This is an optimization exercise on Yosys and OpenROAD, whose aim is small area, a short achievable clock period and few clock cycles, not a production implementation. RTL that was checked went through simulation tests only; none was proved equivalent to the original. Not every run is shown, and edits may drop behaviour that the tests do not exercise. Only the layout flow was run in runs 5 to 10; the RTL was not checked for function there.

$ cat flow/design.v
`timescale 1ns / 1ps
module reg_file(
	input clk,
	input write_en,
	input [3:0] wrData,
	input [15:0] DataIn,
	input [3:0] rdDataA,
	input [3:0] rdDataB,
	output reg [15:0] A,
	output reg [15:0] B);
	reg [15:0] reg1,  reg2,  reg3,  reg4;
   reg [15:0] reg5,  reg6,  reg7,  reg8;
   reg [15:0] reg9,  reg10, reg11, reg12;
   reg [15:0] reg13, reg14, reg15;
	always@(*)
	begin
		case (rdDataA)
		 0 : A = 0;
		 1 : A = reg1;
		 2 : A = reg2;
		 3 : A = reg3;
		 4 : A = reg4;
		 5 : A = reg5;
		 6 : A = reg6;
		 7 : A = reg7;
		 8 : A = reg8;
		 9 : A = reg9;
		 10 : A = reg10;
		 11 : A = reg11;
		 12 : A = reg12;
		 13 : A = reg13;
		 14 : A = reg14;
		 15 : A = reg15;
		endcase
		case (rdDataB)
		 0 : B = 0;
		 1 : B = reg1;
		 2 : B = reg2;
		 3 : B = reg3;
		 4 : B = reg4;
		 5 : B = reg5;
		 6 : B = reg6;
		 7 : B = reg7;
		 8 : B = reg8;
		 9 : B = reg9;
		 10 : B = reg10;
		 11 : B = reg11;
		 12 : B = reg12;
		 13 : B = reg13;
		 14 : B = reg14;
		 15 : B = reg15;
		endcase	
	end
	always@(posedge clk)
	begin
	   if (write_en)
			case (wrData)
				0 : begin end
				1 : reg1 <= DataIn;
				2 : reg2 <= DataIn;
				3 : reg3 <= DataIn;
				4 : reg4 <= DataIn;
				5 : reg5 <= DataIn;
				6 : reg6 <= DataIn;
				7 : reg7 <= DataIn;
				8 : reg8 <= DataIn;
				9 : reg9 <= DataIn;
			  10 : reg10 <= DataIn;
			  11 : reg11 <= DataIn;
			  12 : reg12 <= DataIn;
			  13 : reg13 <= DataIn;
			  14 : reg14 <= DataIn;
			  15 : reg15 <= DataIn;
			endcase
	end
endmodule
`timescale 1ns / 1ps
module Core(
	input             clk,
	input             rst,                        
	input      [15:0] mem_to_core_data,           
	output reg [15:0] core_to_mem_data,           
	output reg [23:0] core_to_mem_address,        
	output reg        core_to_mem_write_enable);  
	parameter ADD  = 4'b0000;
	parameter ADDI = 4'b0001;
	parameter SUB  = 4'b0010;
	parameter LW   = 4'b0011;
	parameter SW   = 4'b0100;
	parameter LUI  = 4'b0101;
	parameter CMP  = 4'b0110;
	parameter BR   = 4'b0111;
	parameter JMP  = 4'b1000;
	parameter SLL  = 4'b1001;
	parameter SLR  = 4'b1010;
	parameter AND  = 4'b1011;
	parameter NAND = 4'b1100;
	parameter OR   = 4'b1101;
	parameter NOT  = 4'b1110;
	parameter LLI  = 4'b1111;
	parameter FETCH   = 3'b000;
	parameter DECODE  = 3'b001;
	parameter EXECUTE = 3'b010;
	parameter LOAD1   = 3'b011;
	parameter LOAD2   = 3'b100;
	parameter STORE   = 3'b101;
	parameter BRANCH  = 3'b110;
	parameter JUMP    = 3'b111;
	reg        zero;                   
	reg        negative;               
	reg        addr_ext;               
	reg [2:0]  core_state;             
	reg [23:0] pc;                     
	reg [3:0]  opcode;
	reg [3:0]  offset;
	reg [3:0]  dest_index;
	reg [3:0]  branch_index;
	reg [7:0]  immediate;
	reg [15:0] reg_data1;
	reg [15:0] reg_data2;
	reg         write_enable;
	reg  [3:0]  read_index1;
	reg  [3:0]  read_index2;
	reg  [3:0]  write_index;
	reg  [15:0] write_data;
	wire [15:0] read_data1;
	wire [15:0] read_data2;
	reg_file _reg_file(
	 .clk      (clk), 
	 .rdDataA  (read_index1),
	 .rdDataB  (read_index2),
	 .write_en (write_enable),
	 .DataIn   (write_data),
	 .wrData   (write_index),
	 .A		  (read_data1),
	 .B		  (read_data2));
	always@(*)
	begin
	 read_index1  = 0;
	 read_index2  = 0;
	 write_data   = 0;
	 write_enable = 0;
	 write_index  = 0;
	 core_to_mem_address      = 0;
	 core_to_mem_data         = 0;
	 core_to_mem_write_enable = 0;
	 case (core_state)
	  FETCH:   core_to_mem_address = pc;
	  DECODE:  begin 
				   read_index1 = mem_to_core_data[11:8];  
				   read_index2 = mem_to_core_data[7:4];   
			     end
	  EXECUTE: begin 
	            write_index  = dest_index;
				   write_enable = 1;
				   if      (opcode == ADD)
				    write_data = reg_data1 + reg_data2;
				   else if (opcode == ADDI)
				    write_data = reg_data1 + immediate;
				   else if (opcode == SUB)
				    write_data = reg_data2 - reg_data1;						 
				   else if (opcode == SLL)
				    write_data = reg_data1 << offset;
				   else if (opcode == SLR)
				    write_data = reg_data1 >> offset;
				   else if (opcode == AND)
				    write_data = reg_data1 & reg_data2;
				   else if (opcode == NAND)
				    write_data = ~(reg_data1 & reg_data2);
				   else if (opcode == OR)
				    write_data = reg_data1 | reg_data2;
				   else if (opcode == NOT)
				    write_data = ~reg_data1;
				   else if (opcode == LUI)
				    write_data = {immediate, reg_data1[7:0]};
				   else if (opcode == LLI)
				    write_data = {reg_data1[15:8], immediate};
				   else if (opcode == CMP)
				    write_enable = 0;
				  end
	  LOAD1:   begin
					if (addr_ext == 0)
				    core_to_mem_address = pc;
					else
					 core_to_mem_address = {immediate, mem_to_core_data};
				  end
	  LOAD2:   begin
				   write_enable = 1;
				   write_index  = dest_index;
				   write_data   = mem_to_core_data;
				  end
	  STORE:   begin
					if (addr_ext == 0)
					 core_to_mem_address = pc;
					else
					 begin
					  core_to_mem_address      = {immediate,mem_to_core_data};
					  core_to_mem_data         = reg_data1;
				     core_to_mem_write_enable = 1;
					 end
				  end
	  BRANCH: begin 
					if (addr_ext == 0)
				    core_to_mem_address = pc;
					else
					 core_to_mem_address = core_to_mem_address;
				 end
	  JUMP:   begin 
			      if (addr_ext == 0)
				    core_to_mem_address = pc;
					else
					 core_to_mem_address = core_to_mem_address;
				 end
	 endcase
	end
	always@(posedge clk)
	 begin	
	 if (rst)
	  begin
	   core_state <= FETCH;
	   pc         <= 24'h3c8c;
	   addr_ext   <= 0;
	  end
	 else
	 case (core_state)
	  FETCH:   begin 
			      core_state <= DECODE;
			      pc         <= pc + 1'b1;
			     end
	  DECODE:  begin
				   opcode        = mem_to_core_data[15:12];
				   immediate    <= mem_to_core_data[7:0];
				   offset       <= mem_to_core_data[3:0];
				   reg_data1    <= read_data1;
				   reg_data2    <= read_data2;
					branch_index <= mem_to_core_data[11:8];
				   if (opcode == LW || opcode == LUI || opcode == LLI || opcode == ADDI)
				    dest_index <= mem_to_core_data[11:8];
				   else
				    dest_index <= mem_to_core_data[7:4];
				   if (opcode == ADD  ||
				       opcode == ADDI ||
				       opcode == SUB  ||
				       opcode == CMP  ||
				       opcode == SLL  ||
				       opcode == SLR  ||
				       opcode == AND  ||
				       opcode == NAND ||
				       opcode == OR   ||
				       opcode == LUI  ||
				       opcode == LLI  ||
				       opcode == NOT)
				    core_state <= EXECUTE;
				   else if (opcode == LW)
				    core_state <= LOAD1;
				   else if (opcode == SW)
				    core_state <= STORE;
				   else if (opcode == BR)
				    core_state <= BRANCH;
				   else if (opcode == JMP)
				    core_state <= JUMP;
				  end
	  EXECUTE: begin 
				   if (opcode == CMP) 
				    begin
					  zero <= reg_data1 == reg_data2;
					  if (reg_data1 < reg_data2)
					   negative <= 1;	
					  else
					   negative <= 0;
				    end
				   core_state <= FETCH;
				  end
	  LOAD1:   begin
				   if (addr_ext == 1)
				    begin 
				     core_state <= LOAD2;
			        addr_ext   <= 0;
				    end
				   else
				    addr_ext <= 1;
				  end
	  LOAD2:   begin
	            core_state <= FETCH;
					pc         <= pc + 1'b1;
	           end
	  STORE:   begin
				   if (addr_ext == 1)
					 begin
				     core_state <= FETCH;
					  pc         <= pc + 1'b1;
					  addr_ext   <= 0;
					 end
				   else
				    addr_ext <= 1;
				  end
	  BRANCH:  begin
					if (addr_ext == 1)
				    begin 
				     if      (branch_index == 4'b0000)  
				      if (zero)
				       pc <= {immediate, mem_to_core_data};
				      else
				       pc <= pc + 1'b1; 
				     else if (branch_index == 4'b0001)  
				      if (!zero)
				       pc <= {immediate, mem_to_core_data};	
				      else
				       pc <= pc + 1'b1; 					  
				     else if (branch_index == 4'b0010)  
				      if (negative)
				       pc <= {immediate, mem_to_core_data};	
				      else
				       pc <= pc + 1'b1;
				     else if (branch_index == 4'b0011)  
				      if (zero || negative)
				       pc <= {immediate, mem_to_core_data};	
				      else
				       pc <= pc + 1'b1;					  
				     else if (branch_index == 4'b0100)  
				      if (!negative && !zero)
				       pc <= {immediate, mem_to_core_data}; 
				      else
				       pc <= pc + 1'b1;
				     else if (branch_index == 4'b0101)  
				      if (!negative || zero)
				       pc <= {immediate, mem_to_core_data};
				      else
				       pc <= pc + 1'b1;  
				     core_state <= FETCH;
				     addr_ext   <= 0;
				    end
				   else
				    addr_ext <= 1;
				  end
	  JUMP:    begin
				   if (addr_ext == 1)
				    begin 
			        pc <= {immediate, mem_to_core_data};
				     core_state <= FETCH;
			        addr_ext <= 0;
				    end
				   else
				    addr_ext <= 1;
				  end	
	  endcase
	 end
endmodule
$ cat flow/constraint.sdc
create_clock -name core_clock -period 7.0 [get_ports {clk}]
set_input_delay 1.4000 -clock core_clock [delete_from_list [all_inputs] [get_ports {clk}]]
set_output_delay 1.4000 -clock core_clock [all_outputs]
set_load 0.01 [all_outputs]
$ cat flow/config.mk
export PLATFORM = sky130hd
export DESIGN_NAME = Core
export DESIGN_NICKNAME = Core
export VERILOG_FILES = /design/flow/design.v
export SDC_FILE = /design/flow/constraint.sdc
export NUM_CORES = 4
export LEC_CHECK = 0
export CAP_MARGIN = 20
export CORE_MARGIN = 2
export CORE_UTILIZATION = 40
export SLEW_MARGIN = 20
$ cat flow/run.sh
#!/bin/bash
# synth_recipe.tcl (not shown) runs the flow's synth.tcl, then flattens the netlist and writes it again
# the make line also repeats each setting of config.mk as NAME=value (left out here)
make -C /OpenROAD-flow-scripts/flow DESIGN_CONFIG=/design/flow/config.mk WORK_HOME=/design/flow/orfs CLKGATE_MAP_FILE= SYNTH_SCRIPT=/design/flow/synth_recipe.tcl finish
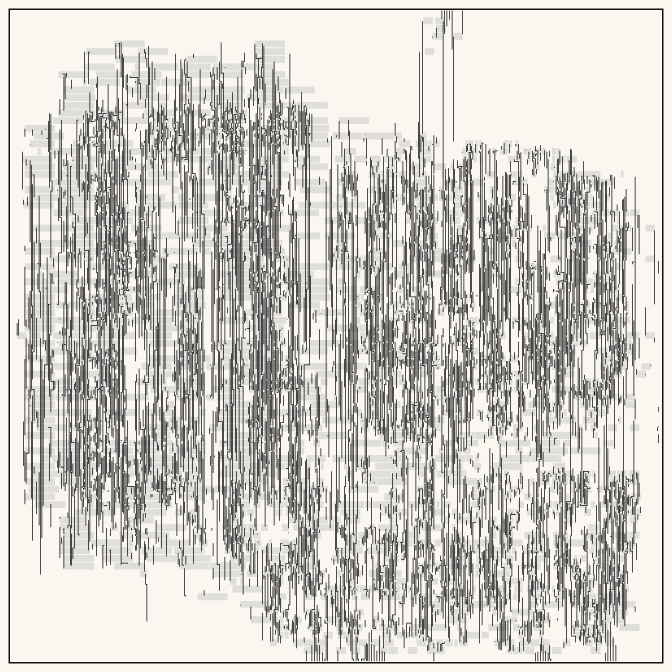
run_1/layer_met2.png
Cells faint in the background.
- share of all routed wire: 44%
- main direction: vertical
Vias: 18794
WL final: 80.85 mm
met2 track utilization from global routing: 45.71%

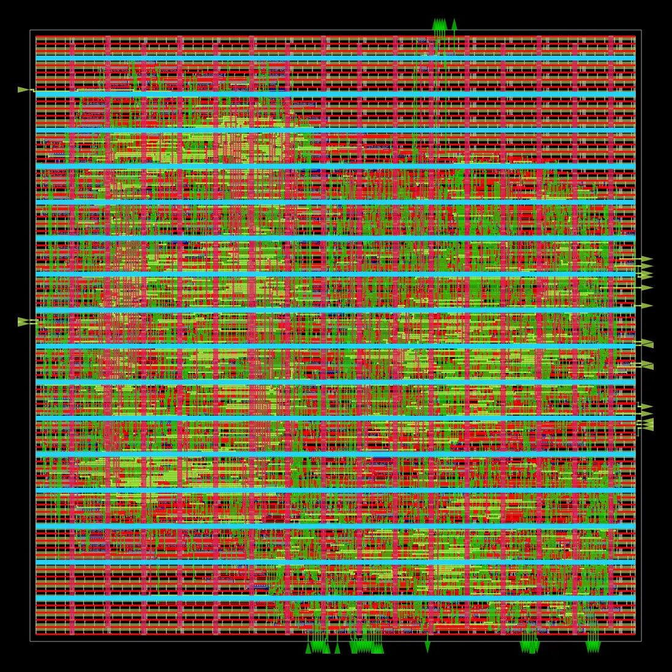
run_1/layout.png
final non-filler cell area: 23210 sq um
# rows: 83

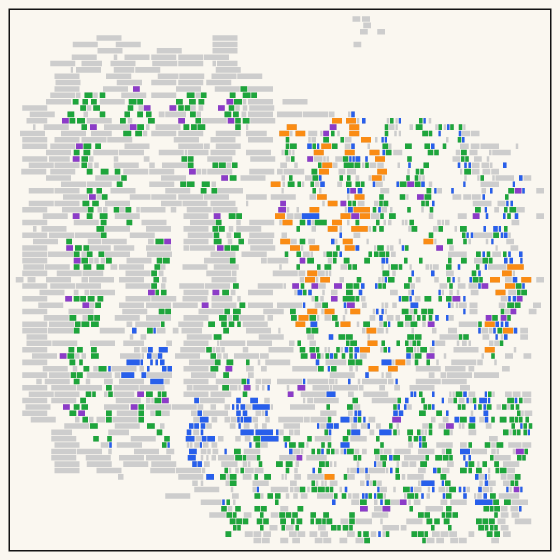
run_1/logic_types.png
- purple: AND-OR and OR-AND gates (cells 72)
- green: inverting AOI/OAI gates (cells 634; where spread over the die)
- blue: NOR gates (cells 272)
- orange: adder and majority cells (cells 61)
share of cell area taken by multi-input logic gates: 44.68%
leading cell type in the layout, fill and taps excluded: edfxtp_1
Final Instance Count excl. Fillers: 2759

-- run 1: through the flow --
step | instance area [sq um] | utilization, % | setup WS [ns]
final | 23210 | 45.42 | 2.057
after global routing | 23200 | 45.41 | 1.821
after CTS | 23180 | 45.37 | 1.727
after detailed placement | 21960 | 42.97 | 2.193
after global placement | 21950 | 42.97 | 2.233
after floorplan | 20610 | - | 2.706
-- run 1: how the worst max path moves through the flow --
| stage | endpoint | depth (start not counted) | start | slack, ns |
|---|---|---|---|---|
| after detailed placement | core_to_mem_address[8] | 4 | mem_to_core_data[8] | 2.19 |
| after global placement | core_to_mem_address[11] | 4 | mem_to_core_data[11] | 2.23 |
| after CTS | core_to_mem_address[17] | 6 | core_state[2] | 1.73 |
| after floorplan | branch_index[0] | 3 | rst | 2.71 |
| final | core_to_mem_address[6] | 6 | core_state[2] | 2.06 |
| after global routing | core_to_mem_address[16] | 6 | core_state[2] | 1.82 |
==> impl_metrics.toml, run 1 <==
[finish]
layout.sequential_cells = 322
buffers_excl_clock = 130
layout.nets = 2130
bufAreaShareNonClock_pct = 4.831
area_dominant_class = "multi-input combinational cells"
inv_count = 66
commonest_non_fill_non_tap_cells_in_the_layout = "edfxtp_1, a22oi_1, nor2_1"
n_clock_buffer = 42
drive_gt1_share_pct = 11.16

[setup_path]
crit-reg2reg-launch = "immediate[0]"
setup.worst_path.end_class = "output pin"
terminus_of_the_critical_flop_to_flop_path = "_reg_file.reg9[14]"
worst-path-buf-inv = 2
r2r.worst_path.cells = 12
critical_path_class = "flop to output pin"

[min_path]
worst_hold_end = "pc[22]"
min_path_cells = 2

[clock_tree]
clock_tree.buffer_depth = 3
htreeDepth = 2
cts_tree = "built"
cts.hold.buffers_added = 0
cts.repair.resized = 0
worst_setup_hold_path_clk_slew_ns = 0.06

[yosys]
synth.avg_cell_area_sq_um = 10.08
share_of_synthesized_cell_area_in_full_adder_half_adder_and_majority_cells_pct = 3.813
syn_inst = 2045
post_synth_mux_area_share_pct = 4.244
post_synth_num_cell_types = 94
ys.flop_type = "edfxtp_1"
synth.largest_area_cell = "edfxtp_1"
synth_enable_flop_cells = 294
synthMostInstantiatedCell = "edfxtp_1"
synthDominantCellAreaShare_pct = 42.84

[status]
run_status = "no timing/DRC/antenna violations"

[route]
met2_wirelength_mm = 35.47
detail_route.wirelength.met1_mm = 32.15
drt_initial_violations = 2861

[global_route]
met3_global_route_usage_pct = 6.052
gr-usage-met1_pct = 40.11
first_global_vias = 17836
grt_pass1_wl_mm = 118.8

[die]
dieArea_sq_um = 53350

[sta]
grt_setup_unrepaired = "false"
fin_crit_sh_pct = 70.61

[placed_design]
post-place-cells = 2692
Testbench counts for the RTL of run 1, summed over its fixed seeds: cycles 110,023.
run_1/cell_density.png
23 x 23 tiles, from black (low) to pale yellow (high), 0 to 100% covered.
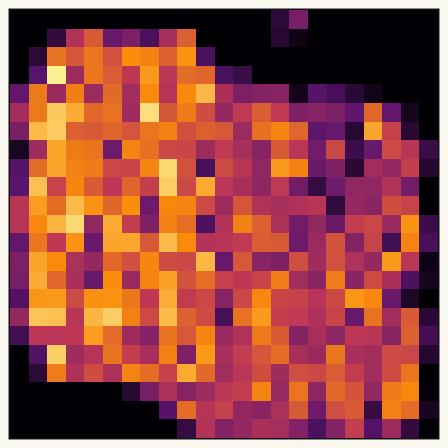

--- run 2 (changed files replaced; the others as in run 1) ---
==> flow/design.v <==
`timescale 1ns / 1ps
module reg_file(
	input         clk,
	input         we_hi,
	input         we_lo,
	input  [3:0]  wr_idx,
	input  [15:0] wr_data,
	input  [3:0]  rd_idx_a,
	input  [3:0]  rd_idx_b,
	output [15:0] rd_a,
	output [15:0] rd_b);
	reg [15:0] regs [1:15];
	assign rd_a = (rd_idx_a == 4'd0) ? 16'h0000 : regs[rd_idx_a];
	assign rd_b = (rd_idx_b == 4'd0) ? 16'h0000 : regs[rd_idx_b];
	integer i;
	always @(posedge clk)
		for (i = 1; i < 16; i = i + 1)
			if (wr_idx == i) begin
				if (we_hi) regs[i][15:8] <= wr_data[15:8];
				if (we_lo) regs[i][7:0]  <= wr_data[7:0];
			end
endmodule
`timescale 1ns / 1ps
module Core(
	input             clk,
	input             rst,                        
	input      [15:0] mem_to_core_data,           
	output     [15:0] core_to_mem_data,           
	output     [23:0] core_to_mem_address,        
	output            core_to_mem_write_enable);  
	localparam ADD  = 4'b0000;
	localparam ADDI = 4'b0001;
	localparam SUB  = 4'b0010;
	localparam LW   = 4'b0011;
	localparam SW   = 4'b0100;
	localparam LUI  = 4'b0101;
	localparam CMP  = 4'b0110;
	localparam BR   = 4'b0111;
	localparam JMP  = 4'b1000;
	localparam SLL  = 4'b1001;
	localparam SLR  = 4'b1010;
	localparam AND  = 4'b1011;
	localparam NAND = 4'b1100;
	localparam OR   = 4'b1101;
	localparam NOT  = 4'b1110;
	localparam LLI  = 4'b1111;
	wire [15:0] md = mem_to_core_data;
	reg [23:0] addr;         
	reg [23:0] save;         
	reg        dslot;        
	reg        dslot_ld;     
	reg        we;           
	reg        a_data;       
	reg        a_ld;         
	reg        nf_lo;        
	reg        nf_kill;      
	reg [3:0]  ld_dest;
	reg        ld_we;
	reg [15:0] ir;           
	reg        r_valid;      
	reg        zero, negative;
	reg [15:0] opa, opb;
	reg        e_valid;      
	reg        e_cmp;
	reg        e_sub;        
	reg [1:0]  e_sel;        
	reg [3:0]  e_tt;         
	reg        e_we_hi, e_we_lo;
	reg [3:0]  e_dest;
	wire [15:0] a_in = e_sub ? ~opa : opa;
	wire [16:0] sum  = {1'b0, opb} + {1'b0, a_in} + {16'b0, e_sub};
	wire        eq   = (opa == opb);
	wire        lt   = sum[16] & ~eq;    
	reg  [15:0] logic_r;
	integer k;
	always @(*)
		for (k = 0; k < 16; k = k + 1)
			logic_r[k] = e_tt[{opa[k], opb[k]}];
	reg [15:0] result;
	always @(*)
		case (e_sel)
			2'd0: result = sum[15:0];
			2'd1: result = logic_r;
			2'd2: result = opa << opb[3:0];
			default: result = opa >> opb[3:0];
		endcase
	wire        w_hi  = a_ld ? ld_we : (e_valid & e_we_hi);
	wire        w_lo  = a_ld ? ld_we : (e_valid & e_we_lo);
	wire [3:0]  w_idx = a_ld ? ld_dest : e_dest;
	wire [15:0] w_data = a_ld ? md : result;
	wire [3:0] op = ir[15:12];
	wire [3:0] ra = ir[11:8];
	wire [3:0] rb = ir[7:4];
	wire [7:0] imm = ir[7:0];
	wire [15:0] rf_a, rf_b;
	reg_file _reg_file(
		.clk(clk), .we_hi(w_hi), .we_lo(w_lo), .wr_idx(w_idx), .wr_data(w_data),
		.rd_idx_a(ra), .rd_idx_b(rb), .rd_a(rf_a), .rd_b(rf_b));
	wire hit_a = (w_idx == ra);
	wire hit_b = (w_idx == rb);
	wire [15:0] fwd_a = {(hit_a & w_hi) ? w_data[15:8] : rf_a[15:8],
	                     (hit_a & w_lo) ? w_data[7:0]  : rf_a[7:0]};
	wire [15:0] fwd_b = {(hit_b & w_hi) ? w_data[15:8] : rf_b[15:8],
	                     (hit_b & w_lo) ? w_data[7:0]  : rf_b[7:0]};
	reg        d_alu, d_cmp, d_sub, d_imm, d_hi, d_lo, d_desta;
	reg [1:0]  d_sel;
	reg [3:0]  d_tt;
	reg [15:0] d_immv;
	always @(*) begin
		d_alu = 1; d_cmp = 0; d_sub = 0; d_imm = 0; d_hi = 1; d_lo = 1; d_desta = 0;
		d_sel = 2'd0; d_tt = 4'b0000; d_immv = {8'h00, imm};
		case (op)
			ADD:  ;
			ADDI: begin d_imm = 1; d_desta = 1; end
			SUB:  d_sub = 1;
			CMP:  begin d_cmp = 1; d_sub = 1; d_hi = 0; d_lo = 0; end
			SLL:  begin d_imm = 1; d_sel = 2'd2; end
			SLR:  begin d_imm = 1; d_sel = 2'd3; end
			AND:  begin d_sel = 2'd1; d_tt = 4'b1000; end
			NAND: begin d_sel = 2'd1; d_tt = 4'b0111; end
			OR:   begin d_sel = 2'd1; d_tt = 4'b1110; end
			NOT:  begin d_sel = 2'd1; d_tt = 4'b0011; end
			LUI:  begin d_imm = 1; d_sel = 2'd1; d_tt = 4'b1010; d_desta = 1; d_lo = 0; d_immv = {imm, imm}; end
			LLI:  begin d_imm = 1; d_sel = 2'd1; d_tt = 4'b1010; d_desta = 1; d_hi = 0; d_immv = {imm, imm}; end
			default: begin d_alu = 0; d_hi = 0; d_lo = 0; end
		endcase
	end
	wire [3:0] d_dest = d_desta ? ra : rb;
	wire       d_dnz  = (d_dest != 4'd0);
	wire a_fs    = ~a_data;
	wire is_ins  = a_fs & ~nf_lo & ~nf_kill;
	wire is_lo   = a_fs & nf_lo;
	wire [3:0] mop = md[15:12];
	wire needs_lo = (mop == LW) | (mop == SW) | (mop == JMP) |
	                ((mop == BR) & (md[11:8] < 4'd6));
	wire z_eff = (e_valid & e_cmp) ? eq : zero;
	wire n_eff = (e_valid & e_cmp) ? lt : negative;
	reg  cond;
	always @(*)
		case (ra[2:0])
			3'd0: cond = z_eff;
			3'd1: cond = ~z_eff;
			3'd2: cond = n_eff;
			3'd3: cond = z_eff | n_eff;
			3'd4: cond = ~n_eff & ~z_eff;
			default: cond = ~n_eff | z_eff;
		endcase
	wire lo_ldst  = is_lo & ((op == LW) | (op == SW));
	wire lo_jump  = is_lo & ((op == JMP) | ((op == BR) & cond));
	always @(posedge clk) begin
		save <= addr + 24'd1;
		if (rst) begin
			addr    <= 24'h3c8c;
			dslot   <= 0;
			we      <= 0;
			a_data  <= 0;
			nf_lo   <= 0;
			nf_kill <= 1;
			r_valid <= 0;
			e_valid <= 0;
			a_ld    <= 0;
		end else begin
			if (dslot)
				addr <= save;
			else if (lo_ldst | lo_jump)
				addr <= {imm, md};
			else
				addr <= addr + 24'd1;
			dslot    <= lo_ldst;
			dslot_ld <= is_lo & (op == LW);
			we       <= is_lo & (op == SW);
			a_data   <= dslot;
			a_ld     <= dslot & dslot_ld;
			if (a_fs) begin
				nf_lo   <= is_ins & needs_lo;
				nf_kill <= lo_jump;
			end
			r_valid <= is_ins;
			e_valid <= r_valid & d_alu;
		end
		if (is_lo) begin
			ld_dest <= ra;
			ld_we   <= (ra != 4'd0);
		end
		if (is_ins)
			ir <= md;
		if (e_valid & e_cmp) begin
			zero     <= eq;
			negative <= lt;
		end
		if (r_valid)
			opa <= fwd_a;           
		opb <= d_imm ? d_immv : fwd_b;
		e_cmp   <= d_cmp;
		e_sub   <= d_sub;
		e_sel   <= d_sel;
		e_tt    <= d_tt;
		e_we_hi <= d_hi & d_dnz;
		e_we_lo <= d_lo & d_dnz;
		e_dest  <= d_dest;
	end
	assign core_to_mem_address      = addr;
	assign core_to_mem_data         = opa;
	assign core_to_mem_write_enable = we;
endmodule
==> flow/config.mk <==
export PLATFORM = sky130hd
export DESIGN_NAME = Core
export DESIGN_NICKNAME = Core
export VERILOG_FILES = /design/flow/design.v
export SDC_FILE = /design/flow/constraint.sdc
export NUM_CORES = 4
export LEC_CHECK = 0
export ABC_AREA = 1
export CAP_MARGIN = 20
export CORE_MARGIN = 2
export CORE_UTILIZATION = 40
export SETUP_SLACK_MARGIN = 3.5
export SLEW_MARGIN = 20
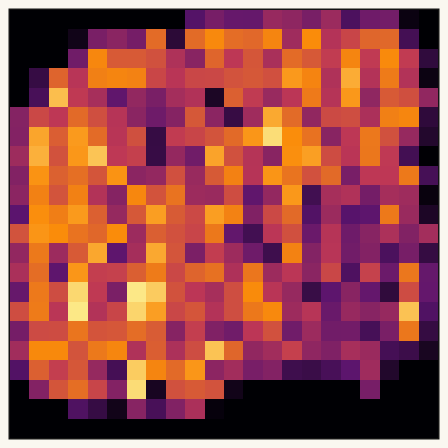
run_2/cell_density.png
22 x 22 tiles, from black (low) to pale yellow (high), 0 to 100% covered.
- fullest tile: 95%
- mean over tiles: 42%
- densest ninth of the die: left middle
- emptiest ninth of the die: bottom right
Core ar.: 46750 sq um
final core area utilization: 46.34%

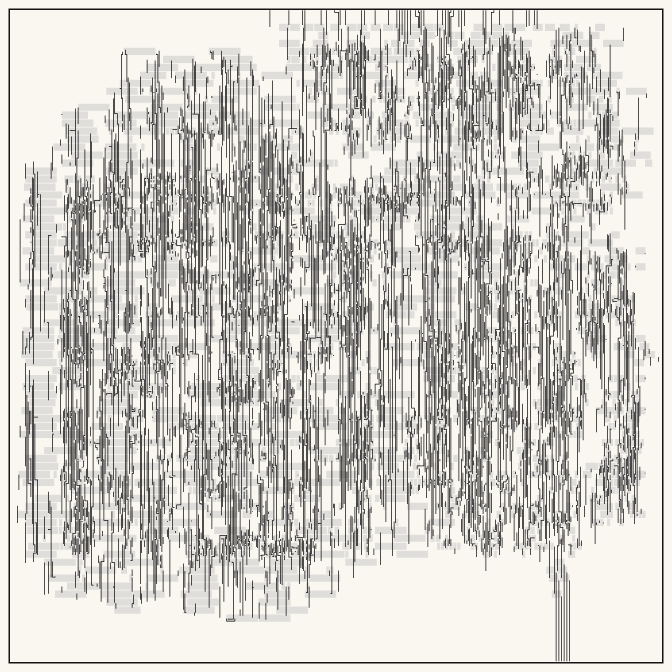
run_2/layer_met2.png
Cells faint in the background.
- main direction: vertical
- wire length on this layer: 31.1 mm
- nets with wire on the layer: 1789
- longest straight run: 89.1 um
WL final: 68.98 mm
met2 track utilization from global routing: 43.10%

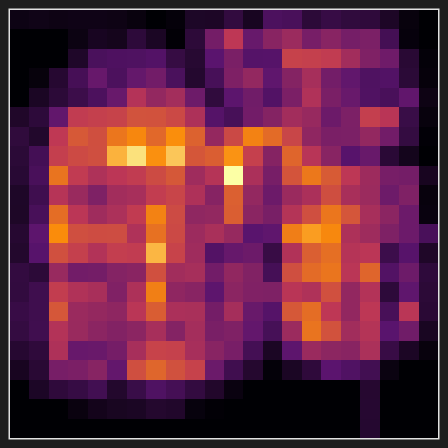
run_2/metal_density.png
22 x 22 tiles, from black (low) to pale yellow (high), scaled to the fullest tile. Values are wire area over tile area, all layers added.
- nearly empty tiles: 14%
- fullest tile: 0.79
- tiles over half the peak: 19%
- mean over tiles: 0.23
- emptiest ninth of the die: bottom right
- densest ninth of the die: middle
routed wirelength normalized by instance count: 23.85 um
Vias: 16997
Overall Global Routing Usage: 27.40%

==> run 2 against run 1 <==
  * Synthesized area fell by 7.6%
  * Via count fell by 9.6%
  * Routed wire length fell by 15%
  * Critical path depth rose by 2
  * Critical path type is now flop to flop
  * Highest routed layer is now met5
==> impl_metrics.toml, run 2 <==
[route]
drt.antenna.violating_nets = 0
detail_route.wirelength.met1_mm = 28.77
remaining_drc_errors = 0
drt_initial_violations = 1875
met2_wirelength_mm = 31.10

[finish]
buffers_excl_clock = 93
bufAreaShareNonClock_pct = 3.893
instances_no_fill = 2892
leading_cell_type_in_the_layout_fill_and_taps_excluded = "nand2_1"
multi_input_area_sq_um = 7477
layout.nets = 2291
n_clock_buffer = 57
layout.sequential_cells = 366
area_dominant_class = "sequential cells"
inv_count = 323
drive_gt1_share_pct = 5.908
seq_area_sq_um = 10110
layout.cell_area.non_filler_sq_um = 21660
multi_input_area_share_pct = 34.52
commonest_non_fill_non_tap_cells_in_the_layout = "nand2_1, inv_1, edfxtp_1"

[yosys]
synth_seq_area_share_pct = 53.10
synth.largest_area_cell = "edfxtp_1"
synth.avg_cell_area_sq_um = 8.686
post_synth_mux_area_share_pct = 0.1051
syn_area_sq_um = 19040
post_synth_num_cell_types = 56
syn_inst = 2192
post_synth_main_area_contributors = "edfxtp_1, dfxtp_1, nand2_1"
ys.flop_type = "edfxtp_1"
synth_compound_gate_area_share_pct = 18.12
synthMostInstantiatedCell = "nand2_1"
synth_enable_flop_cells = 278
share_of_synthesized_cell_area_in_full_adder_half_adder_and_majority_cells_pct = 1.222
synthDominantCellAreaShare_pct = 43.85
yosys.area_share.simple_pct = 17.46

[clock_tree]
clock_tree.buffer_depth = 3
worst_setup_hold_path_clk_slew_ns = 0.06
cts_tree = "built"
htreeDepth = 2
cts.hold.buffers_added = 0
cts.repair.resized = 5

[die]
dieArea_sq_um = 49360
dieHeight_um = 222.2
rows = 79

[sta]
worst_slew_margin_rel_pct = 33.23
grt_setup_unrepaired = "true"
setup_ws_ns = 3.458
period_minus_slack_ns = 3.542
fin_crit_sh_pct = 50.60
max_freq_mhz = 282.3
timing.clock.skew_ns = 0.04511

[global_route]
met3_global_route_usage_pct = 4.840
gr-usage-met1_pct = 37.72
grt_pass1_wl_mm = 102.3
grt-busiest-layer = "met2"
grt-ovfl-total = 0
first_global_vias = 16225

[placed_design]
post-place-cells = 2809
placement.cell_area_sq_um = 20270
post_placement_worst_setup_slack_ns = 3.139

[setup_path]
r2r.worst_path.cells = 8
setup.worst_path.end_class = "flop"
worst-path-buf-inv = 3
critPathMaxFanout = 24
critical_path_class = "flop to flop"
cp.depth = 8

[min_path]
hold_removal_path_class = "flop to flop"
min_path_cells = 2

[status]
run_status = "no timing/DRC/antenna violations"
Testbench counts for the RTL of run 2, summed over its fixed seeds: cycles 52,730.
==> run 2: changes by cell type after synthesis, moves of 37 or more <==
| cell | change |
|---|---|
| a21oi_1 | +48 |
| a22oi_1 | -177 |
| and3_1 | -38 |
| clkbuf_1 | -45 |
| dfxtp_1 | +60 |
| ha_1 | -41 |
| inv_1 | +237 |
| mux2i_1 | -37 |
| nand2_1 | +330 |
| nand3_1 | +71 |
| nor3_1 | -37 |
| o21ai_0 | +59 |
==> run 2: worst paths after layout <==
check	to	startpoint
setup / recovery	_reg_file.regs[6][13]	a_ld
hold / removal	addr[22]	save[22]
setup reg to reg	_reg_file.regs[6][13]	a_ld
hold reg to reg	addr[22]	save[22]
==> run 2: metrics by stage <==
| step | util [%] | hold slack (ns) |
|---|---|---|
| 4_1_cts | 46.06 | 0.4262 |
| 6_report | 46.34 | 0.4241 |
| 3_3_place_gp | 43.35 | 0.4051 |
| 5_1_grt | 46.34 | 0.4433 |
| 2_1_floorplan | - | 0.4033 |
| 3_5_place_dp | 43.35 | 0.4141 |
run_2/layout.png
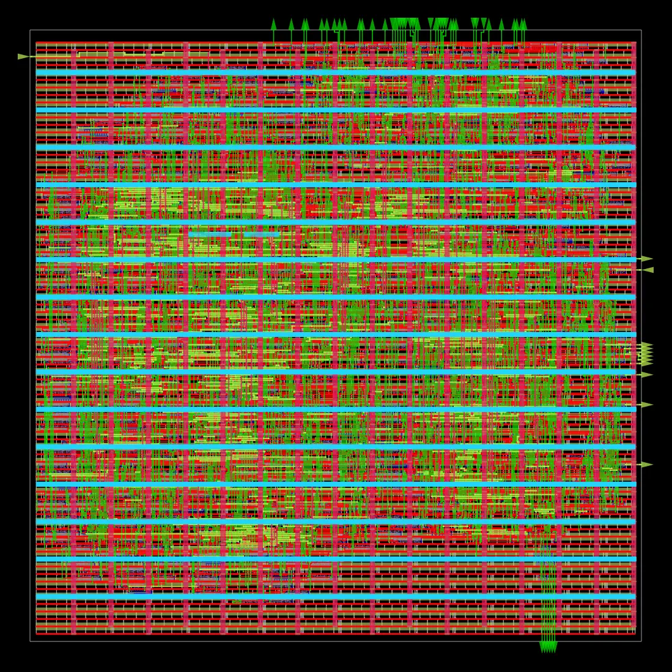

==> run 3, diff against run 2 <==
--- a/flow/config.mk
+++ b/flow/config.mk
@@ -6,5 +6,4 @@
 export NUM_CORES = 4
 export LEC_CHECK = 0
-export ABC_AREA = 1
 export CAP_MARGIN = 20
 export CORE_MARGIN = 2
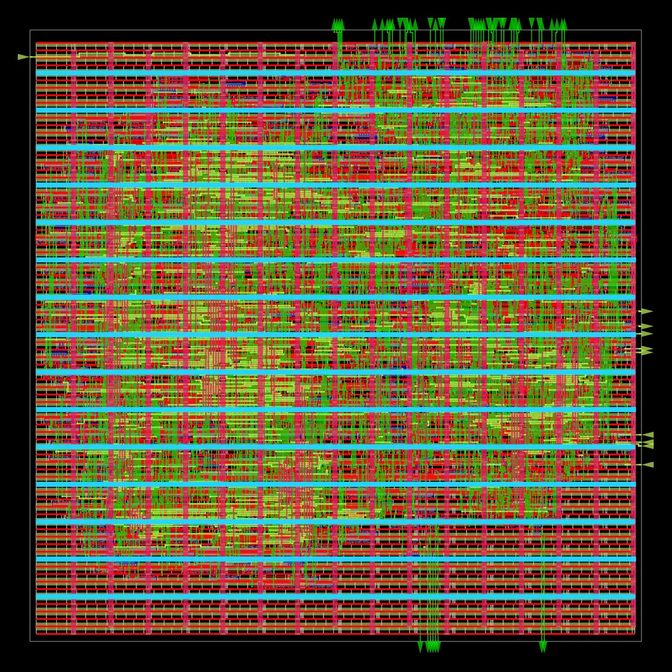
run_3/layout.png
Final Instance Count excl. Fillers: 2399
WL final: 71.17 mm
# rows: 79
die outline width: 222.3 um

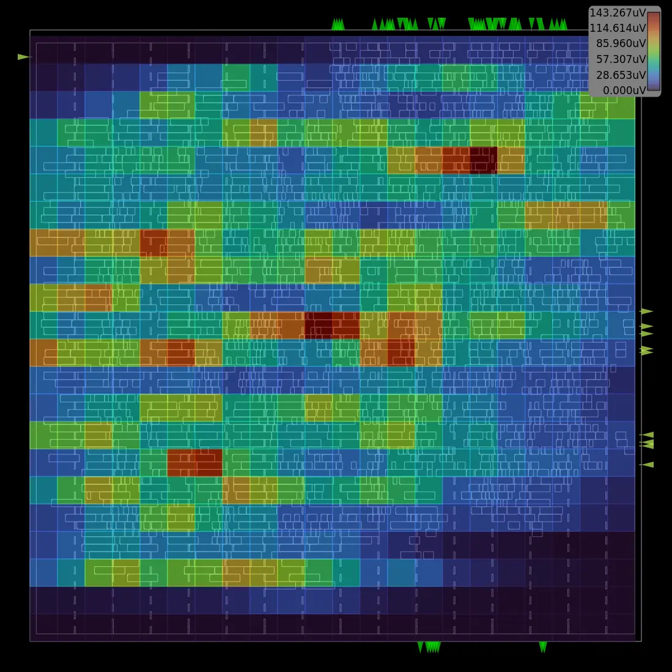
run_3/ir_drop.png

==> run 3 against run 2 <==
  * Global-route usage up 0.47 points
  * First-iteration DRC count up 34%
  * Sequential share of layout area down 1.2 points
  * Critical path depth up 2
  * Cell area up 2.7%
  * Die area up 0.12%
  * Utilization up 1.3 points
  * Synthesized cell count down 22%
  * Non-clock buffer count up 53
  * Register-to-register slack better by 0.11 ns
  * Critical endpoint is now addr[16]
  * Largest cell class unchanged
==> impl_metrics.toml, run 3 <==
[status]
run_status = "no timing/DRC/antenna violations"

[route]
drt_initial_violations = 2506
remaining_drc_errors = 0
via_count = 16257
routed_wirelength_normalized_by_instance_count_um = 29.67
drt.antenna.violating_nets = 0
met2_wirelength_mm = 31.96

[placed_design]
post-place-cells = 2288
post_placement_worst_setup_slack_ns = 2.624
placement.cell_area_sq_um = 20450

[yosys]
synth.largest_area_cell = "edfxtp_1"
syn_area_sq_um = 19060
syn_inst = 1703
synth.avg_cell_area_sq_um = 11.19
synthMostInstantiatedCell = "edfxtp_1"
post_synth_num_cell_types = 86
ys.flop_type = "edfxtp_1"
async_reset_ff_share_pct = 0
synth_top_cells_by_count = "edfxtp_1, nor2_1, nand2_1, a22oi_1, clkbuf_1"
synthDominantCellAreaShare_pct = 43.79
synth_seq_area_share_pct = 53.03
post_synth_main_area_contributors = "edfxtp_1, dfxtp_1, a22oi_1"
synth_enable_flop_cells = 278

[setup_path]
timing.critical_path.cells = "mux2_2, fa_1, a211oi_2, o21a_2, nor4_4, o311a_1, o21bai_4, a41o_4, nor2_1, a311o_1"
critical_path_class = "flop to flop"
setup.worst_path.end_class = "flop"
r2r.worst_path.cells = 10
cp.depth = 10
worst-path-buf-inv = 0
timing.critical_path.from = "opa[0]"
crit-reg2reg-launch = "opa[0]"
critPathMaxFanout = 10
start_kind = "flop"

[sta]
max_freq_mhz = 291.1
setup_ws_ns = 3.565
fin_crit_sh_pct = 49.07
worst_slew_margin_rel_pct = 15.51
whs_ns = 0.4497
grt_setup_unrepaired = "true"
timing.clock.skew_ns = 0.03698
period_minus_slack_ns = 3.435

[finish]
leading_cell_type_in_the_layout_fill_and_taps_excluded = "edfxtp_1"
layout.nets = 1797
largest_register_ffs = 240
commonest_non_fill_non_tap_cells_in_the_layout = "edfxtp_1, nor2_1, nand2_1"
layout.cell_area.non_filler_sq_um = 22250

[clock_tree]
htreeDepth = 2
clock-root-buffer = "clkbuf_16"
clock_tree.buffer_depth = 3
cts.hold.buffers_added = 0
cts_tree = "built"
cts.repair.resized = 20

[global_route]
grt_pass1_wl_mm = 102.3
globalRouteMet2Util_pct = 43.37
grt-ovfl-total = 0
met3_global_route_usage_pct = 6.321
first_global_vias = 15373
gr-usage-met1_pct = 36.46
grt-busiest-layer = "met2"

[min_path]
min_path_cells = 2
worst_hold_startpoint = "save[13]"

[die]
dieArea_sq_um = 49420
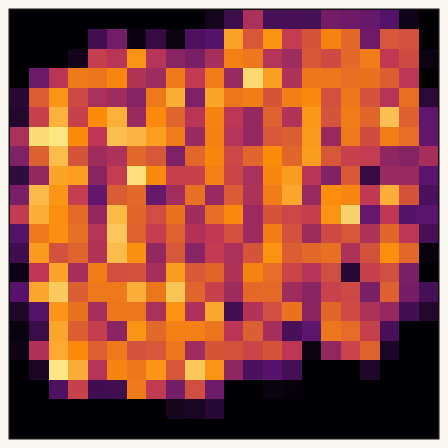
run_3/cell_density.png
22 x 22 tiles, from black (low) to pale yellow (high), 0 to 100% covered.
- emptiest ninth of the die: bottom right
- fullest tile: 95%
- nearly empty tiles: 18%
- tiles over 75% full: 12%
- mean over tiles: 44%
starting utilization of the core area: 40.77%
final core area utilization: 47.60%

-- run 3: cell types whose count changed in the layout (fill, tap and decap cells not counted), sizes merged, moves of 22 or more --
cell,change
inv,-281
a22oi,+110
o21ai,-120
xnor2,+23
a221oi,-41
nand2,-346
a21oi,-70
buf,+52
nor2,-22
mux2,+23
o22ai,-49
mux4,+30
nand3,-71
mux2i,+44
-- run 3: kinds of logic after synthesis --
group           Yosys count  share of synthesized area [%]
fa+ha+maj                18                          1.221
compound gates          506                          19.31
simple gates            489                          12.54
buf+inv                 159                          3.544
xor+xnor                 66                          3.032
flops                   366                          53.03
mux                      99                          7.318
-- run 3: layout make-up --
type                       count  area [sq um]  area share (%)
clock buffer                  50          1082           4.864
clock inverter                24         276.5           1.243
inverter                      26         101.3          0.4554
multi-input combinational   1180          8641           38.83
sequential                   366         10120           45.48
tap                          607         759.5           3.413
timing repair buffer         146          1272           5.718
-- run 3: path summary, 6_finish.rpt --
kind                            endpoint
worst min register to register  addr[13]
worst max-delay path            addr[16]
worst min-delay path            addr[13]
worst max register to register  addr[16]
==> run 4, diff against run 3 <==
--- a/flow/config.mk
+++ b/flow/config.mk
@@ -9,4 +9,3 @@
 export CORE_MARGIN = 2
 export CORE_UTILIZATION = 40
-export SETUP_SLACK_MARGIN = 3.5
 export SLEW_MARGIN = 20
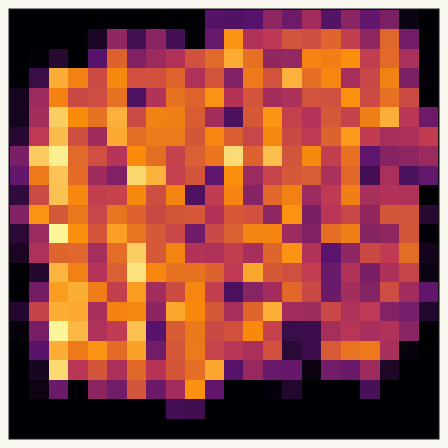
run_4/cell_density.png
22 x 22 tiles, from black (low) to pale yellow (high), 0 to 100% covered.
- mean over tiles: 43%
- nearly empty tiles: 18%
- emptiest ninth of the die: bottom right
- tiles over 75% full: 10%
- fullest tile: 98%
final core area utilization: 46.72%

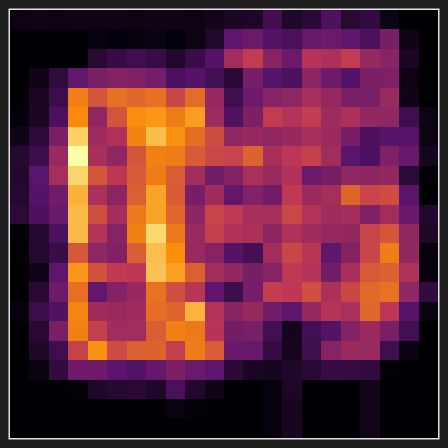
run_4/metal_density.png
22 x 22 tiles, from black (low) to pale yellow (high), scaled to the fullest tile. Values are wire area over tile area, all layers added.
- emptiest ninth of the die: bottom right
- fullest tile: 0.82
- nearly empty tiles: 18%
Vias: 15832
WL final: 69.56 mm

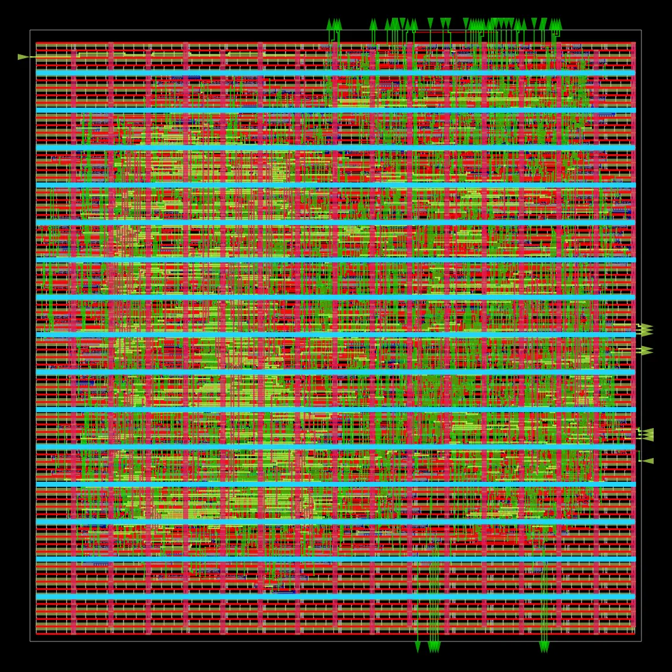
run_4/layout.png
Final Instance Count excl. Fillers: 2365
Die Area: 49420 sq um

==> run 4 against run 3 <==
  * Non-clock buffer count fell by 33
  * Hold slack improved by 0.0053 ns
  * Critical path type unchanged
  * Highest routed layer unchanged
  * Sequential share of layout area rose by 0.81 points
  * Still clean on timing, DRC and antenna
  * Fmax fell by 25%
  * Register-to-register slack got worse by 1.2 ns
  * Synthesized area did not move
  * Synthesized cell count did not move
==> impl_metrics.toml, run 4 <==
[status]
run_status = "no timing/DRC/antenna violations"

[global_route]
grt-busiest-layer = "met2"
first_global_vias = 15222
globalRouteMet2Util_pct = 42.29
grt_pass1_wl_mm = 101.4

[yosys]
synth_seq_area_share_pct = 53.03
ys.flop_type = "edfxtp_1"
post_synth_num_cell_types = 86
synth.largest_area_cell = "edfxtp_1"
synthMostInstantiatedCell = "edfxtp_1"
post_synth_main_area_contributors = "edfxtp_1, dfxtp_1, a22oi_1"
syn_area_sq_um = 19060
synth_top_cells_by_count = "edfxtp_1, nor2_1, nand2_1, a22oi_1, clkbuf_1"

[die]
rows = 79
die_outline_width_um = 222.3

[clock_tree]
clock_tree.buffer_depth = 3
cts.repair.resized = 0
clock-root-buffer = "clkbuf_16"
cts_tree = "built"
cts.hold.buffers_added = 0
htreeDepth = 2

[finish]
largest_register_ffs = 240
layout.cell_area.non_filler_sq_um = 21840
commonest_non_fill_non_tap_cells_in_the_layout = "edfxtp_1, nor2_1, nand2_1"
layout.nets = 1762

[sta]
setup_ws_ns = 2.403
timing.clock.skew_ns = 0.03290
worst_slew_margin_rel_pct = 14.50
max_freq_mhz = 217.5
period_minus_slack_ns = 4.597
fin_crit_sh_pct = 65.67

[route]
drt_initial_violations = 2397
met2_wirelength_mm = 30.75
drt.antenna.violating_nets = 0
remaining_drc_errors = 0

[placed_design]
post-place-cells = 2287

[setup_path]
critical_path_class = "flop to flop"
critPathMaxFanout = 16
start_kind = "flop"
setup.worst_path.end_class = "flop"
## run 4: cell type report
| class | count | area, sq um | share of cell area [%] |
|---|---|---|---|
| clock inverters | 25 | 260.3 | 1.191 |
| flip-flops and latches | 366 | 10110 | 46.29 |
| inverters | 26 | 97.59 | 0.4468 |
| well taps | 607 | 759.5 | 3.477 |
| clock buffers | 50 | 1111 | 5.086 |
| multi-input cells | 1178 | 8506 | 38.94 |
| repair buffers | 113 | 999.7 | 4.576 |
## run 4: worst paths after layout
check	depth (start not counted)	end	startpoint	slack [ns]
min	2	addr[13]	save[13]	0.46
max	10	addr[23]	e_sub	2.40
min reg2reg	2	addr[13]	save[13]	0.46
max reg2reg	10	addr[23]	e_sub	2.40
## run 4: cell families (layout without fill, tap and decap cells)
kind of cell | Yosys count | count (layout) | synth area share, %
flip-flops | 366 | 366 | 53.03
XOR/XNOR | 66 | 66 | 3.032
adder cells (fa/ha/maj) | 18 | 18 | 1.221
AND/OR/NAND/NOR | 489 | 489 | 12.54
buffers and inverters | 159 | 214 | 3.544
AO/OA/AOI/OAI | 506 | 506 | 19.31
multiplexers | 99 | 99 | 7.318
==> run 5, diff against run 4 <==
--- a/flow/design.v
+++ b/flow/design.v
@@ -70,6 +70,22 @@
 	wire [15:0] a_in = e_sub ? ~opa : opa;
 	wire [16:0] sum  = {1'b0, opb} + {1'b0, a_in} + {16'b0, e_sub};
-	wire        eq   = (opa == opb);
-	wire        lt   = sum[16] & ~eq;    
+	wire [15:0] c_eq = ~(opa ^ opb);
+	wire [15:0] c_lt = ~opa & opb;
+	reg  [15:0] ge, gl;
+	reg  [15:0] te, tl;
+	integer lv, j;
+	always @(*) begin
+		te = c_eq; tl = c_lt;
+		for (lv = 1; lv < 16; lv = lv * 2) begin
+			ge = te; gl = tl;
+			for (j = 0; j < 16; j = j + 2 * lv) begin
+				gl[j] = tl[j + lv] | (te[j + lv] & tl[j]);
+				ge[j] = te[j + lv] & te[j];
+			end
+			te = ge; tl = gl;
+		end
+	end
+	wire eq = te[0];
+	wire lt = tl[0];
 	reg  [15:0] logic_r;
 	integer k;
@@ -77,14 +93,12 @@
 		for (k = 0; k < 16; k = k + 1)
 			logic_r[k] = e_tt[{opa[k], opb[k]}];
-	reg [15:0] result;
-	always @(*)
-		case (e_sel)
-			2'd0: result = sum[15:0];
-			2'd1: result = logic_r;
-			2'd2: result = opa << opb[3:0];
-			default: result = opa >> opb[3:0];
-		endcase
-	wire        w_hi  = a_ld ? ld_we : (e_valid & e_we_hi);
-	wire        w_lo  = a_ld ? ld_we : (e_valid & e_we_lo);
+	wire [15:0] other  = ({16{e_sel == 2'd1}} & logic_r) |
+	                     ({16{e_sel == 2'd2}} & (opa << opb[3:0])) |
+	                     ({16{e_sel == 2'd3}} & (opa >> opb[3:0]));
+	wire [15:0] result = (e_sel == 2'd0) ? sum[15:0] : other;
+	wire        e_hi  = e_valid & e_we_hi;
+	wire        e_lo  = e_valid & e_we_lo;
+	wire        w_hi  = a_ld ? ld_we : e_hi;
+	wire        w_lo  = a_ld ? ld_we : e_lo;
 	wire [3:0]  w_idx = a_ld ? ld_dest : e_dest;
 	wire [15:0] w_data = a_ld ? md : result;
@@ -97,10 +111,12 @@
 		.clk(clk), .we_hi(w_hi), .we_lo(w_lo), .wr_idx(w_idx), .wr_data(w_data),
 		.rd_idx_a(ra), .rd_idx_b(rb), .rd_a(rf_a), .rd_b(rf_b));
-	wire hit_a = (w_idx == ra);
-	wire hit_b = (w_idx == rb);
-	wire [15:0] fwd_a = {(hit_a & w_hi) ? w_data[15:8] : rf_a[15:8],
-	                     (hit_a & w_lo) ? w_data[7:0]  : rf_a[7:0]};
-	wire [15:0] fwd_b = {(hit_b & w_hi) ? w_data[15:8] : rf_b[15:8],
-	                     (hit_b & w_lo) ? w_data[7:0]  : rf_b[7:0]};
+	wire ea = (e_dest == ra), eb = (e_dest == rb);
+	wire la = a_ld & ld_we & (ld_dest == ra), lb = a_ld & ld_we & (ld_dest == rb);
+	wire [15:0] ld_a = la ? md : rf_a;
+	wire [15:0] ld_b = lb ? md : rf_b;
+	wire [15:0] fwd_a = {(ea & e_hi) ? result[15:8] : ld_a[15:8],
+	                     (ea & e_lo) ? result[7:0]  : ld_a[7:0]};
+	wire [15:0] fwd_b = {(eb & e_hi) ? result[15:8] : ld_b[15:8],
+	                     (eb & e_lo) ? result[7:0]  : ld_b[7:0]};
 	reg        d_alu, d_cmp, d_sub, d_imm, d_hi, d_lo, d_desta;
 	reg [1:0]  d_sel;
@@ -161,8 +177,8 @@
 			a_ld    <= 0;
 		end else begin
-			if (dslot)
+			if (lo_ldst | lo_jump)
+				addr <= {imm, md};
+			else if (dslot)
 				addr <= save;
-			else if (lo_ldst | lo_jump)
-				addr <= {imm, md};
 			else
 				addr <= addr + 24'd1;
--- a/flow/config.mk
+++ b/flow/config.mk
@@ -9,3 +9,4 @@
 export CORE_MARGIN = 2
 export CORE_UTILIZATION = 40
+export SETUP_SLACK_MARGIN = 4.0
 export SLEW_MARGIN = 20
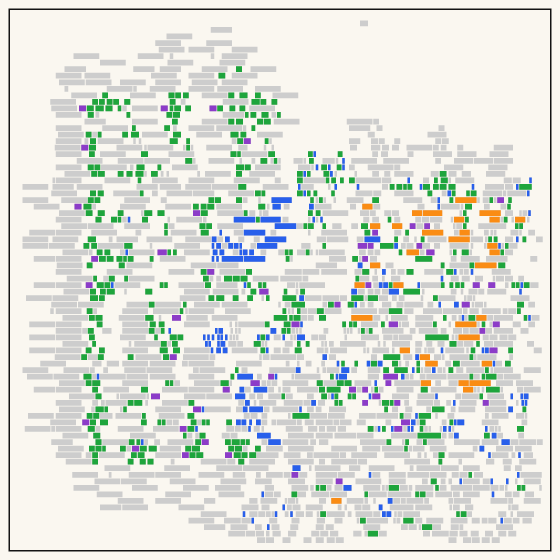
run_5/logic_types.png
share of cell area taken by multi-input logic gates: 39.38%
Final Instance Count excl. Fillers: 2498

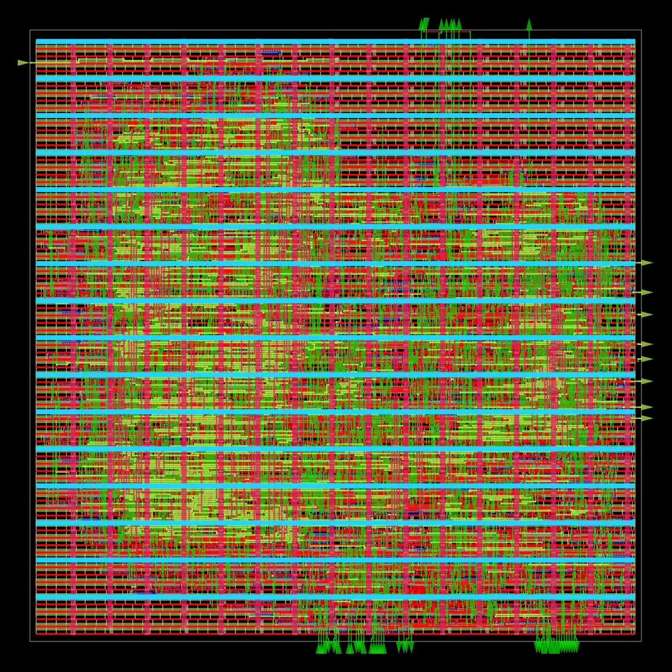
run_5/layout.png
# rows: 80
final non-filler cell area: 23860 sq um

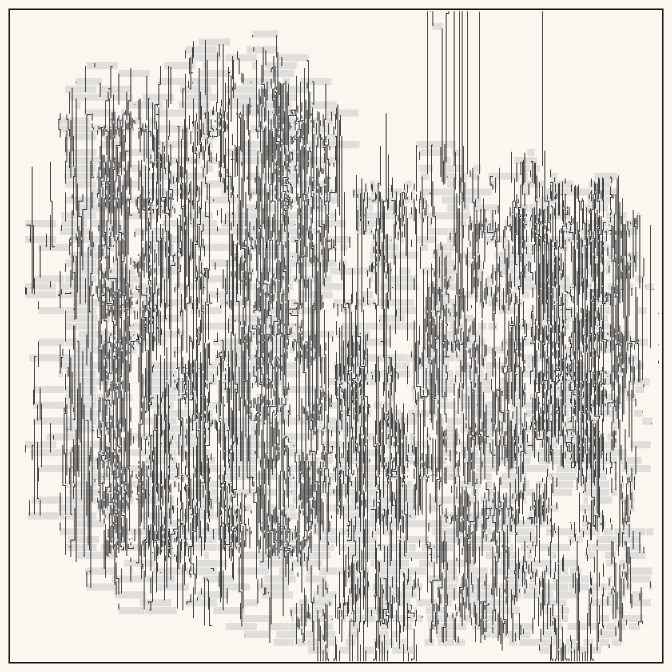
run_5/layer_met2.png
Cells faint in the background.
- wire length on this layer: 32.8 mm
- share of all routed wire: 43%
- main direction: vertical
- longest straight run: 89.2 um
- nets with wire on the layer: 1635
Vias: 16962
WL final: 75.64 mm
met2 track utilization from global routing: 44.37%

==> run 5 against run 4 <==
  * Still clean
  * Via count grew 7.1%
  * Critical path depth is 8 lower
  * Utilization grew 3.1 points
  * Clock skew grew 0.0079 ns
  * First-iteration DRC count increased by 16%
==> impl_metrics.toml, run 5 <==
[setup_path]
timing.critical_path.required_ns = 5.60
r2r.worst_path.cells = 12
crit-reg2reg-launch = "opa[8]"
critPathMaxFanout = 10
cp-endpoint = "core_to_mem_data[9]"
setup.worst_path.end_class = "output pin"
start_kind = "flop"
critical_path_class = "flop to output pin"
terminus_of_the_critical_flop_to_flop_path = "_reg_file.regs[8][12]"
worst_r2r_setup_slack_ns = 3.82
timing.critical_path.from = "opa[9]"

[finish]
layout.nets = 1901
largest_register_ffs = 240
commonest_non_fill_non_tap_cells_in_the_layout = "edfxtp_1, nand2_1, a22oi_1"
finalCoreUtilization_pct = 49.86

[sta]
max_freq_mhz = 313.1
worst_slew_margin_rel_pct = 16.66
timing.clock.skew_ns = 0.04078
setup_ws_ns = 3.807
fin_crit_sh_pct = 45.62
period_minus_slack_ns = 3.193

[yosys]
synth_xor_area_share_pct = 2.836
synthMostInstantiatedCell = "edfxtp_1"
share_of_synthesized_cell_area_in_full_adder_half_adder_and_majority_cells_pct = 2.161
synth_compound_gate_area_share_pct = 19.11
post_synth_mux_area_share_pct = 8.992
syn_area_sq_um = 19450
synth_top_cells_by_count = "edfxtp_1, nand2_1, a22oi_1, nor2_1, clkbuf_1"
yosys.area_share.simple_pct = 11.15
ys.flop_type = "edfxtp_1"
synth_seq_area_share_pct = 51.97
post_synth_num_cell_types = 77
largest_family_of_logic_cells_by_synthesized_area = "compound AO/OA/AOI/OAI gates"
yosys_warns = 19

[clock_tree]
cts_tree = "built"
clock-root-buffer = "clkbuf_16"

[min_path]
worst_hold_end = "save[0]"

[die]
dieArea_sq_um = 50410
dieHeight_um = 224.5
start_util_pct = 40.66

[global_route]
first_global_vias = 15727
grt-busiest-layer = "met2"

[status]
run_status = "no timing/DRC/antenna violations"

[placed_design]
post-place-cells = 2316

[route]
drt_initial_violations = 2781
drt.antenna.violating_nets = 0
remaining_drc_errors = 0
run 5: changes by cell type after synthesis, moves of 12 or more:
cell,previous run,this run
clkbuf_1,89,110
o21ai_0,56,68
a222oi_1,19,31
a22oi_1,112,129
and3_1,21,7
a21oi_1,86,98
ha_1,17,32
nor3_1,37,23
nor2_1,142,128
run 5: timing repair:
item,4_1_cts,5_1_grt
endpoints found under the setup margin,286,248
buffers inserted,72,24
pin swaps,30,33
gates resized for setup,100,72
gates cloned,5,5
hold buffers,0,0
run 5: routing by layer:
| metal | vias to the layer above | wire [um] |
|---|---|---|
| met2 | 1381 | 32750 |
| met5 | - | 0 |
| li1 | 7054 | - |
| met1 | 8207 | 28530 |
| met4 | 0 | 4456 |
| met3 | 320 | 9896 |
run 5: final cells by class:
| type | instances | area, sq um |
|---|---|---|
| Sequential cell | 366 | 10120 |
| Inverter | 38 | 143.9 |
| Clock inverter | 24 | 193.9 |
| Clock buffer | 52 | 1150 |
| Tap cell | 615 | 769.5 |
| Fill cell | 4154 | 23990 |
| Timing Repair Buffer | 217 | 2078 |
| Multi-Input combinational cell | 1186 | 9395 |
run 5: worst max-delay path: cells and delay by family (launching register included):
family	cells	cell delay (ns)
buf+inv	2	0.80
flops	1	0.45
==> run 6, diff against run 5 <==
--- a/flow/config.mk
+++ b/flow/config.mk
@@ -9,4 +9,4 @@
 export CORE_MARGIN = 2
 export CORE_UTILIZATION = 40
-export SETUP_SLACK_MARGIN = 4.0
+export SETUP_SLACK_MARGIN = 4.6
 export SLEW_MARGIN = 20
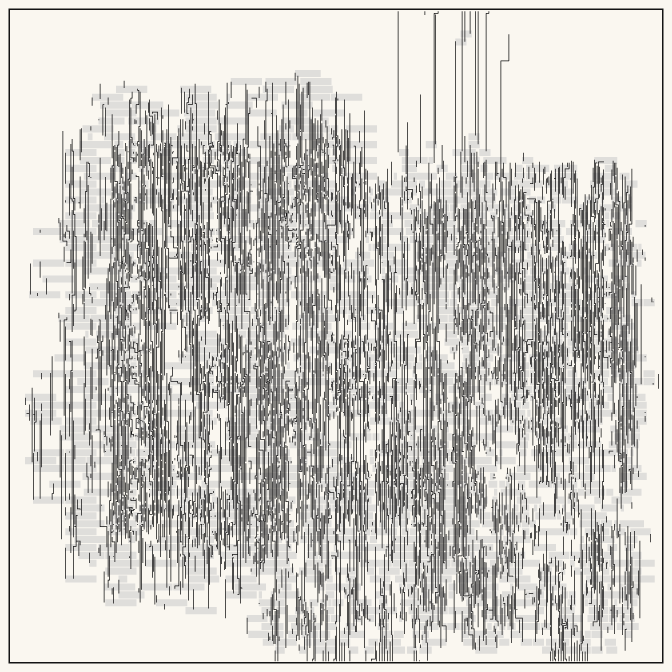
run_6/layer_met2.png
Cells faint in the background.
- nets with wire on the layer: 1697
- wire length on this layer: 33.3 mm
- share of all routed wire: 43%
WL final: 77.09 mm
met2 track utilization from global routing: 43.78%
Vias: 17386

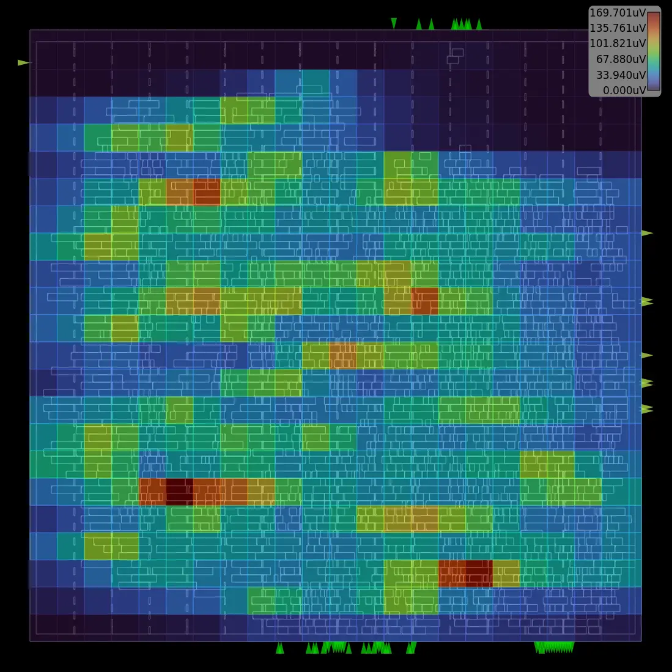
run_6/ir_drop.png

==> run 6 against run 5 <==
  * Non-clock buffer count grew 72
  * Critical path type is now flop to flop
  * Highest routed layer is now met5
  * Clock-buffer cell count shrank 4
  * Register-to-register slack lost 0.22 ns
  * Utilization grew 2.9 points
==> impl_metrics.toml, run 6 <==
[setup_path]
critical_path_class = "flop to flop"
cp-endpoint = "addr[23]"
critPathMaxFanout = 5
terminus_of_the_critical_flop_to_flop_path = "addr[23]"
setup.worst_path.end_class = "flop"
crit-reg2reg-launch = "opa[7]"
timing.critical_path.required_ns = 7.44
timing.critical_path.from = "opa[7]"
start_kind = "flop"
worst_r2r_setup_slack_ns = 3.60

[yosys]
synth_top_cells_by_count = "edfxtp_1, nand2_1, a22oi_1, nor2_1, clkbuf_1"
synth_xor_area_share_pct = 2.836
post_synth_num_cell_types = 77
yosys.area_share.simple_pct = 11.15
synthMostInstantiatedCell = "edfxtp_1"
synth_seq_area_share_pct = 51.97
syn_area_sq_um = 19450
largest_family_of_logic_cells_by_synthesized_area = "compound AO/OA/AOI/OAI gates"
post_synth_mux_area_share_pct = 8.992
synth_compound_gate_area_share_pct = 19.11
yosys_warns = 19

[finish]
seqAreaFraction_pct = 40.36
n_clock_buffer = 48
bufAreaShareNonClock_pct = 11.47
layout.comb_gates.multi_input = 1189
registers.top_by_ff_count = "_reg_file.regs"
multi_input_area_sq_um = 9884
layout.nets = 1976
finalCoreUtilization_pct = 52.77
seq_area_sq_um = 10190
buffers_excl_clock = 289
layout.clock.cell_area_share_pct = 5.322
layout.sequential_cells = 366
inv_count = 39
layout.cell_area.non_filler_sq_um = 25250
num-fill-cells = 4003
commonest_non_fill_non_tap_cells_in_the_layout = "edfxtp_1, buf_4, nand2_1"

[route]
met2_wirelength_mm = 33.28
detail_route.wirelength.met1_mm = 29.25
drt.antenna.violating_nets = 0
highest_layer = "met5"
met3WireLength_mm = 10.12

[clock_tree]
clock-root-buffer = "clkbuf_16"
cts_tree = "built"
cts.repair.resized = 428
cts.hold.buffers_added = 0
post-cts-setup-buffers = 136

[die]
rows = 80
num_tap_cells = 615
dieArea_sq_um = 50410
die_outline_width_um = 224.5
dieHeight_um = 224.5

[global_route]
first_global_vias = 16186

[status]
run_status = "no timing/DRC/antenna violations"

[sta]
fin_crit_sh_pct = 48.59
worst_slew_margin_rel_pct = 9.450
max_freq_mhz = 294.0
setup_ws_ns = 3.599
timing.clock.skew_ns = 0.04400
period_minus_slack_ns = 3.401

[placed_design]
post-place-cells = 2304
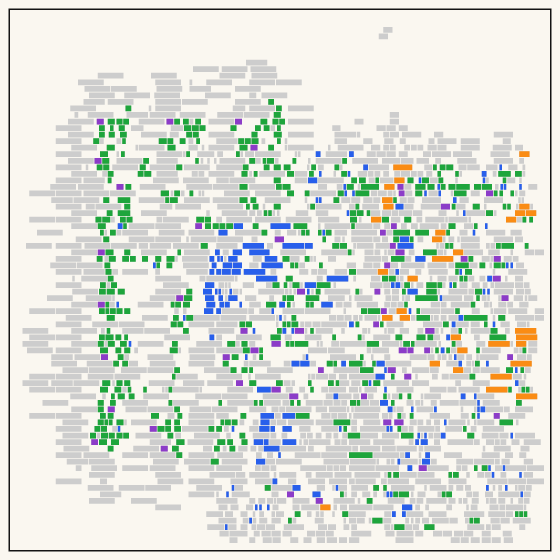
run_6/logic_types.png
- purple: AND-OR and OR-AND gates (cells 56)
- blue: NOR gates (cells 183)
- green: inverting AOI/OAI gates (cells 463)
- orange: adder and majority cells (cells 33; where right middle)
share of cell area taken by multi-input logic gates: 39.15%
Final Instance Count excl. Fillers: 2573

==> run 6: worst min path at each step <==
stage	start	end	slack, ns	cells past startpoint
2_1_floorplan	nf_kill	r_valid	0.42	1
3_3_place_gp	addr[0]	save[0]	0.41	1
3_5_place_dp	addr[0]	save[0]	0.42	1
4_1_cts	nf_kill	r_valid	0.48	1
5_1_grt	nf_kill	r_valid	0.50	1
6_report	nf_kill	r_valid	0.49	1
==> run 6: worst max-delay path, delay by kind of cell, from the launching register on <==
kind,cells,cell delay (ns)
AND/OR/NAND/NOR,3,0.91
AO/OA/AOI/OAI,3,0.66
multiplexers,2,0.53
flip-flops,1,0.47
buffers and inverters,3,0.44
adder cells (fa/ha/maj),1,0.26
==> run 6: routing by layer <==
layer | global-route usage, % | up-vias
li1 | - | 7226
met1 | 39.17 | 8434
met2 | 43.78 | 1386
met3 | 8.165 | 334
met4 | 13.39 | 6
met5 | 0 | -
==> run 7, diff against run 6 <==
--- a/flow/design.v
+++ b/flow/design.v
@@ -70,22 +70,6 @@
 	wire [15:0] a_in = e_sub ? ~opa : opa;
 	wire [16:0] sum  = {1'b0, opb} + {1'b0, a_in} + {16'b0, e_sub};
-	wire [15:0] c_eq = ~(opa ^ opb);
-	wire [15:0] c_lt = ~opa & opb;
-	reg  [15:0] ge, gl;
-	reg  [15:0] te, tl;
-	integer lv, j;
-	always @(*) begin
-		te = c_eq; tl = c_lt;
-		for (lv = 1; lv < 16; lv = lv * 2) begin
-			ge = te; gl = tl;
-			for (j = 0; j < 16; j = j + 2 * lv) begin
-				gl[j] = tl[j + lv] | (te[j + lv] & tl[j]);
-				ge[j] = te[j + lv] & te[j];
-			end
-			te = ge; tl = gl;
-		end
-	end
-	wire eq = te[0];
-	wire lt = tl[0];
+	wire eq = (opa == opb);
+	wire lt = sum[16] & ~eq;    
 	reg  [15:0] logic_r;
 	integer k;
@@ -111,12 +95,4 @@
 		.clk(clk), .we_hi(w_hi), .we_lo(w_lo), .wr_idx(w_idx), .wr_data(w_data),
 		.rd_idx_a(ra), .rd_idx_b(rb), .rd_a(rf_a), .rd_b(rf_b));
-	wire ea = (e_dest == ra), eb = (e_dest == rb);
-	wire la = a_ld & ld_we & (ld_dest == ra), lb = a_ld & ld_we & (ld_dest == rb);
-	wire [15:0] ld_a = la ? md : rf_a;
-	wire [15:0] ld_b = lb ? md : rf_b;
-	wire [15:0] fwd_a = {(ea & e_hi) ? result[15:8] : ld_a[15:8],
-	                     (ea & e_lo) ? result[7:0]  : ld_a[7:0]};
-	wire [15:0] fwd_b = {(eb & e_hi) ? result[15:8] : ld_b[15:8],
-	                     (eb & e_lo) ? result[7:0]  : ld_b[7:0]};
 	reg        d_alu, d_cmp, d_sub, d_imm, d_hi, d_lo, d_desta;
 	reg [1:0]  d_sel;
@@ -144,24 +120,36 @@
 	wire [3:0] d_dest = d_desta ? ra : rb;
 	wire       d_dnz  = (d_dest != 4'd0);
+	wire ea = (e_dest == ra), eb = (e_dest == rb) & ~d_imm;
+	wire la = a_ld & ld_we & (ld_dest == ra), lb = a_ld & ld_we & (ld_dest == rb);
+	wire [15:0] ld_a = la ? md : rf_a;
+	wire [15:0] ld_b = d_imm ? d_immv : lb ? md : rf_b;
+	wire [15:0] fwd_a = {(ea & e_hi) ? result[15:8] : ld_a[15:8],
+	                     (ea & e_lo) ? result[7:0]  : ld_a[7:0]};
+	wire [15:0] fwd_b = {(eb & e_hi) ? result[15:8] : ld_b[15:8],
+	                     (eb & e_lo) ? result[7:0]  : ld_b[7:0]};
 	wire a_fs    = ~a_data;
-	wire is_ins  = a_fs & ~nf_lo & ~nf_kill;
-	wire is_lo   = a_fs & nf_lo;
+	wire kill    = nf_kill | b_hit;
+	wire is_ins  = a_fs & ~kill & ~nf_lo;
+	wire is_lo   = a_fs & ~kill & nf_lo;
 	wire [3:0] mop = md[15:12];
 	wire needs_lo = (mop == LW) | (mop == SW) | (mop == JMP) |
 	                ((mop == BR) & (md[11:8] < 4'd6));
-	wire z_eff = (e_valid & e_cmp) ? eq : zero;
-	wire n_eff = (e_valid & e_cmp) ? lt : negative;
 	reg  cond;
 	always @(*)
 		case (ra[2:0])
-			3'd0: cond = z_eff;
-			3'd1: cond = ~z_eff;
-			3'd2: cond = n_eff;
-			3'd3: cond = z_eff | n_eff;
-			3'd4: cond = ~n_eff & ~z_eff;
-			default: cond = ~n_eff | z_eff;
+			3'd0: cond = zero;
+			3'd1: cond = ~zero;
+			3'd2: cond = negative;
+			3'd3: cond = zero | negative;
+			3'd4: cond = ~negative & ~zero;
+			default: cond = ~negative | zero;
 		endcase
+	reg  bpend;              
+	wire b_adj    = e_valid & e_cmp;
 	wire lo_ldst  = is_lo & ((op == LW) | (op == SW));
-	wire lo_jump  = is_lo & ((op == JMP) | ((op == BR) & cond));
+	wire lo_jump  = is_lo & ((op == JMP) | ((op == BR) & (b_adj | cond)));
+	wire b_pred   = is_lo & (op == BR) & b_adj;
+	wire b_miss   = bpend & ~cond;       
+	wire b_hit    = bpend & cond;        
 	always @(posedge clk) begin
 		save <= addr + 24'd1;
@@ -176,8 +164,9 @@
 			e_valid <= 0;
 			a_ld    <= 0;
+			bpend   <= 0;
 		end else begin
 			if (lo_ldst | lo_jump)
 				addr <= {imm, md};
-			else if (dslot)
+			else if (dslot | b_miss)
 				addr <= save;
 			else
@@ -189,7 +178,9 @@
 			a_ld     <= dslot & dslot_ld;
 			if (a_fs) begin
-				nf_lo   <= is_ins & needs_lo;
-				nf_kill <= lo_jump;
+				if (~kill)
+					nf_lo <= is_ins & needs_lo;
+				nf_kill <= (lo_jump & ~b_pred) | b_miss;
 			end
+			bpend <= b_pred;
 			r_valid <= is_ins;
 			e_valid <= r_valid & d_alu;
@@ -207,5 +198,5 @@
 		if (r_valid)
 			opa <= fwd_a;           
-		opb <= d_imm ? d_immv : fwd_b;
+		opb <= fwd_b;
 		e_cmp   <= d_cmp;
 		e_sub   <= d_sub;
--- a/flow/config.mk
+++ b/flow/config.mk
@@ -9,4 +9,4 @@
 export CORE_MARGIN = 2
 export CORE_UTILIZATION = 40
-export SETUP_SLACK_MARGIN = 4.6
+export SETUP_SLACK_MARGIN = 4.0
 export SLEW_MARGIN = 20
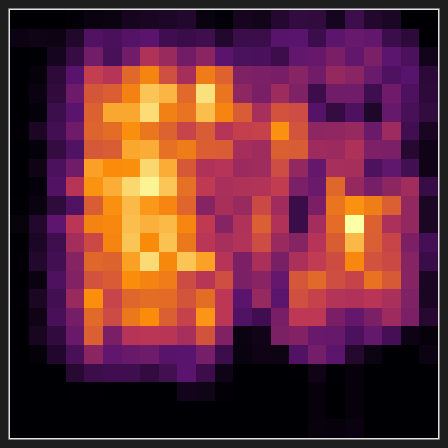
run_7/metal_density.png
23 x 23 tiles, from black (low) to pale yellow (high), scaled to the fullest tile. Values are wire area over tile area, all layers added.
- tiles over half the peak: 26%
- emptiest ninth of the die: bottom right
- nearly empty tiles: 21%
WL final: 80.98 mm
Vias: 17933
routed wirelength normalized by instance count: 29.80 um

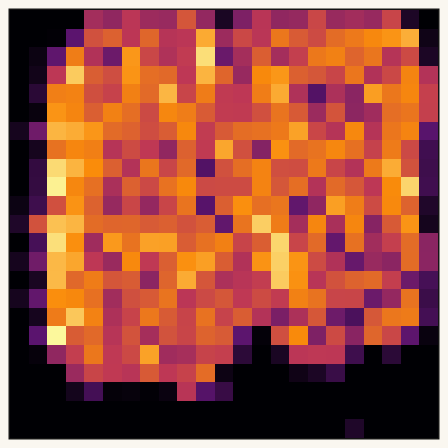
run_7/cell_density.png
23 x 23 tiles, from black (low) to pale yellow (high), 0 to 100% covered.
Core ar.: 51300 sq um
starting utilization of the core area: 40.41%

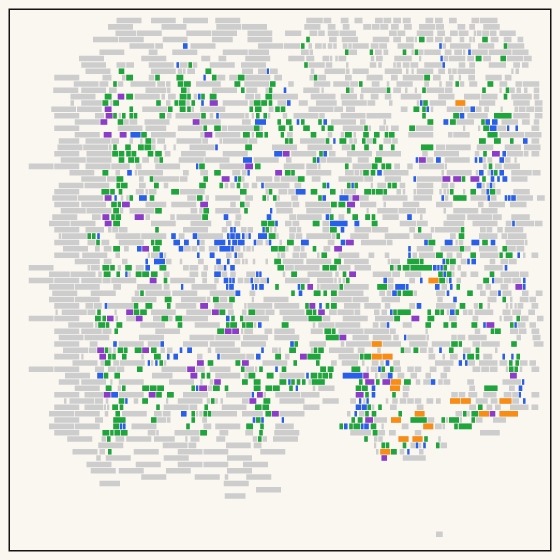
run_7/logic_types.png
- green: inverting AOI/OAI gates (cells 492)
- blue: NOR gates (cells 229)
- orange: adder and majority cells (cells 18; where bottom right)
- purple: AND-OR and OR-AND gates (cells 68)
share of cell area taken by multi-input logic gates: 41.59%
Final Instance Count excl. Fillers: 2717

==> run 7 against run 6 <==
  * Still clean
  * Worst setup slack gained 0.050 ns
  * Via count grew 3.1%
  * Routed wire length grew 5.0%
  * Clock-buffer cell count grew 2
  * Critical endpoint is now _reg_file.regs[5][10]
  * Highest routed layer unchanged
==> impl_metrics.toml, run 7 <==
[global_route]
globalRouteTotalUtil_pct = 29.71
grt-ovfl-total = 0
globalRouteMet2Util_pct = 43.33
met3_global_route_usage_pct = 7.653
gr-usage-met1_pct = 39.95
first_global_vias = 16991
grt-busiest-layer = "met2"

[route]
firstDrtPassIters = 6
drt.antenna.violating_nets = 0
met2_wirelength_mm = 34.25
highest_layer = "met5"
met3WireLength_mm = 9.445
detail_route.wirelength.met1_mm = 31.58

[yosys]
post_synth_num_cell_types = 83
yosys_warns = 19
syn_area_sq_um = 20730
synth_seq_area_share_pct = 48.96
synth_enable_flop_cells = 280
synthMostInstantiatedCell = "edfxtp_1"
synth_top_cells_by_count = "edfxtp_1, nor2_1, nand2_1, a21oi_1, mux2i_1"

[finish]
seq_area_sq_um = 10170
multi_input_area_sq_um = 10160
bufAreaShareNonClock_pct = 7.390
commonest_non_fill_non_tap_cells_in_the_layout = "edfxtp_1, nor2_1, nand2_1, a21oi_1, buf_4"
seqAreaFraction_pct = 41.63
layout.cell_area.non_filler_sq_um = 24430
finalCoreUtilization_pct = 47.62
registers.top_by_ff_count = "_reg_file.regs"
inv_count = 38
num-fill-cells = 4701
buffers_excl_clock = 194
n_clock_buffer = 50
largest_register_ffs = 240
layout.sequential_cells = 367
layout.nets = 2042
layout.clock.cell_area_share_pct = 5.285

[setup_path]
start_kind = "flop"
critPathMaxFanout = 8
setup.worst_path.end_class = "flop"
worst-path-buf-inv = 0
cp_top_family = "multiplexers"
critical_path_class = "flop to flop"
timing.critical_path.required_ns = 7.32

[status]
run_status = "no timing/DRC/antenna violations"

[clock_tree]
post-cts-setup-buffers = 60
cts.repair.resized = 80
cts.hold.buffers_added = 0
clock-root-buffer = "clkbuf_16"

[die]
num_tap_cells = 680
die_outline_width_um = 231.6
dieHeight_um = 231.6
dieArea_sq_um = 53660
rows = 83

[placed_design]
placement.cell_area_sq_um = 21960
post-place-cells = 2566

[sta]
worst_slew_margin_rel_pct = 35.00
timing.clock.skew_ns = 0.03748
setup_ws_ns = 3.648
whs_ns = 0.4555
period_minus_slack_ns = 3.352
max_freq_mhz = 298.4
[run 7: cell count changes in the layout (fill, tap and decap cells not counted), sizes merged, moves of 15 or more]
cell / before / now
xnor2: 24 / 49
mux2i: 51 / 107
clkdlybuf4s50: 15 / 44
nor2b: 7 / 38
buf: 270 / 134
nor2: 128 / 145
a21oi: 98 / 131
a222oi: 31 / 2
ha: 32 / 17
a32oi: 3 / 23
a22oi: 129 / 60
[run 7: kinds of logic after synthesis]
family          after synthesis  synth area share (%)
compound gates              560                 18.83
xor+xnor                     80                 3.380
fa+ha+maj                    18                 1.123
buf+inv                     197                 4.219
flops                       367                 48.96
mux                         187                 11.42
simple gates                517                 12.06
[run 7: worst paths after layout]
check | start | end | slack (ns) | depth (start not counted)
worst max register to register | opa[0] | _reg_file.regs[5][10] | 3.65 | 9
worst max-delay path | opa[0] | _reg_file.regs[5][10] | 3.65 | 9
worst min register to register | dslot_ld | a_ld | 0.46 | 1
worst min-delay path | dslot_ld | a_ld | 0.46 | 1
==> run 8, diff against run 7 <==
--- a/flow/design.v
+++ b/flow/design.v
@@ -61,15 +61,13 @@
 	reg        zero, negative;
 	reg [15:0] opa, opb;
-	reg        e_valid;      
-	reg        e_cmp;
-	reg        e_sub;        
-	reg [1:0]  e_sel;        
+	reg        e_cmp;        
+	reg        e_kadd, e_ksub, e_klog, e_kshl, e_kshr;    
 	reg [3:0]  e_tt;         
 	reg        e_we_hi, e_we_lo;
 	reg [3:0]  e_dest;
-	wire [15:0] a_in = e_sub ? ~opa : opa;
-	wire [16:0] sum  = {1'b0, opb} + {1'b0, a_in} + {16'b0, e_sub};
+	wire [15:0] sum_add = opa + opb;
+	wire [16:0] sum_sub = {1'b0, opb} + {1'b0, ~opa} + 17'd1;
 	wire eq = (opa == opb);
-	wire lt = sum[16] & ~eq;    
+	wire lt = sum_sub[16] & ~eq;    
 	reg  [15:0] logic_r;
 	integer k;
@@ -77,14 +75,14 @@
 		for (k = 0; k < 16; k = k + 1)
 			logic_r[k] = e_tt[{opa[k], opb[k]}];
-	wire [15:0] other  = ({16{e_sel == 2'd1}} & logic_r) |
-	                     ({16{e_sel == 2'd2}} & (opa << opb[3:0])) |
-	                     ({16{e_sel == 2'd3}} & (opa >> opb[3:0]));
-	wire [15:0] result = (e_sel == 2'd0) ? sum[15:0] : other;
-	wire        e_hi  = e_valid & e_we_hi;
-	wire        e_lo  = e_valid & e_we_lo;
+	wire [15:0] other  = ({16{e_klog}} & logic_r) |
+	                     ({16{e_kshl}} & (opa << opb[3:0])) |
+	                     ({16{e_kshr}} & (opa >> opb[3:0]));
+	wire [15:0] result = ({16{e_kadd}} & sum_add) | ({16{e_ksub}} & sum_sub[15:0]) | other;
+	wire        e_hi  = e_we_hi;
+	wire        e_lo  = e_we_lo;
 	wire        w_hi  = a_ld ? ld_we : e_hi;
 	wire        w_lo  = a_ld ? ld_we : e_lo;
 	wire [3:0]  w_idx = a_ld ? ld_dest : e_dest;
-	wire [15:0] w_data = a_ld ? md : result;
+	wire [15:0] w_data = ({16{a_ld}} & md) | result;    
 	wire [3:0] op = ir[15:12];
 	wire [3:0] ra = ir[11:8];
@@ -146,5 +144,5 @@
 		endcase
 	reg  bpend;              
-	wire b_adj    = e_valid & e_cmp;
+	wire b_adj    = e_cmp;
 	wire lo_ldst  = is_lo & ((op == LW) | (op == SW));
 	wire lo_jump  = is_lo & ((op == JMP) | ((op == BR) & (b_adj | cond)));
@@ -162,5 +160,4 @@
 			nf_kill <= 1;
 			r_valid <= 0;
-			e_valid <= 0;
 			a_ld    <= 0;
 			bpend   <= 0;
@@ -184,5 +181,4 @@
 			bpend <= b_pred;
 			r_valid <= is_ins;
-			e_valid <= r_valid & d_alu;
 		end
 		if (is_lo) begin
@@ -192,5 +188,5 @@
 		if (is_ins)
 			ir <= md;
-		if (e_valid & e_cmp) begin
+		if (e_cmp) begin
 			zero     <= eq;
 			negative <= lt;
@@ -199,10 +195,24 @@
 			opa <= fwd_a;           
 		opb <= fwd_b;
-		e_cmp   <= d_cmp;
-		e_sub   <= d_sub;
-		e_sel   <= d_sel;
 		e_tt    <= d_tt;
-		e_we_hi <= d_hi & d_dnz;
-		e_we_lo <= d_lo & d_dnz;
+		if (rst) begin
+			e_cmp   <= 0;
+			e_kadd  <= 0;
+			e_ksub  <= 0;
+			e_klog  <= 0;
+			e_kshl  <= 0;
+			e_kshr  <= 0;
+			e_we_hi <= 0;
+			e_we_lo <= 0;
+		end else begin
+			e_cmp   <= r_valid & d_cmp;
+			e_kadd  <= r_valid & d_alu & (d_sel == 2'd0) & ~d_sub;
+			e_ksub  <= r_valid & d_alu & (d_sel == 2'd0) & d_sub & ~d_cmp;
+			e_klog  <= r_valid & d_alu & (d_sel == 2'd1);
+			e_kshl  <= r_valid & d_alu & (d_sel == 2'd2);
+			e_kshr  <= r_valid & d_alu & (d_sel == 2'd3);
+			e_we_hi <= r_valid & d_hi & d_dnz;
+			e_we_lo <= r_valid & d_lo & d_dnz;
+		end
 		e_dest  <= d_dest;
 	end
==> run 8 against run 7 <==
  * Still clean on timing, DRC and antenna
  * Die area increased by 2.0%
  * Routed wire length is 7.4% higher
  * Utilization up 1.4 points
  * Sequential share of layout area fell by 2.0 points
  * Global-route usage is 1.1 points higher
  * Hold slack better by 0.0089 ns
  * First-iteration DRC count rose by 15%
  * Register-to-register slack better by 0.18 ns
  * Cell area up 5.2%
  * Critical path type unchanged
  * Critical endpoint is now opa[15]
==> impl_metrics.toml, run 8 <==
[global_route]
first_global_vias = 18233
gr-usage-met1_pct = 40.16

[route]
firstDrtPassIters = 7
met3WireLength_mm = 10.74
met2_wirelength_mm = 38.14

[finish]
commonest_non_fill_non_tap_cells_in_the_layout = "edfxtp_1, nor2_1, a21oi_1"
instances_no_fill = 2867
layout.nets = 2199
seq_area_sq_um = 10190
multi_input_area_sq_um = 10900
registers.top_by_ff_count = "_reg_file.regs"
largest_register_ffs = 240
num-fill-cells = 4696

[yosys]
synth_seq_area_share_pct = 48.08
yosys_warns = 19
post_synth_mux_area_share_pct = 11.04
synth_compound_gate_area_share_pct = 20.70
synth_enable_flop_cells = 280
synth_xor_area_share_pct = 1.780
post_synth_num_cell_types = 86
synth_top_cells_by_count = "edfxtp_1, nor2_1, nand2_1, a21oi_1, mux2i_1"

[setup_path]
setup.worst_path.end_class = "flop"
worst_r2r_setup_slack_ns = 3.83
start_kind = "flop"
cp_top_family = "compound AO/OA/AOI/OAI gates"
terminus_of_the_critical_flop_to_flop_path = "opa[15]"
critPathMaxFanout = 6
critical_path_class = "flop to flop"

[clock_tree]
cts.hold.buffers_added = 0
post-cts-setup-buffers = 65
clock-root-buffer = "clkbuf_16"
cts.repair.resized = 160

[placed_design]
placement.cell_area_sq_um = 22480

[status]
run_status = "no timing/DRC/antenna violations"

[die]
dieArea_sq_um = 54740
dieHeight_um = 234.0

[min_path]
worst_hold_startpoint = "dslot_ld"
worst_hold_end = "a_ld"

[sta]
setup_ws_ns = 3.827
worst_slew_margin_rel_pct = 21.91
period_minus_slack_ns = 3.173
==> run 8: cell count changes after synthesis, moves of 23 or more <==
cell / delta
a21oi_1: +23
a221oi_1: +25
buf_2: -24
clkbuf_1: +25
inv_1: +28
nand2_1: +27
nor2_1: +42
xnor2_1: -26
==> run 8: worst max-delay path by stage <==
stage                 from               endpoint  depth (start not counted)
global placement    ir[11]                 opa[3]                          8
detailed placement  ir[11]                 opa[3]                          8
CTS                 opa[1]                opa[15]                         10
floorplan           opa[8]                opa[15]                         11
global route        opa[5]  _reg_file.regs[1][13]                         12
finish              opa[8]                opa[15]                         10
==> run 8: cell type report <==
class	count	share of cell area (%)
repair inverters	1	0.01948
clock inverters	16	0.5552
inverters	74	1.218
multi-input cells	1448	42.42
well taps	688	3.351
flip-flops and latches	368	39.67
diodes	1	0.009740
repair buffers	214	8.274
clock buffers	57	4.481
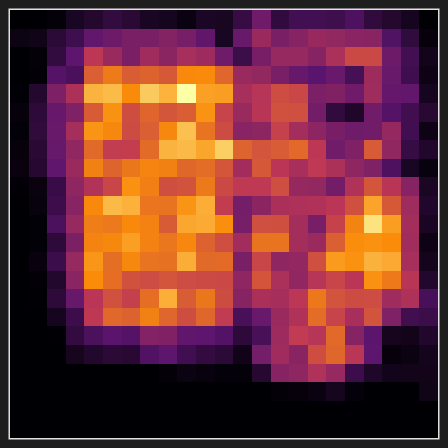
run_8/metal_density.png
23 x 23 tiles, from black (low) to pale yellow (high), scaled to the fullest tile. Values are wire area over tile area, all layers added.
- mean over tiles: 0.28
- fullest tile: 0.83
- nearly empty tiles: 21%
- tiles over half the peak: 31%
- densest ninth of the die: middle
Vias: 19284
routed wirelength normalized by instance count: 30.34 um
Overall Global Routing Usage: 30.80%
WL final: 86.97 mm

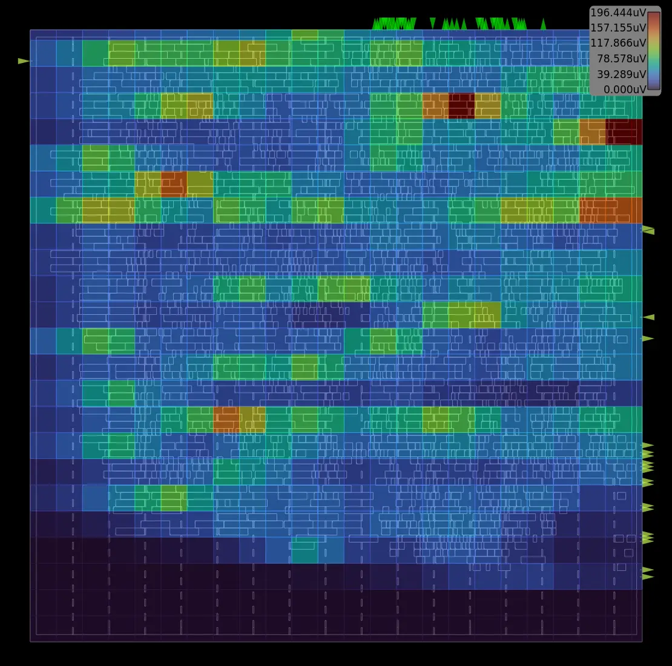
run_8/ir_drop.png

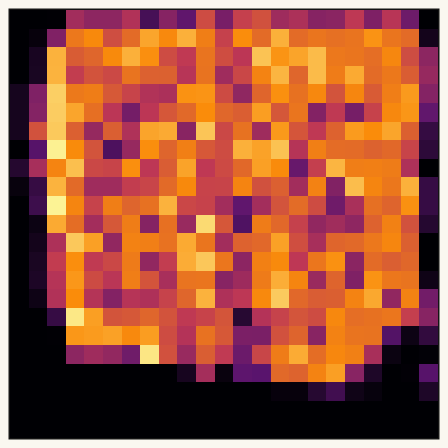
run_8/cell_density.png
23 x 23 tiles, from black (low) to pale yellow (high), 0 to 100% covered.
- nearly empty tiles: 20%
- mean over tiles: 45%
- tiles over 75% full: 14%
final core area utilization: 48.99%
Core ar.: 52450 sq um
starting utilization of the core area: 40.33%

==> run 9, diff against run 8 <==
==> flow/flow/run.sh (new file) <==
#!/bin/bash
# The standard layout (standard.sh, unchanged synthesis and steps), except
# that the input and output port buffers are buf_4 cells instead of the delay
# buffers (clkdlybuf4s50_1) that buffer_ports picks by default.
set -euo pipefail
export BUFFER_PORTS_ARGS="-buffer_cell sky130_fd_sc_hd__buf_4"
bash standard.sh > standard.log 2>&1
==> flow/standard.sh (new file) <==
#!/bin/bash
# synth_recipe.tcl (not shown) runs the flow's synth.tcl, then flattens the netlist and writes it again
# the make line also repeats each setting of config.mk as NAME=value (left out here)
make -C /OpenROAD-flow-scripts/flow DESIGN_CONFIG=/design/flow/config.mk WORK_HOME=/design/flow/orfs CLKGATE_MAP_FILE= SYNTH_SCRIPT=/design/flow/synth_recipe.tcl "${@:-finish}"
removed: flow/run.sh
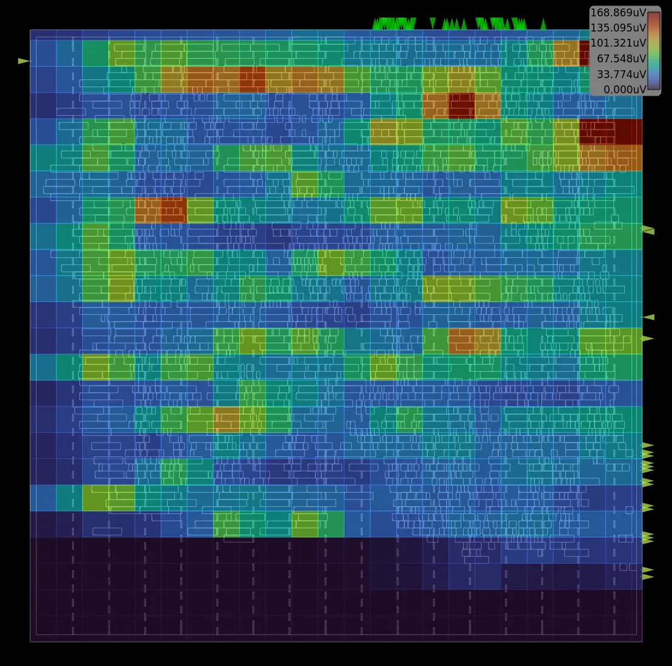
run_9/ir_drop.png

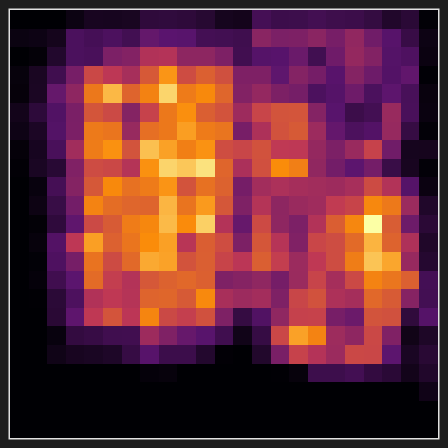
run_9/metal_density.png
23 x 23 tiles, from black (low) to pale yellow (high), scaled to the fullest tile. Values are wire area over tile area, all layers added.
- nearly empty tiles: 22%
- fullest tile: 0.90
- mean over tiles: 0.28
- tiles over half the peak: 29%
routed wirelength normalized by instance count: 30.38 um
WL final: 86.82 mm
Vias: 19385

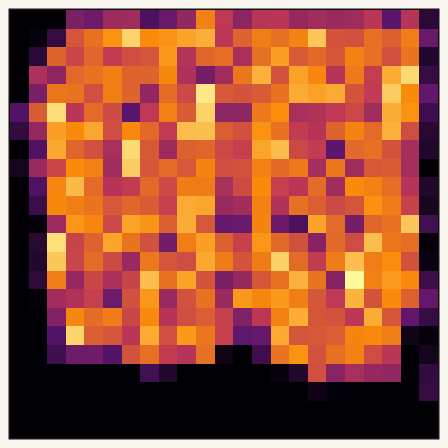
run_9/cell_density.png
23 x 23 tiles, from black (low) to pale yellow (high), 0 to 100% covered.
- tiles over 75% full: 13%
- emptiest ninth of the die: bottom left
- mean over tiles: 45%
- nearly empty tiles: 21%
- fullest tile: 99%
final core area utilization: 48.60%

==> run 9 against run 8 <==
  * Hold slack worse by 0.0031 ns
  * Routed wire length fell by 0.18%
  * Worst setup slack worse by 0.087 ns
  * Fmax decreased by 2.7%
  * Non-clock buffer count down 9
  * Still clean on timing, DRC and antenna
==> impl_metrics.toml, run 9 <==
[status]
run_status = "no timing/DRC/antenna violations"

[clock_tree]
clock-root-buffer = "clkbuf_16"
clock_tree.buffer_depth = 3
worstSkewPairLatency_ns = 0.57
clock_sink_count = 368
cts.hold.buffers_added = 0

[global_route]
met3_global_route_usage_pct = 7.417
grt-busiest-layer = "met2"
globalRouteMet2Util_pct = 46.05
gr-usage-met1_pct = 40.39
globalRouteTotalUtil_pct = 30.43
grt-ovfl-total = 0
first_global_vias = 17810

[route]
drt-vias-per-instance = 6.783
remaining_drc_errors = 0
firstDrtPassIters = 7
met2_wirelength_mm = 37.24
drt.antenna.violating_nets = 0
met3WireLength_mm = 11.43

[die]
die_outline_width_um = 234.0
rows = 84
dieArea_sq_um = 54740
core_area_sq_um = 52450
io_pins = 59
start_util_pct = 40.33
dieHeight_um = 234.0

[setup_path]
cp-endpoint = "opa[15]"
start_kind = "flop"
timing.critical_path.from = "opa[7]"
critical_path_class = "flop to flop"
setup.worst_path.end_class = "flop"
worstPathArrival_ns = 3.56
timing.critical_path.cells = "buf_6, buf_4, mux4_2, mux2i_2, o221ai_1, or4_4, o41a_4, mux2_4"
critPathMaxFanout = 5
r2r.worst_path.cells = 8
worst_r2r_setup_slack_ns = 3.74
timing.critical_path.required_ns = 7.30
critPathSlowestCell = "or4_4"
terminus_of_the_critical_flop_to_flop_path = "opa[15]"
cp_top_family = "multiplexers"
crit-reg2reg-launch = "opa[7]"
cp.depth = 8

[yosys]
synth.avg_cell_area_sq_um = 10.38
yosys_warns = 19
syn_inst = 2037
synth_top_cells_by_count = "edfxtp_1, nor2_1, nand2_1, a21oi_1, mux2i_1"
post_synth_num_cell_types = 86
synthMostInstantiatedCell = "edfxtp_1"
post_synth_main_area_contributors = "edfxtp_1, dfxtp_1, mux2i_1"
synth_seq_area_share_pct = 48.08
synth_enable_flop_cells = 280
ys.flop_type = "edfxtp_1"
synthDominantCellAreaShare_pct = 39.75

[placed_design]
post_placement_worst_setup_slack_ns = 3.053
port_buffers = 58
placement.cell_area_sq_um = 22330
finalWeightedCongestion = 0.9850
post-place-cells = 2685

[min_path]
hold_removal_path_class = "flop to flop"
worst_hold_startpoint = "dslot_ld"
worst_hold_end = "a_ld"

[sta]
setup_ws_ns = 3.739
fin_crit_sh_pct = 46.58
timing.clock.skew_ns = 0.02547
worst_slew_pin_slew_ns = 1.152
worst_slew_margin_rel_pct = 22.94
period_minus_slack_ns = 3.261

[finish]
instances_no_fill = 2858
registers.top_by_ff_count = "_reg_file.regs"
num-fill-cells = 4668
multi_input_area_sq_um = 10910
largest_register_ffs = 240
antenna-diode-count = 0
seq_area_sq_um = 10180
commonest_non_fill_non_tap_cells_in_the_layout = "edfxtp_1, buf_4, nor2_1"
layout.nets = 2190
top_regs = "_reg_file.regs x240, addr x24, save x24"
syn2layout_area_growth_pct = 20.50
==> run 9: cell counts after synthesis <==
No cell type changed its count.
==> run 9: area by class of cell <==
type                            instances  area share, %
Tap cell                              688          3.377
Timing Repair Buffer                  205          7.653
Clock buffer                           49          4.227
Inverter                               74          1.178
Clock inverter                         25         0.8443
Multi-Input combinational cell       1449          42.79
Sequential cell                       368          39.93
==> run 9: logic make-up after synthesis <==
| group | synth area share (%) |
|---|---|
| multiplexers | 11.04 |
| XOR/XNOR | 1.780 |
| AND/OR/NAND/NOR | 11.94 |
| buffers and inverters | 4.377 |
| adder cells (fa/ha/maj) | 2.082 |
| flip-flops | 48.08 |
| AO/OA/AOI/OAI | 20.70 |
==> run 9: what timing repair did <==
action / in CTS / in global routing
resized for setup: 126 / 77
setup buffers: 53 / 31
pin swaps: 24 / 22
cloned: 9 / 5
setup endpoints to repair: 308 / 245
==> run 10, diff against run 9 <==
==> flow/flow/run.sh (replaced) <==
#!/bin/bash
# The standard layout (standard.sh: same synthesis script, registers and
# steps), with two changes to how cells are picked:
#  - ADDER_MAP_FILE is empty, so synthesis leaves adders to abc as plain logic
#    instead of fixed full/half adder cells;
#  - the input and output port buffers are buf_4 cells instead of the delay
#    buffers (clkdlybuf4s50_1) that buffer_ports picks by default.
# ORFS writes each step's full log under orfs/logs; make's output goes to
# standard.log.
set -euo pipefail
export ADDER_MAP_FILE=
export BUFFER_PORTS_ARGS="-buffer_cell sky130_fd_sc_hd__buf_4"
bash standard.sh > standard.log 2>&1
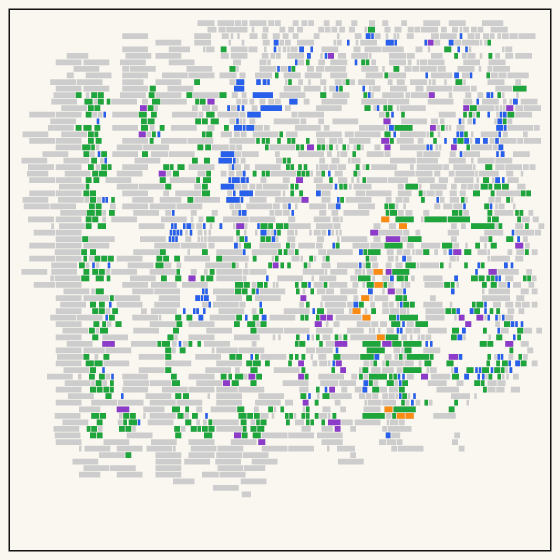
run_10/logic_types.png
Final Instance Count excl. Fillers: 2589
share of cell area taken by multi-input logic gates: 39.36%

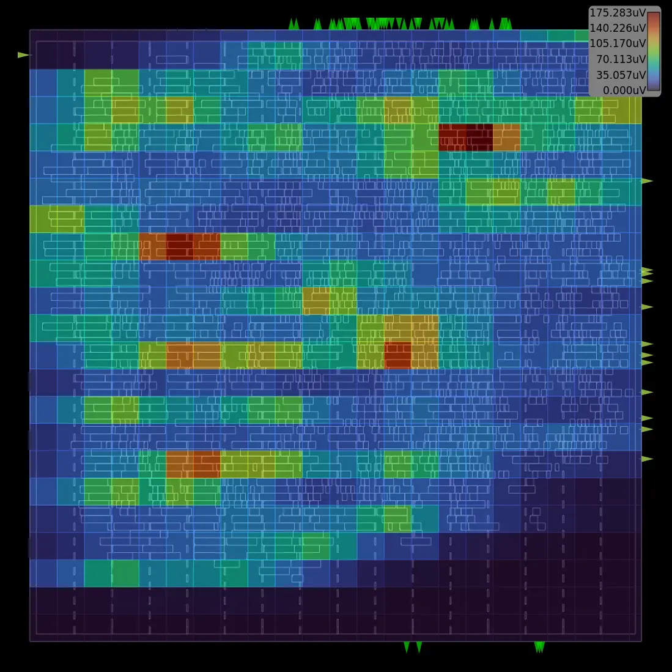
run_10/ir_drop.png

==> run 10 against run 9 <==
  * Fmax up 4.7%
  * Global-route usage down 2.8 points
  * Critical path depth up 1
  * Largest cell class is now sequential cells
  * Critical path type unchanged
  * Register-to-register slack better by 0.15 ns
  * Worst setup slack better by 0.15 ns
  * Die area down 8.0%
  * Clock-buffer cell count up 1
==> impl_metrics.toml, run 10 <==
[finish]
antenna-diode-count = 0
syn2layout_area_growth_pct = 20.26
registers.top_by_ff_count = "_reg_file.regs"
layout.nets = 1963

[clock_tree]
cts.repair.resized = 84
clock_sink_count = 368
worstSkewPairLatency_ns = 0.57
clock-root-buffer = "clkbuf_16"
cts.hold.buffers_added = 0

[yosys]
post_synth_main_area_contributors = "edfxtp_1, dfxtp_1, a22oi_1"
synth_enable_flop_cells = 280
synth_top_cells_by_count = "edfxtp_1, nor2_1, nand2_1, a22oi_1, a21oi_1"
post_synth_mux_area_share_pct = 6.252
synth.avg_cell_area_sq_um = 10.60
post_synth_num_cell_types = 95
synthDominantCellAreaShare_pct = 43.27
synth_xor_area_share_pct = 3.368
yosys.area_share.simple_pct = 13.34

[status]
run_status = "no timing/DRC/antenna violations"

[setup_path]
r2r.worst_path.cells = 9
start_kind = "flop"
timing.critical_path.required_ns = 7.29
setup.worst_path.end_class = "flop"
critPathMaxFanout = 8
cp.depth = 9
critical_path_class = "flop to flop"
crit-reg2reg-launch = "opa[13]"
cp-endpoint = "_reg_file.regs[1][15]"

[placed_design]
placement.cell_area_sq_um = 20510
post-place-cells = 2414
finalWeightedCongestion = 0.9458

[route]
firstDrtPassIters = 9
remaining_drc_errors = 0
drt-vias-per-instance = 6.487

[die]
io_pins = 59
dieHeight_um = 224.4
die_outline_width_um = 224.4
start_util_pct = 40.61
rows = 80

[sta]
worst_slew_pin_slew_ns = 1.217

[global_route]
first_global_vias = 15985

[min_path]
hold_removal_path_class = "flop to flop"
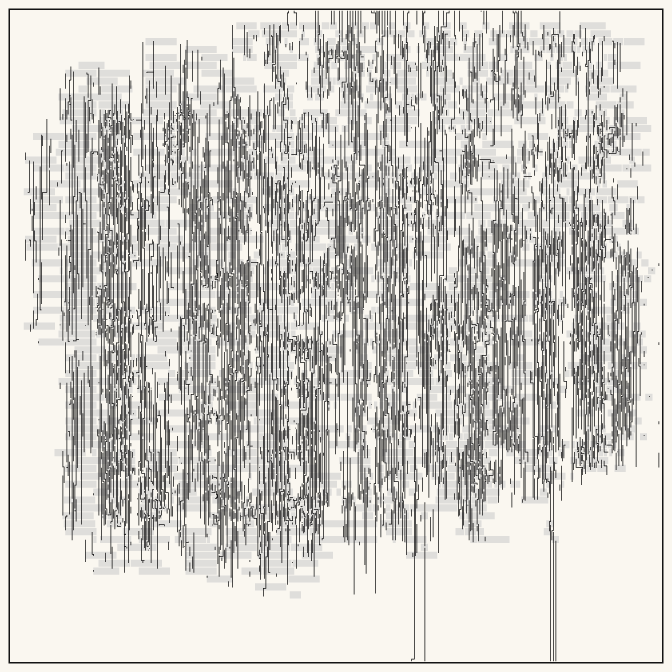
run_10/layer_met2.png
Cells faint in the background.
- nets with wire on the layer: 1657
- main direction: vertical
Vias: 16794
WL final: 71.18 mm
met2 track utilization from global routing: 42.85%

[run 10: changes by cell type after synthesis, sizes merged, moves of 23 or more]
cell | previous run | this run
a22oi | 43 | 145
a21oi | 152 | 117
mux2 | 43 | 13
nand4 | 8 | 34
inv | 72 | 38
mux2i | 113 | 61
xnor2 | 23 | 46
a221oi | 55 | 17
a222oi | 2 | 32
ha | 32 | 0
[run 10: logic make-up (layout without fill, tap and decap cells)]
family	Yosys count	count (layout)
AND/OR/NAND/NOR	543	546
buffers and inverters	175	311
multiplexers	94	94
AO/OA/AOI/OAI	569	571
XOR/XNOR	73	73
flip-flops	368	368
adder cells (fa/ha/maj)	11	11
[run 10: metal layers]
layer / vias to the layer above / GRT usage [%] / share of wire [%] / routed length [um]
met1: 8126 / 37.13 / 40 / 28240
met4: 0 / 13.67 / 5.4 / 3874
met2: 1112 / 42.85 / 45 / 31700
met5: - / 0 / 0 / 0
met3: 278 / 5.199 / 10 / 7377
li1: 7278 / - / - / -
[run 10: area by class of cell]
class | instances | area share (%)
inverters | 41 | 0.7014
flip-flops and latches | 368 | 43.61
clock buffers | 50 | 4.664
repair buffers | 199 | 7.437
clock inverters | 21 | 0.9370
multi-input cells | 1295 | 39.36
well taps | 615 | 3.293
==> run 11, diff against run 10 <==
--- a/flow/design.v
+++ b/flow/design.v
@@ -61,4 +61,5 @@
 	reg        zero, negative;
 	reg [15:0] opa, opb;
+	reg [15:0] sdata;        
 	reg        e_cmp;        
 	reg        e_kadd, e_ksub, e_klog, e_kshl, e_kshr;    
@@ -66,6 +67,8 @@
 	reg        e_we_hi, e_we_lo;
 	reg [3:0]  e_dest;
-	wire [15:0] sum_add = opa + opb;
-	wire [16:0] sum_sub = {1'b0, opb} + {1'b0, ~opa} + 17'd1;
+	wire [15:0] sum_add;
+	wire [16:0] sum_sub;
+	add16 _add(.a(opa),  .b(opb), .cin(1'b0), .s(sum_add), .cout());
+	add16 _sub(.a(~opa), .b(opb), .cin(1'b1), .s(sum_sub[15:0]), .cout(sum_sub[16]));
 	wire eq = (opa == opb);
 	wire lt = sum_sub[16] & ~eq;    
@@ -192,6 +195,7 @@
 			negative <= lt;
 		end
-		if (r_valid)
-			opa <= fwd_a;           
+		opa <= fwd_a;
+		if (r_valid & (op == SW))
+			sdata <= fwd_a;
 		opb <= fwd_b;
 		e_tt    <= d_tt;
@@ -218,5 +222,51 @@
 	end
 	assign core_to_mem_address      = addr;
-	assign core_to_mem_data         = opa;
+	assign core_to_mem_data         = sdata;
 	assign core_to_mem_write_enable = we;
 endmodule
+module add16(
+	input  [15:0] a,
+	input  [15:0] b,
+	input         cin,
+	output [15:0] s,
+	output        cout);
+	wire [15:0] p = a ^ b;
+	wire [15:0] g0 = a & b;
+	wire [15:0] g = {g0[15:1], g0[0] | (p[0] & cin)};
+	wire [15:0] G1, P1, G2, P2, G3, P3, G4, P4;
+	genvar i;
+	generate
+		for (i = 0; i < 16; i = i + 1) begin : pf
+			if (i & 1) begin
+				assign G1[i] = g[i] | (p[i] & g[i - 1]);
+				assign P1[i] = p[i] & p[i - 1];
+			end else begin
+				assign G1[i] = g[i];
+				assign P1[i] = p[i];
+			end
+			if (i & 2) begin
+				assign G2[i] = G1[i] | (P1[i] & G1[(i & ~3) + 1]);
+				assign P2[i] = P1[i] & P1[(i & ~3) + 1];
+			end else begin
+				assign G2[i] = G1[i];
+				assign P2[i] = P1[i];
+			end
+			if (i & 4) begin
+				assign G3[i] = G2[i] | (P2[i] & G2[(i & ~7) + 3]);
+				assign P3[i] = P2[i] & P2[(i & ~7) + 3];
+			end else begin
+				assign G3[i] = G2[i];
+				assign P3[i] = P2[i];
+			end
+			if (i & 8) begin
+				assign G4[i] = G3[i] | (P3[i] & G3[(i & ~15) + 7]);
+				assign P4[i] = P3[i] & P3[(i & ~15) + 7];
+			end else begin
+				assign G4[i] = G3[i];
+				assign P4[i] = P3[i];
+			end
+		end
+	endgenerate
+	assign s = p ^ {G4[14:0], cin};
+	assign cout = G4[15];
+endmodule
==> run 11 against run 10 <==
  * Non-clock buffer count fell by 15
  * Critical path depth grew 1
  * Cell area increased by 3.2%
  * Sequential cell count grew 16
  * Clock skew is essentially flat
  * Synthesized area is 3.2% higher
  * Critical path type unchanged
  * Critical endpoint is now _reg_file.regs[15][13]
  * Highest routed layer unchanged
==> impl_metrics.toml, run 11 <==
[route]
firstDrtPassIters = 9
remaining_drc_errors = 0
drt_initial_violations = 3210

[clock_tree]
worstSkewPairLatency_ns = 0.58
clock-root-buffer = "clkbuf_16"
clock_sink_count = 384
cts.hold.buffers_added = 0
cts.repair.resized = 77

[yosys]
synth_nets = 1848
synth_enable_flop_cells = 280
post_synth_main_area_contributors = "edfxtp_1, dfxtp_1, a22oi_1"
synth.avg_cell_area_sq_um = 10.96
synthDominantCellAreaShare_pct = 41.93
synth_top_cells_by_count = "edfxtp_1, nor2_1, nand2_1, a22oi_1, dfxtp_1"
post_synth_num_cell_types = 95

[sta]
hold_viol = 0

[finish]
antenna-diode-count = 0
bufAreaShareNonClock_pct = 6.748
n_clock_buffer = 55
inv_count = 37
buffers_excl_clock = 184
layout.nets = 1935
layout.comb_gates.multi_input = 1268
registers.top_by_ff_count = "_reg_file.regs"
seqAreaFraction_pct = 43.78
area_dominant_class = "sequential cells"
syn2layout_area_growth_pct = 20.22

[die]
die_outline_width_um = 227.9
dieHeight_um = 227.9
rows = 82
num_tap_cells = 672
io_pins = 59

[global_route]
first_global_vias = 16303

[setup_path]
start_kind = "flop"
setup.worst_path.end_class = "flop"
worstPathArrival_ns = 3.40
crit_path_max_incr_delay_ns = 0.52
critical_path_class = "flop to flop"

[status]
run_status = "no timing/DRC/antenna violations"

[placed_design]
finalWeightedCongestion = 0.9737
placement.cell_area_sq_um = 21330

[min_path]
hold_removal_path_class = "flop to flop"
Testbench counts for the RTL of run 11, summed over its fixed seeds: cycles 53,178.
==> run 11: critical path: cells and delay by family, from the launching register on <==
family                 cells  cell delay (ns)
AOI/OAI and AO/OA          5             1.17
buffers and inverters      2             0.28
DFF                        1             0.39
muxes                      2             0.88
and+or+nand+nor            1             0.11
==> run 11: path summary, 6_finish.rpt <==
kind | from | endpoint | depth (start not counted)
setup / recovery | opb[0] | _reg_file.regs[15][13] | 10
hold / removal | dslot_ld | a_ld | 1
setup reg to reg | opb[0] | _reg_file.regs[15][13] | 10
hold reg to reg | dslot_ld | a_ld | 1
==> run 11: cell families (layout without fill, tap and decap cells) <==
group | count (synthesis) | in the layout | share of synthesized area, %
compound gates | 539 | 540 | 19.20
xor+xnor | 72 | 72 | 3.295
fa+ha+maj | 10 | 10 | 0.5117
buf+inv | 182 | 297 | 3.881
flops | 384 | 384 | 52.32
mux | 127 | 127 | 8.399
simple gates | 516 | 519 | 12.39
==> run 11: metal layers <==
metal | part of all wire (%) | global-route usage (%)
met1 | 38 | 36.44
met4 | 6.0 | 13.01
met2 | 43 | 41.51
met3 | 13 | 7.963
met5 | 0 | 0
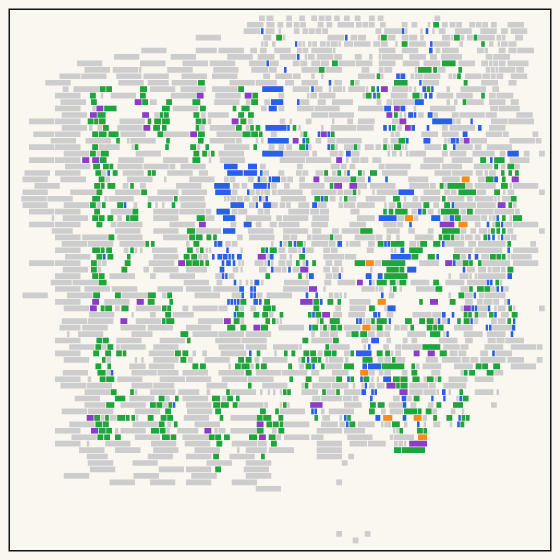
run_11/logic_types.png
Final Instance Count excl. Fillers: 2621
share of cell area taken by multi-input logic gates: 39.70%

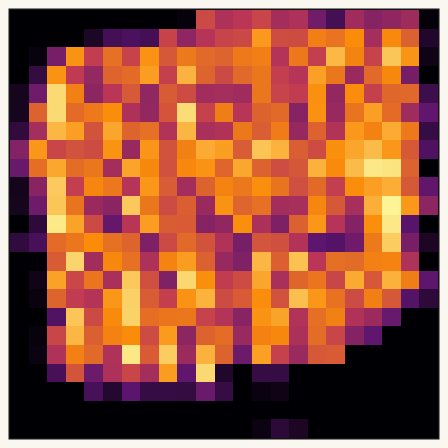
run_11/cell_density.png
23 x 23 tiles, from black (low) to pale yellow (high), 0 to 100% covered.
starting utilization of the core area: 40.21%
final core area utilization: 48.34%

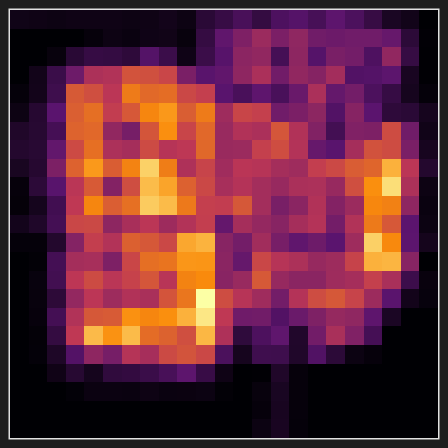
run_11/metal_density.png
23 x 23 tiles, from black (low) to pale yellow (high), scaled to the fullest tile. Values are wire area over tile area, all layers added.
- nearly empty tiles: 20%
- densest ninth of the die: middle
- tiles over half the peak: 23%
- fullest tile: 0.85
routed wirelength normalized by instance count: 28.55 um
Vias: 17366
WL final: 74.82 mm
Overall Global Routing Usage: 27.50%

==> run 12, diff against run 11 <==
--- a/flow/config.mk
+++ b/flow/config.mk
@@ -9,4 +9,6 @@
 export CORE_MARGIN = 2
 export CORE_UTILIZATION = 40
+export CTS_CLUSTER_DIAMETER = 150
+export CTS_CLUSTER_SIZE = 20
 export SETUP_SLACK_MARGIN = 4.0
 export SLEW_MARGIN = 20
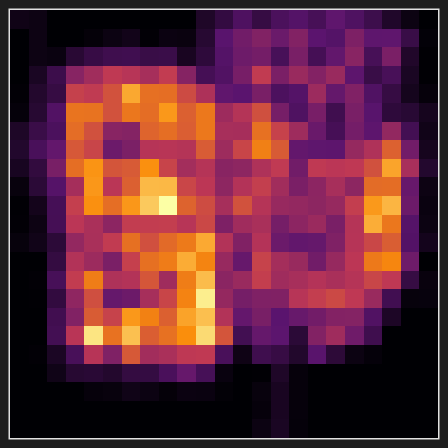
run_12/metal_density.png
23 x 23 tiles, from black (low) to pale yellow (high), scaled to the fullest tile. Values are wire area over tile area, all layers added.
- fullest tile: 0.86
- emptiest ninth of the die: bottom right
- mean over tiles: 0.25
- tiles over half the peak: 23%
- nearly empty tiles: 23%
- densest ninth of the die: middle
Vias: 17075
routed wirelength normalized by instance count: 28.73 um
Overall Global Routing Usage: 27.22%

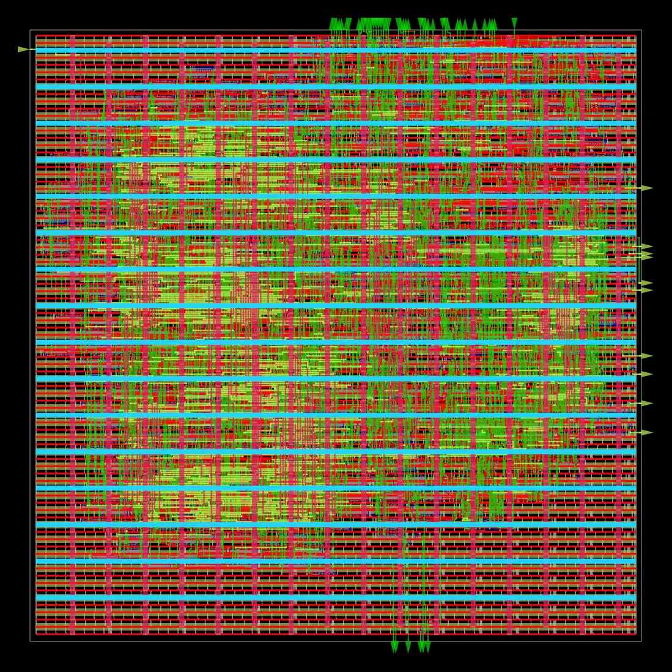
run_12/layout.png
total I/O pin count: 59
vertical extent of the die: 227.9 um

==> run 12 against run 11 <==
  * Synthesized cell count stayed put
  * Clock-buffer cell count is 15 lower
  * Sequential cell count stayed put
  * Highest routed layer unchanged
  * Cell area is 3.8% lower
  * Die area stayed put
  * Sequential share of layout area is 1.7 points higher
  * Global-route usage is 0.28 points lower
  * Via count is 1.7% lower
==> impl_metrics.toml, run 12 <==
[die]
start_util_pct = 40.21
core_area_sq_um = 49860
die_outline_width_um = 227.9
rows = 82

[setup_path]
worstPathArrival_ns = 3.44
cp.depth = 9
worst_r2r_setup_slack_ns = 3.89
setup.worst_path.end_class = "flop"
crit_path_max_incr_delay_ns = 0.54
critPathMaxFanout = 6
r2r.worst_path.cells = 9
start_kind = "flop"
worst-path-buf-inv = 1
critical_path_class = "flop to flop"
cp_top_family = "compound AO/OA/AOI/OAI gates"
timing.critical_path.cells = "buf_12, nand2b_1, a21boi_1, nor2_1, mux4_2, a211oi_2, o21ai_0, a2111o_1, mux2_4"

[yosys]
synthMostInstantiatedCell = "edfxtp_1"
synth.avg_cell_area_sq_um = 10.96
synth_enable_flop_cells = 280
syn_area_sq_um = 20050
synth_seq_area_share_pct = 52.32
synthDominantCellAreaShare_pct = 41.93
yosys_warns = 19
yosys_register_bits = 384
synth_nets = 1848
async_reset_ff_share_pct = 0
synth_top_cells_by_count = "edfxtp_1, nor2_1, nand2_1, a22oi_1, dfxtp_1"
synth.largest_area_cell = "edfxtp_1"
post_synth_num_cell_types = 95
post_synth_main_area_contributors = "edfxtp_1, dfxtp_1, a22oi_1"

[finish]
num-fill-cells = 4519
finalCoreUtilization_pct = 46.51
layout.nets = 1904
syn2layout_area_growth_pct = 15.66
instances_no_fill = 2575
seq_area_sq_um = 10540
top_regs = "_reg_file.regs x240, addr x24, save x24"
layout.cell_area.non_filler_sq_um = 23190
leading_cell_type_in_the_layout_fill_and_taps_excluded = "edfxtp_1"
registers.top_by_ff_count = "_reg_file.regs"
antenna-diode-count = 0
drive_gt1_share_pct = 20.76

[sta]
worst_slew_pin_slew_ns = 1.251
max_freq_mhz = 321.6
timing.clock.skew_ns = 0.03509
setup_ws_ns = 3.891
period_minus_slack_ns = 3.109
hold_viol = 0
setup-tns-final_ns = 0
setup_viol_count_final = 0
fin_crit_sh_pct = 44.42
worst_slew_margin_rel_pct = 16.29
drv_slew = 0
grt_setup_unrepaired = "true"

[global_route]
met3_global_route_usage_pct = 7.025
grt-ovfl-total = 0
first_global_vias = 16114
grt_pass1_wl_mm = 106.7
gr-usage-met1_pct = 36.61
grt-busiest-layer = "met2"
grt_antenna_before_repair = 0

[clock_tree]
cts_tree = "built"
clock_sink_count = 384
num_cts_buffers = 23
post-cts-setup-buffers = 31
cts.hold.buffers_added = 0
clock-root-buffer = "clkbuf_16"
clock_tree.buffer_depth = 3
htreeDepth = 1
worst_setup_hold_path_clk_slew_ns = 0.09
cts.repair.resized = 85
worstSkewPairLatency_ns = 0.59

[route]
drt_initial_violations = 3238
drt-vias-per-instance = 6.631
met3WireLength_mm = 9.279
drt.antenna.violating_nets = 0
detail_route.wirelength.met1_mm = 28.41
highest_layer = "met4"
met2_wirelength_mm = 31.73
firstDrtPassIters = 7
remaining_drc_errors = 0

[status]
run_status = "no timing/DRC/antenna violations"

[placed_design]
port_buffers = 58
placement.cell_area_sq_um = 21330
dp_hpwl_mm = 46.57
finalWeightedCongestion = 0.9737
post-place-cells = 2469

[min_path]
hold_removal_path_class = "flop to flop"
min_path_cells = 1

[run]
timing.max_cap.violations = 0
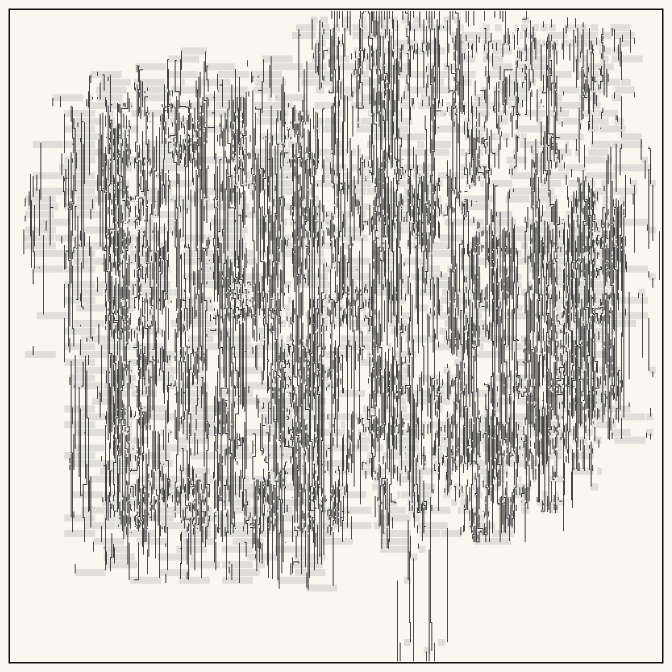
run_12/layer_met2.png
Cells faint in the background.
- longest straight run: 76.5 um
- share of all routed wire: 43%
- wire length on this layer: 31.7 mm
WL final: 73.98 mm
met2 track utilization from global routing: 41.04%

run 12: cell counts after synthesis:
No cell type changed its count.
run 12: final cells by class:
| cell class | instances | area share [%] |
|---|---|---|
| sequential | 384 | 45.46 |
| multi-input combinational | 1268 | 40.95 |
| inverter | 36 | 0.6043 |
| clock buffer | 40 | 2.757 |
| clock inverter | 2 | 0.1565 |
| tap | 672 | 3.626 |
| timing repair inverter | 1 | 0.02158 |
| timing repair buffer | 172 | 6.426 |
run 12: stage by stage:
| step | hold WS, ns |
|---|---|
| after detailed placement | 0.4436 |
| after CTS | 0.4774 |
| after floorplan | 0.4203 |
| final | 0.4791 |
| after global routing | 0.4936 |
| after global placement | 0.4492 |
run 12: cell families after synthesis:
kind of cell    share of synthesized area (%)
buf+inv                                 3.881
simple gates                            12.39
mux                                     8.399
xor+xnor                                3.295
fa+ha+maj                              0.5117
compound gates                          19.20
flops                                   52.32
run 12: worst paths after layout:
check,startpoint,endpoint
min reg2reg,dslot_ld,a_ld
max reg2reg,opb[0],sdata[13]
max,opb[0],sdata[13]
min,dslot_ld,a_ld
## Run 13: large edit since run 12, in outline
flow/design.v: 272 -> 301 lines; modules unchanged: 1
  reg_file: edited, 21 -> 27 lines
  Core: edited, 203 -> 226 lines
==> module reg_file as of run 13 <==
module reg_file(
	input         clk,
	input         we_hi,
	input         we_lo,
	input  [3:0]  wr_idx,
	input  [15:0] wr_data,
	input  [15:1] sel_a,
	input  [15:1] sel_b,
	output reg [15:0] rd_a,
	output reg [15:0] rd_b);
	reg [15:0] regs [1:15];
	integer i;
	always @(*) begin
		rd_a = 16'h0000;
		rd_b = 16'h0000;
		for (i = 1; i < 16; i = i + 1) begin
			rd_a = rd_a | (regs[i] & {16{sel_a[i]}});
			rd_b = rd_b | (regs[i] & {16{sel_b[i]}});
		end
	end
	always @(posedge clk)
		for (i = 1; i < 16; i = i + 1)
			if (wr_idx == i) begin
				if (we_hi) regs[i][15:8] <= wr_data[15:8];
				if (we_lo) regs[i][7:0]  <= wr_data[7:0];
			end
endmodule
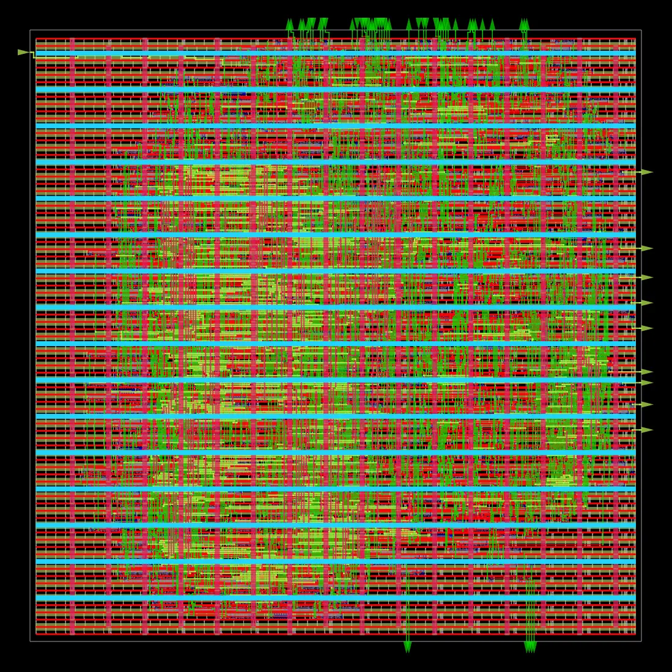
run_13/layout.png
final core area utilization: 44.30%
die outline width: 229.0 um
Final Instance Count excl. Fillers: 2505
vertical extent of the die: 229.0 um

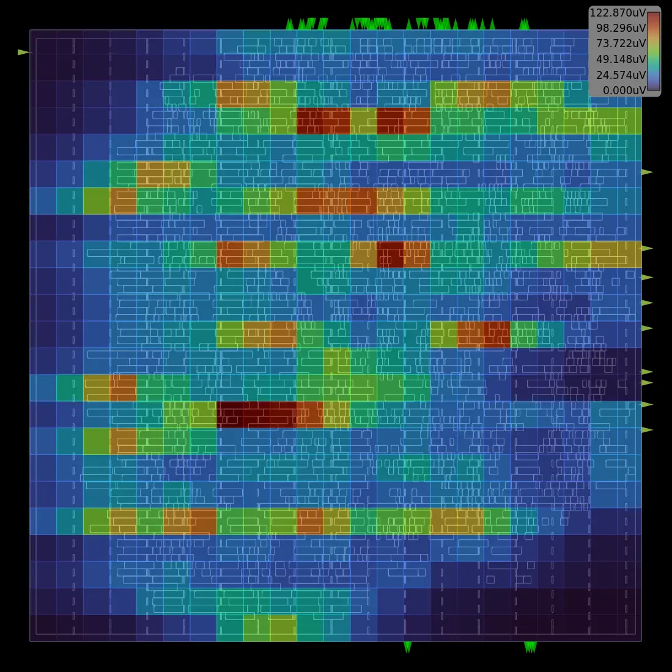
run_13/ir_drop.png

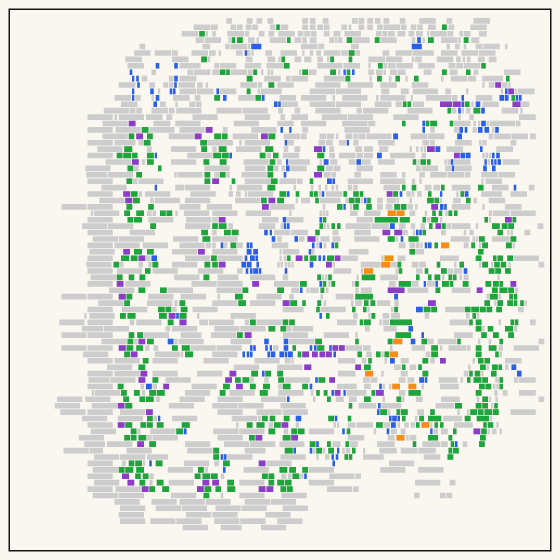
run_13/logic_types.png
share of cell area taken by multi-input logic gates: 37.89%

==> run 13 against run 12 <==
  * Still clean on timing, DRC and antenna
  * Via count shrank 3.3%
  * Critical path depth shrank 1
  * Utilization is 2.2 points lower
  * Clock skew fell by 0.0020 ns
  * Synthesized cell count grew 1.4%
  * Largest cell class unchanged
==> impl_metrics.toml, run 13 <==
[status]
run_status = "no timing/DRC/antenna violations"

[min_path]
min_path_cells = 1
worst_hold_startpoint = "dslot_ld"
hold_removal_path_class = "flop to flop"

[yosys]
post_synth_num_cell_types = 70
post_synth_main_area_contributors = "edfxtp_1, dfxtp_1, a22oi_1"
synthMostInstantiatedCell = "edfxtp_1"
synth.avg_cell_area_sq_um = 10.92
post_synth_mux_area_share_pct = 3.744

[finish]
leading_cell_type_in_the_layout_fill_and_taps_excluded = "edfxtp_1"
drive_gt1_share_pct = 12.49
antenna-diode-count = 0
num-fill-cells = 4728
top_regs = "_reg_file.regs x240, addr x24, save x24"
layout.clock.cell_area_share_pct = 3.215
seqAreaFraction_pct = 51.08
layout.nets = 1833

[global_route]
first_global_vias = 15415
grt_antenna_before_repair = 0
grt-ovfl-total = 0

[sta]
setup-tns-final_ns = 0
grt_setup_unrepaired = "false"
timing.clock.skew_ns = 0.03313
setup_viol_count_final = 0
period_minus_slack_ns = 2.929
drv_slew = 0
fin_crit_sh_pct = 41.84

[die]
core_area_sq_um = 50070
io_pins = 59
start_util_pct = 40.45

[route]
drt.antenna.violating_nets = 0
routed_wirelength_normalized_by_instance_count_um = 28.24
via_count = 16508
firstDrtPassIters = 10

[setup_path]
critPathMaxFanout = 15
cp.depth = 8
r2r.worst_path.cells = 8
critical_path_class = "flop to flop"
setup.worst_path.end_class = "flop"
worst_r2r_setup_slack_ns = 4.07

[placed_design]
placement.cell_area_sq_um = 21170
dp_hpwl_mm = 45.74
port_buffers = 58

[clock_tree]
htreeDepth = 1
worst_setup_hold_path_clk_slew_ns = 0.10
Testbench counts for the RTL of run 13, summed over its fixed seeds: cycles 53,178.
==> run 13: cell types whose count changed in the layout (fill, tap and decap cells not counted), sizes merged, moves of 21 or more <==
cell	previous run	this run
a22oi	121	158
buf	167	102
a21oi	102	54
dfxtp	104	144
mux2	27	6
nor2	159	137
nand2	143	171
a22o	24	49
mux2i	70	33
==> run 13: metal layers <==
layer,GRT usage [%],routed length [um],up-vias
li1,-,-,7080
met1,35.45,27140,8000
met2,40.25,31310,1123
met3,5.229,8222,305
met4,11.93,4064,0
met5,0,0,-
==> run 13: what timing repair did <==
action	4_1_cts	5_1_grt
resized for setup	36	33
endpoints found under the setup margin	166	236
pin swaps	2	5
buffers inserted	2	4
cloned	0	1

[static timing again, ports no longer ideal]
In the flow no input, the clock included, has a driving cell. The finished layouts below were timed again as built, in two steps. Step 1 assumes that a clkbuf_16 drives the clock port and a buf_2 every other input. Step 2 times the ports against the registers' clock, not the clock port: input delays grow and output delays shrink by t, the midpoint of the rising clock arrivals with the driver on. a / b / c = no drivers / after step 1 / after step 2; a / b = the first two.
run	t (ns)	setup WS [ns]	worst register clock-pin slew, ns	cell pins on the clock port's net
run 1	0.611	2.057 / 2.001 / 2.173	0.06 / 0.06	1
run 2	0.627	3.458 / 3.458 / 3.458	0.07 / 0.07	1
run 3	0.613	3.565 / 3.565 / 3.346	0.07 / 0.07	1
run 4	0.619	2.403 / 2.403 / 2.403	0.07 / 0.07	1
run 5	0.613	3.807 / 3.752 / 3.699	0.07 / 0.07	1
run 6	0.634	3.599 / 3.599 / 3.599	0.07 / 0.07	1
run 7	0.641	3.648 / 3.648 / 3.648	0.07 / 0.07	1
run 8	0.621	3.827 / 3.827 / 3.769	0.07 / 0.07	1
run 9	0.614	3.739 / 3.739 / 3.739	0.07 / 0.07	1
run 10	0.613	3.886 / 3.886 / 3.886	0.07 / 0.07	1
run 11	0.623	3.894 / 3.894 / 3.696	0.07 / 0.07	1
run 12	0.635	3.891 / 3.891 / 3.711	0.11 / 0.11	1
run 13	0.627	4.071 / 4.071 / 3.747	0.10 / 0.10	1
After both steps every run listed still meets setup and hold. The setup slack of run 13, which loses most, moves by 0.000 ns with the drivers and by -0.324 ns with both steps.
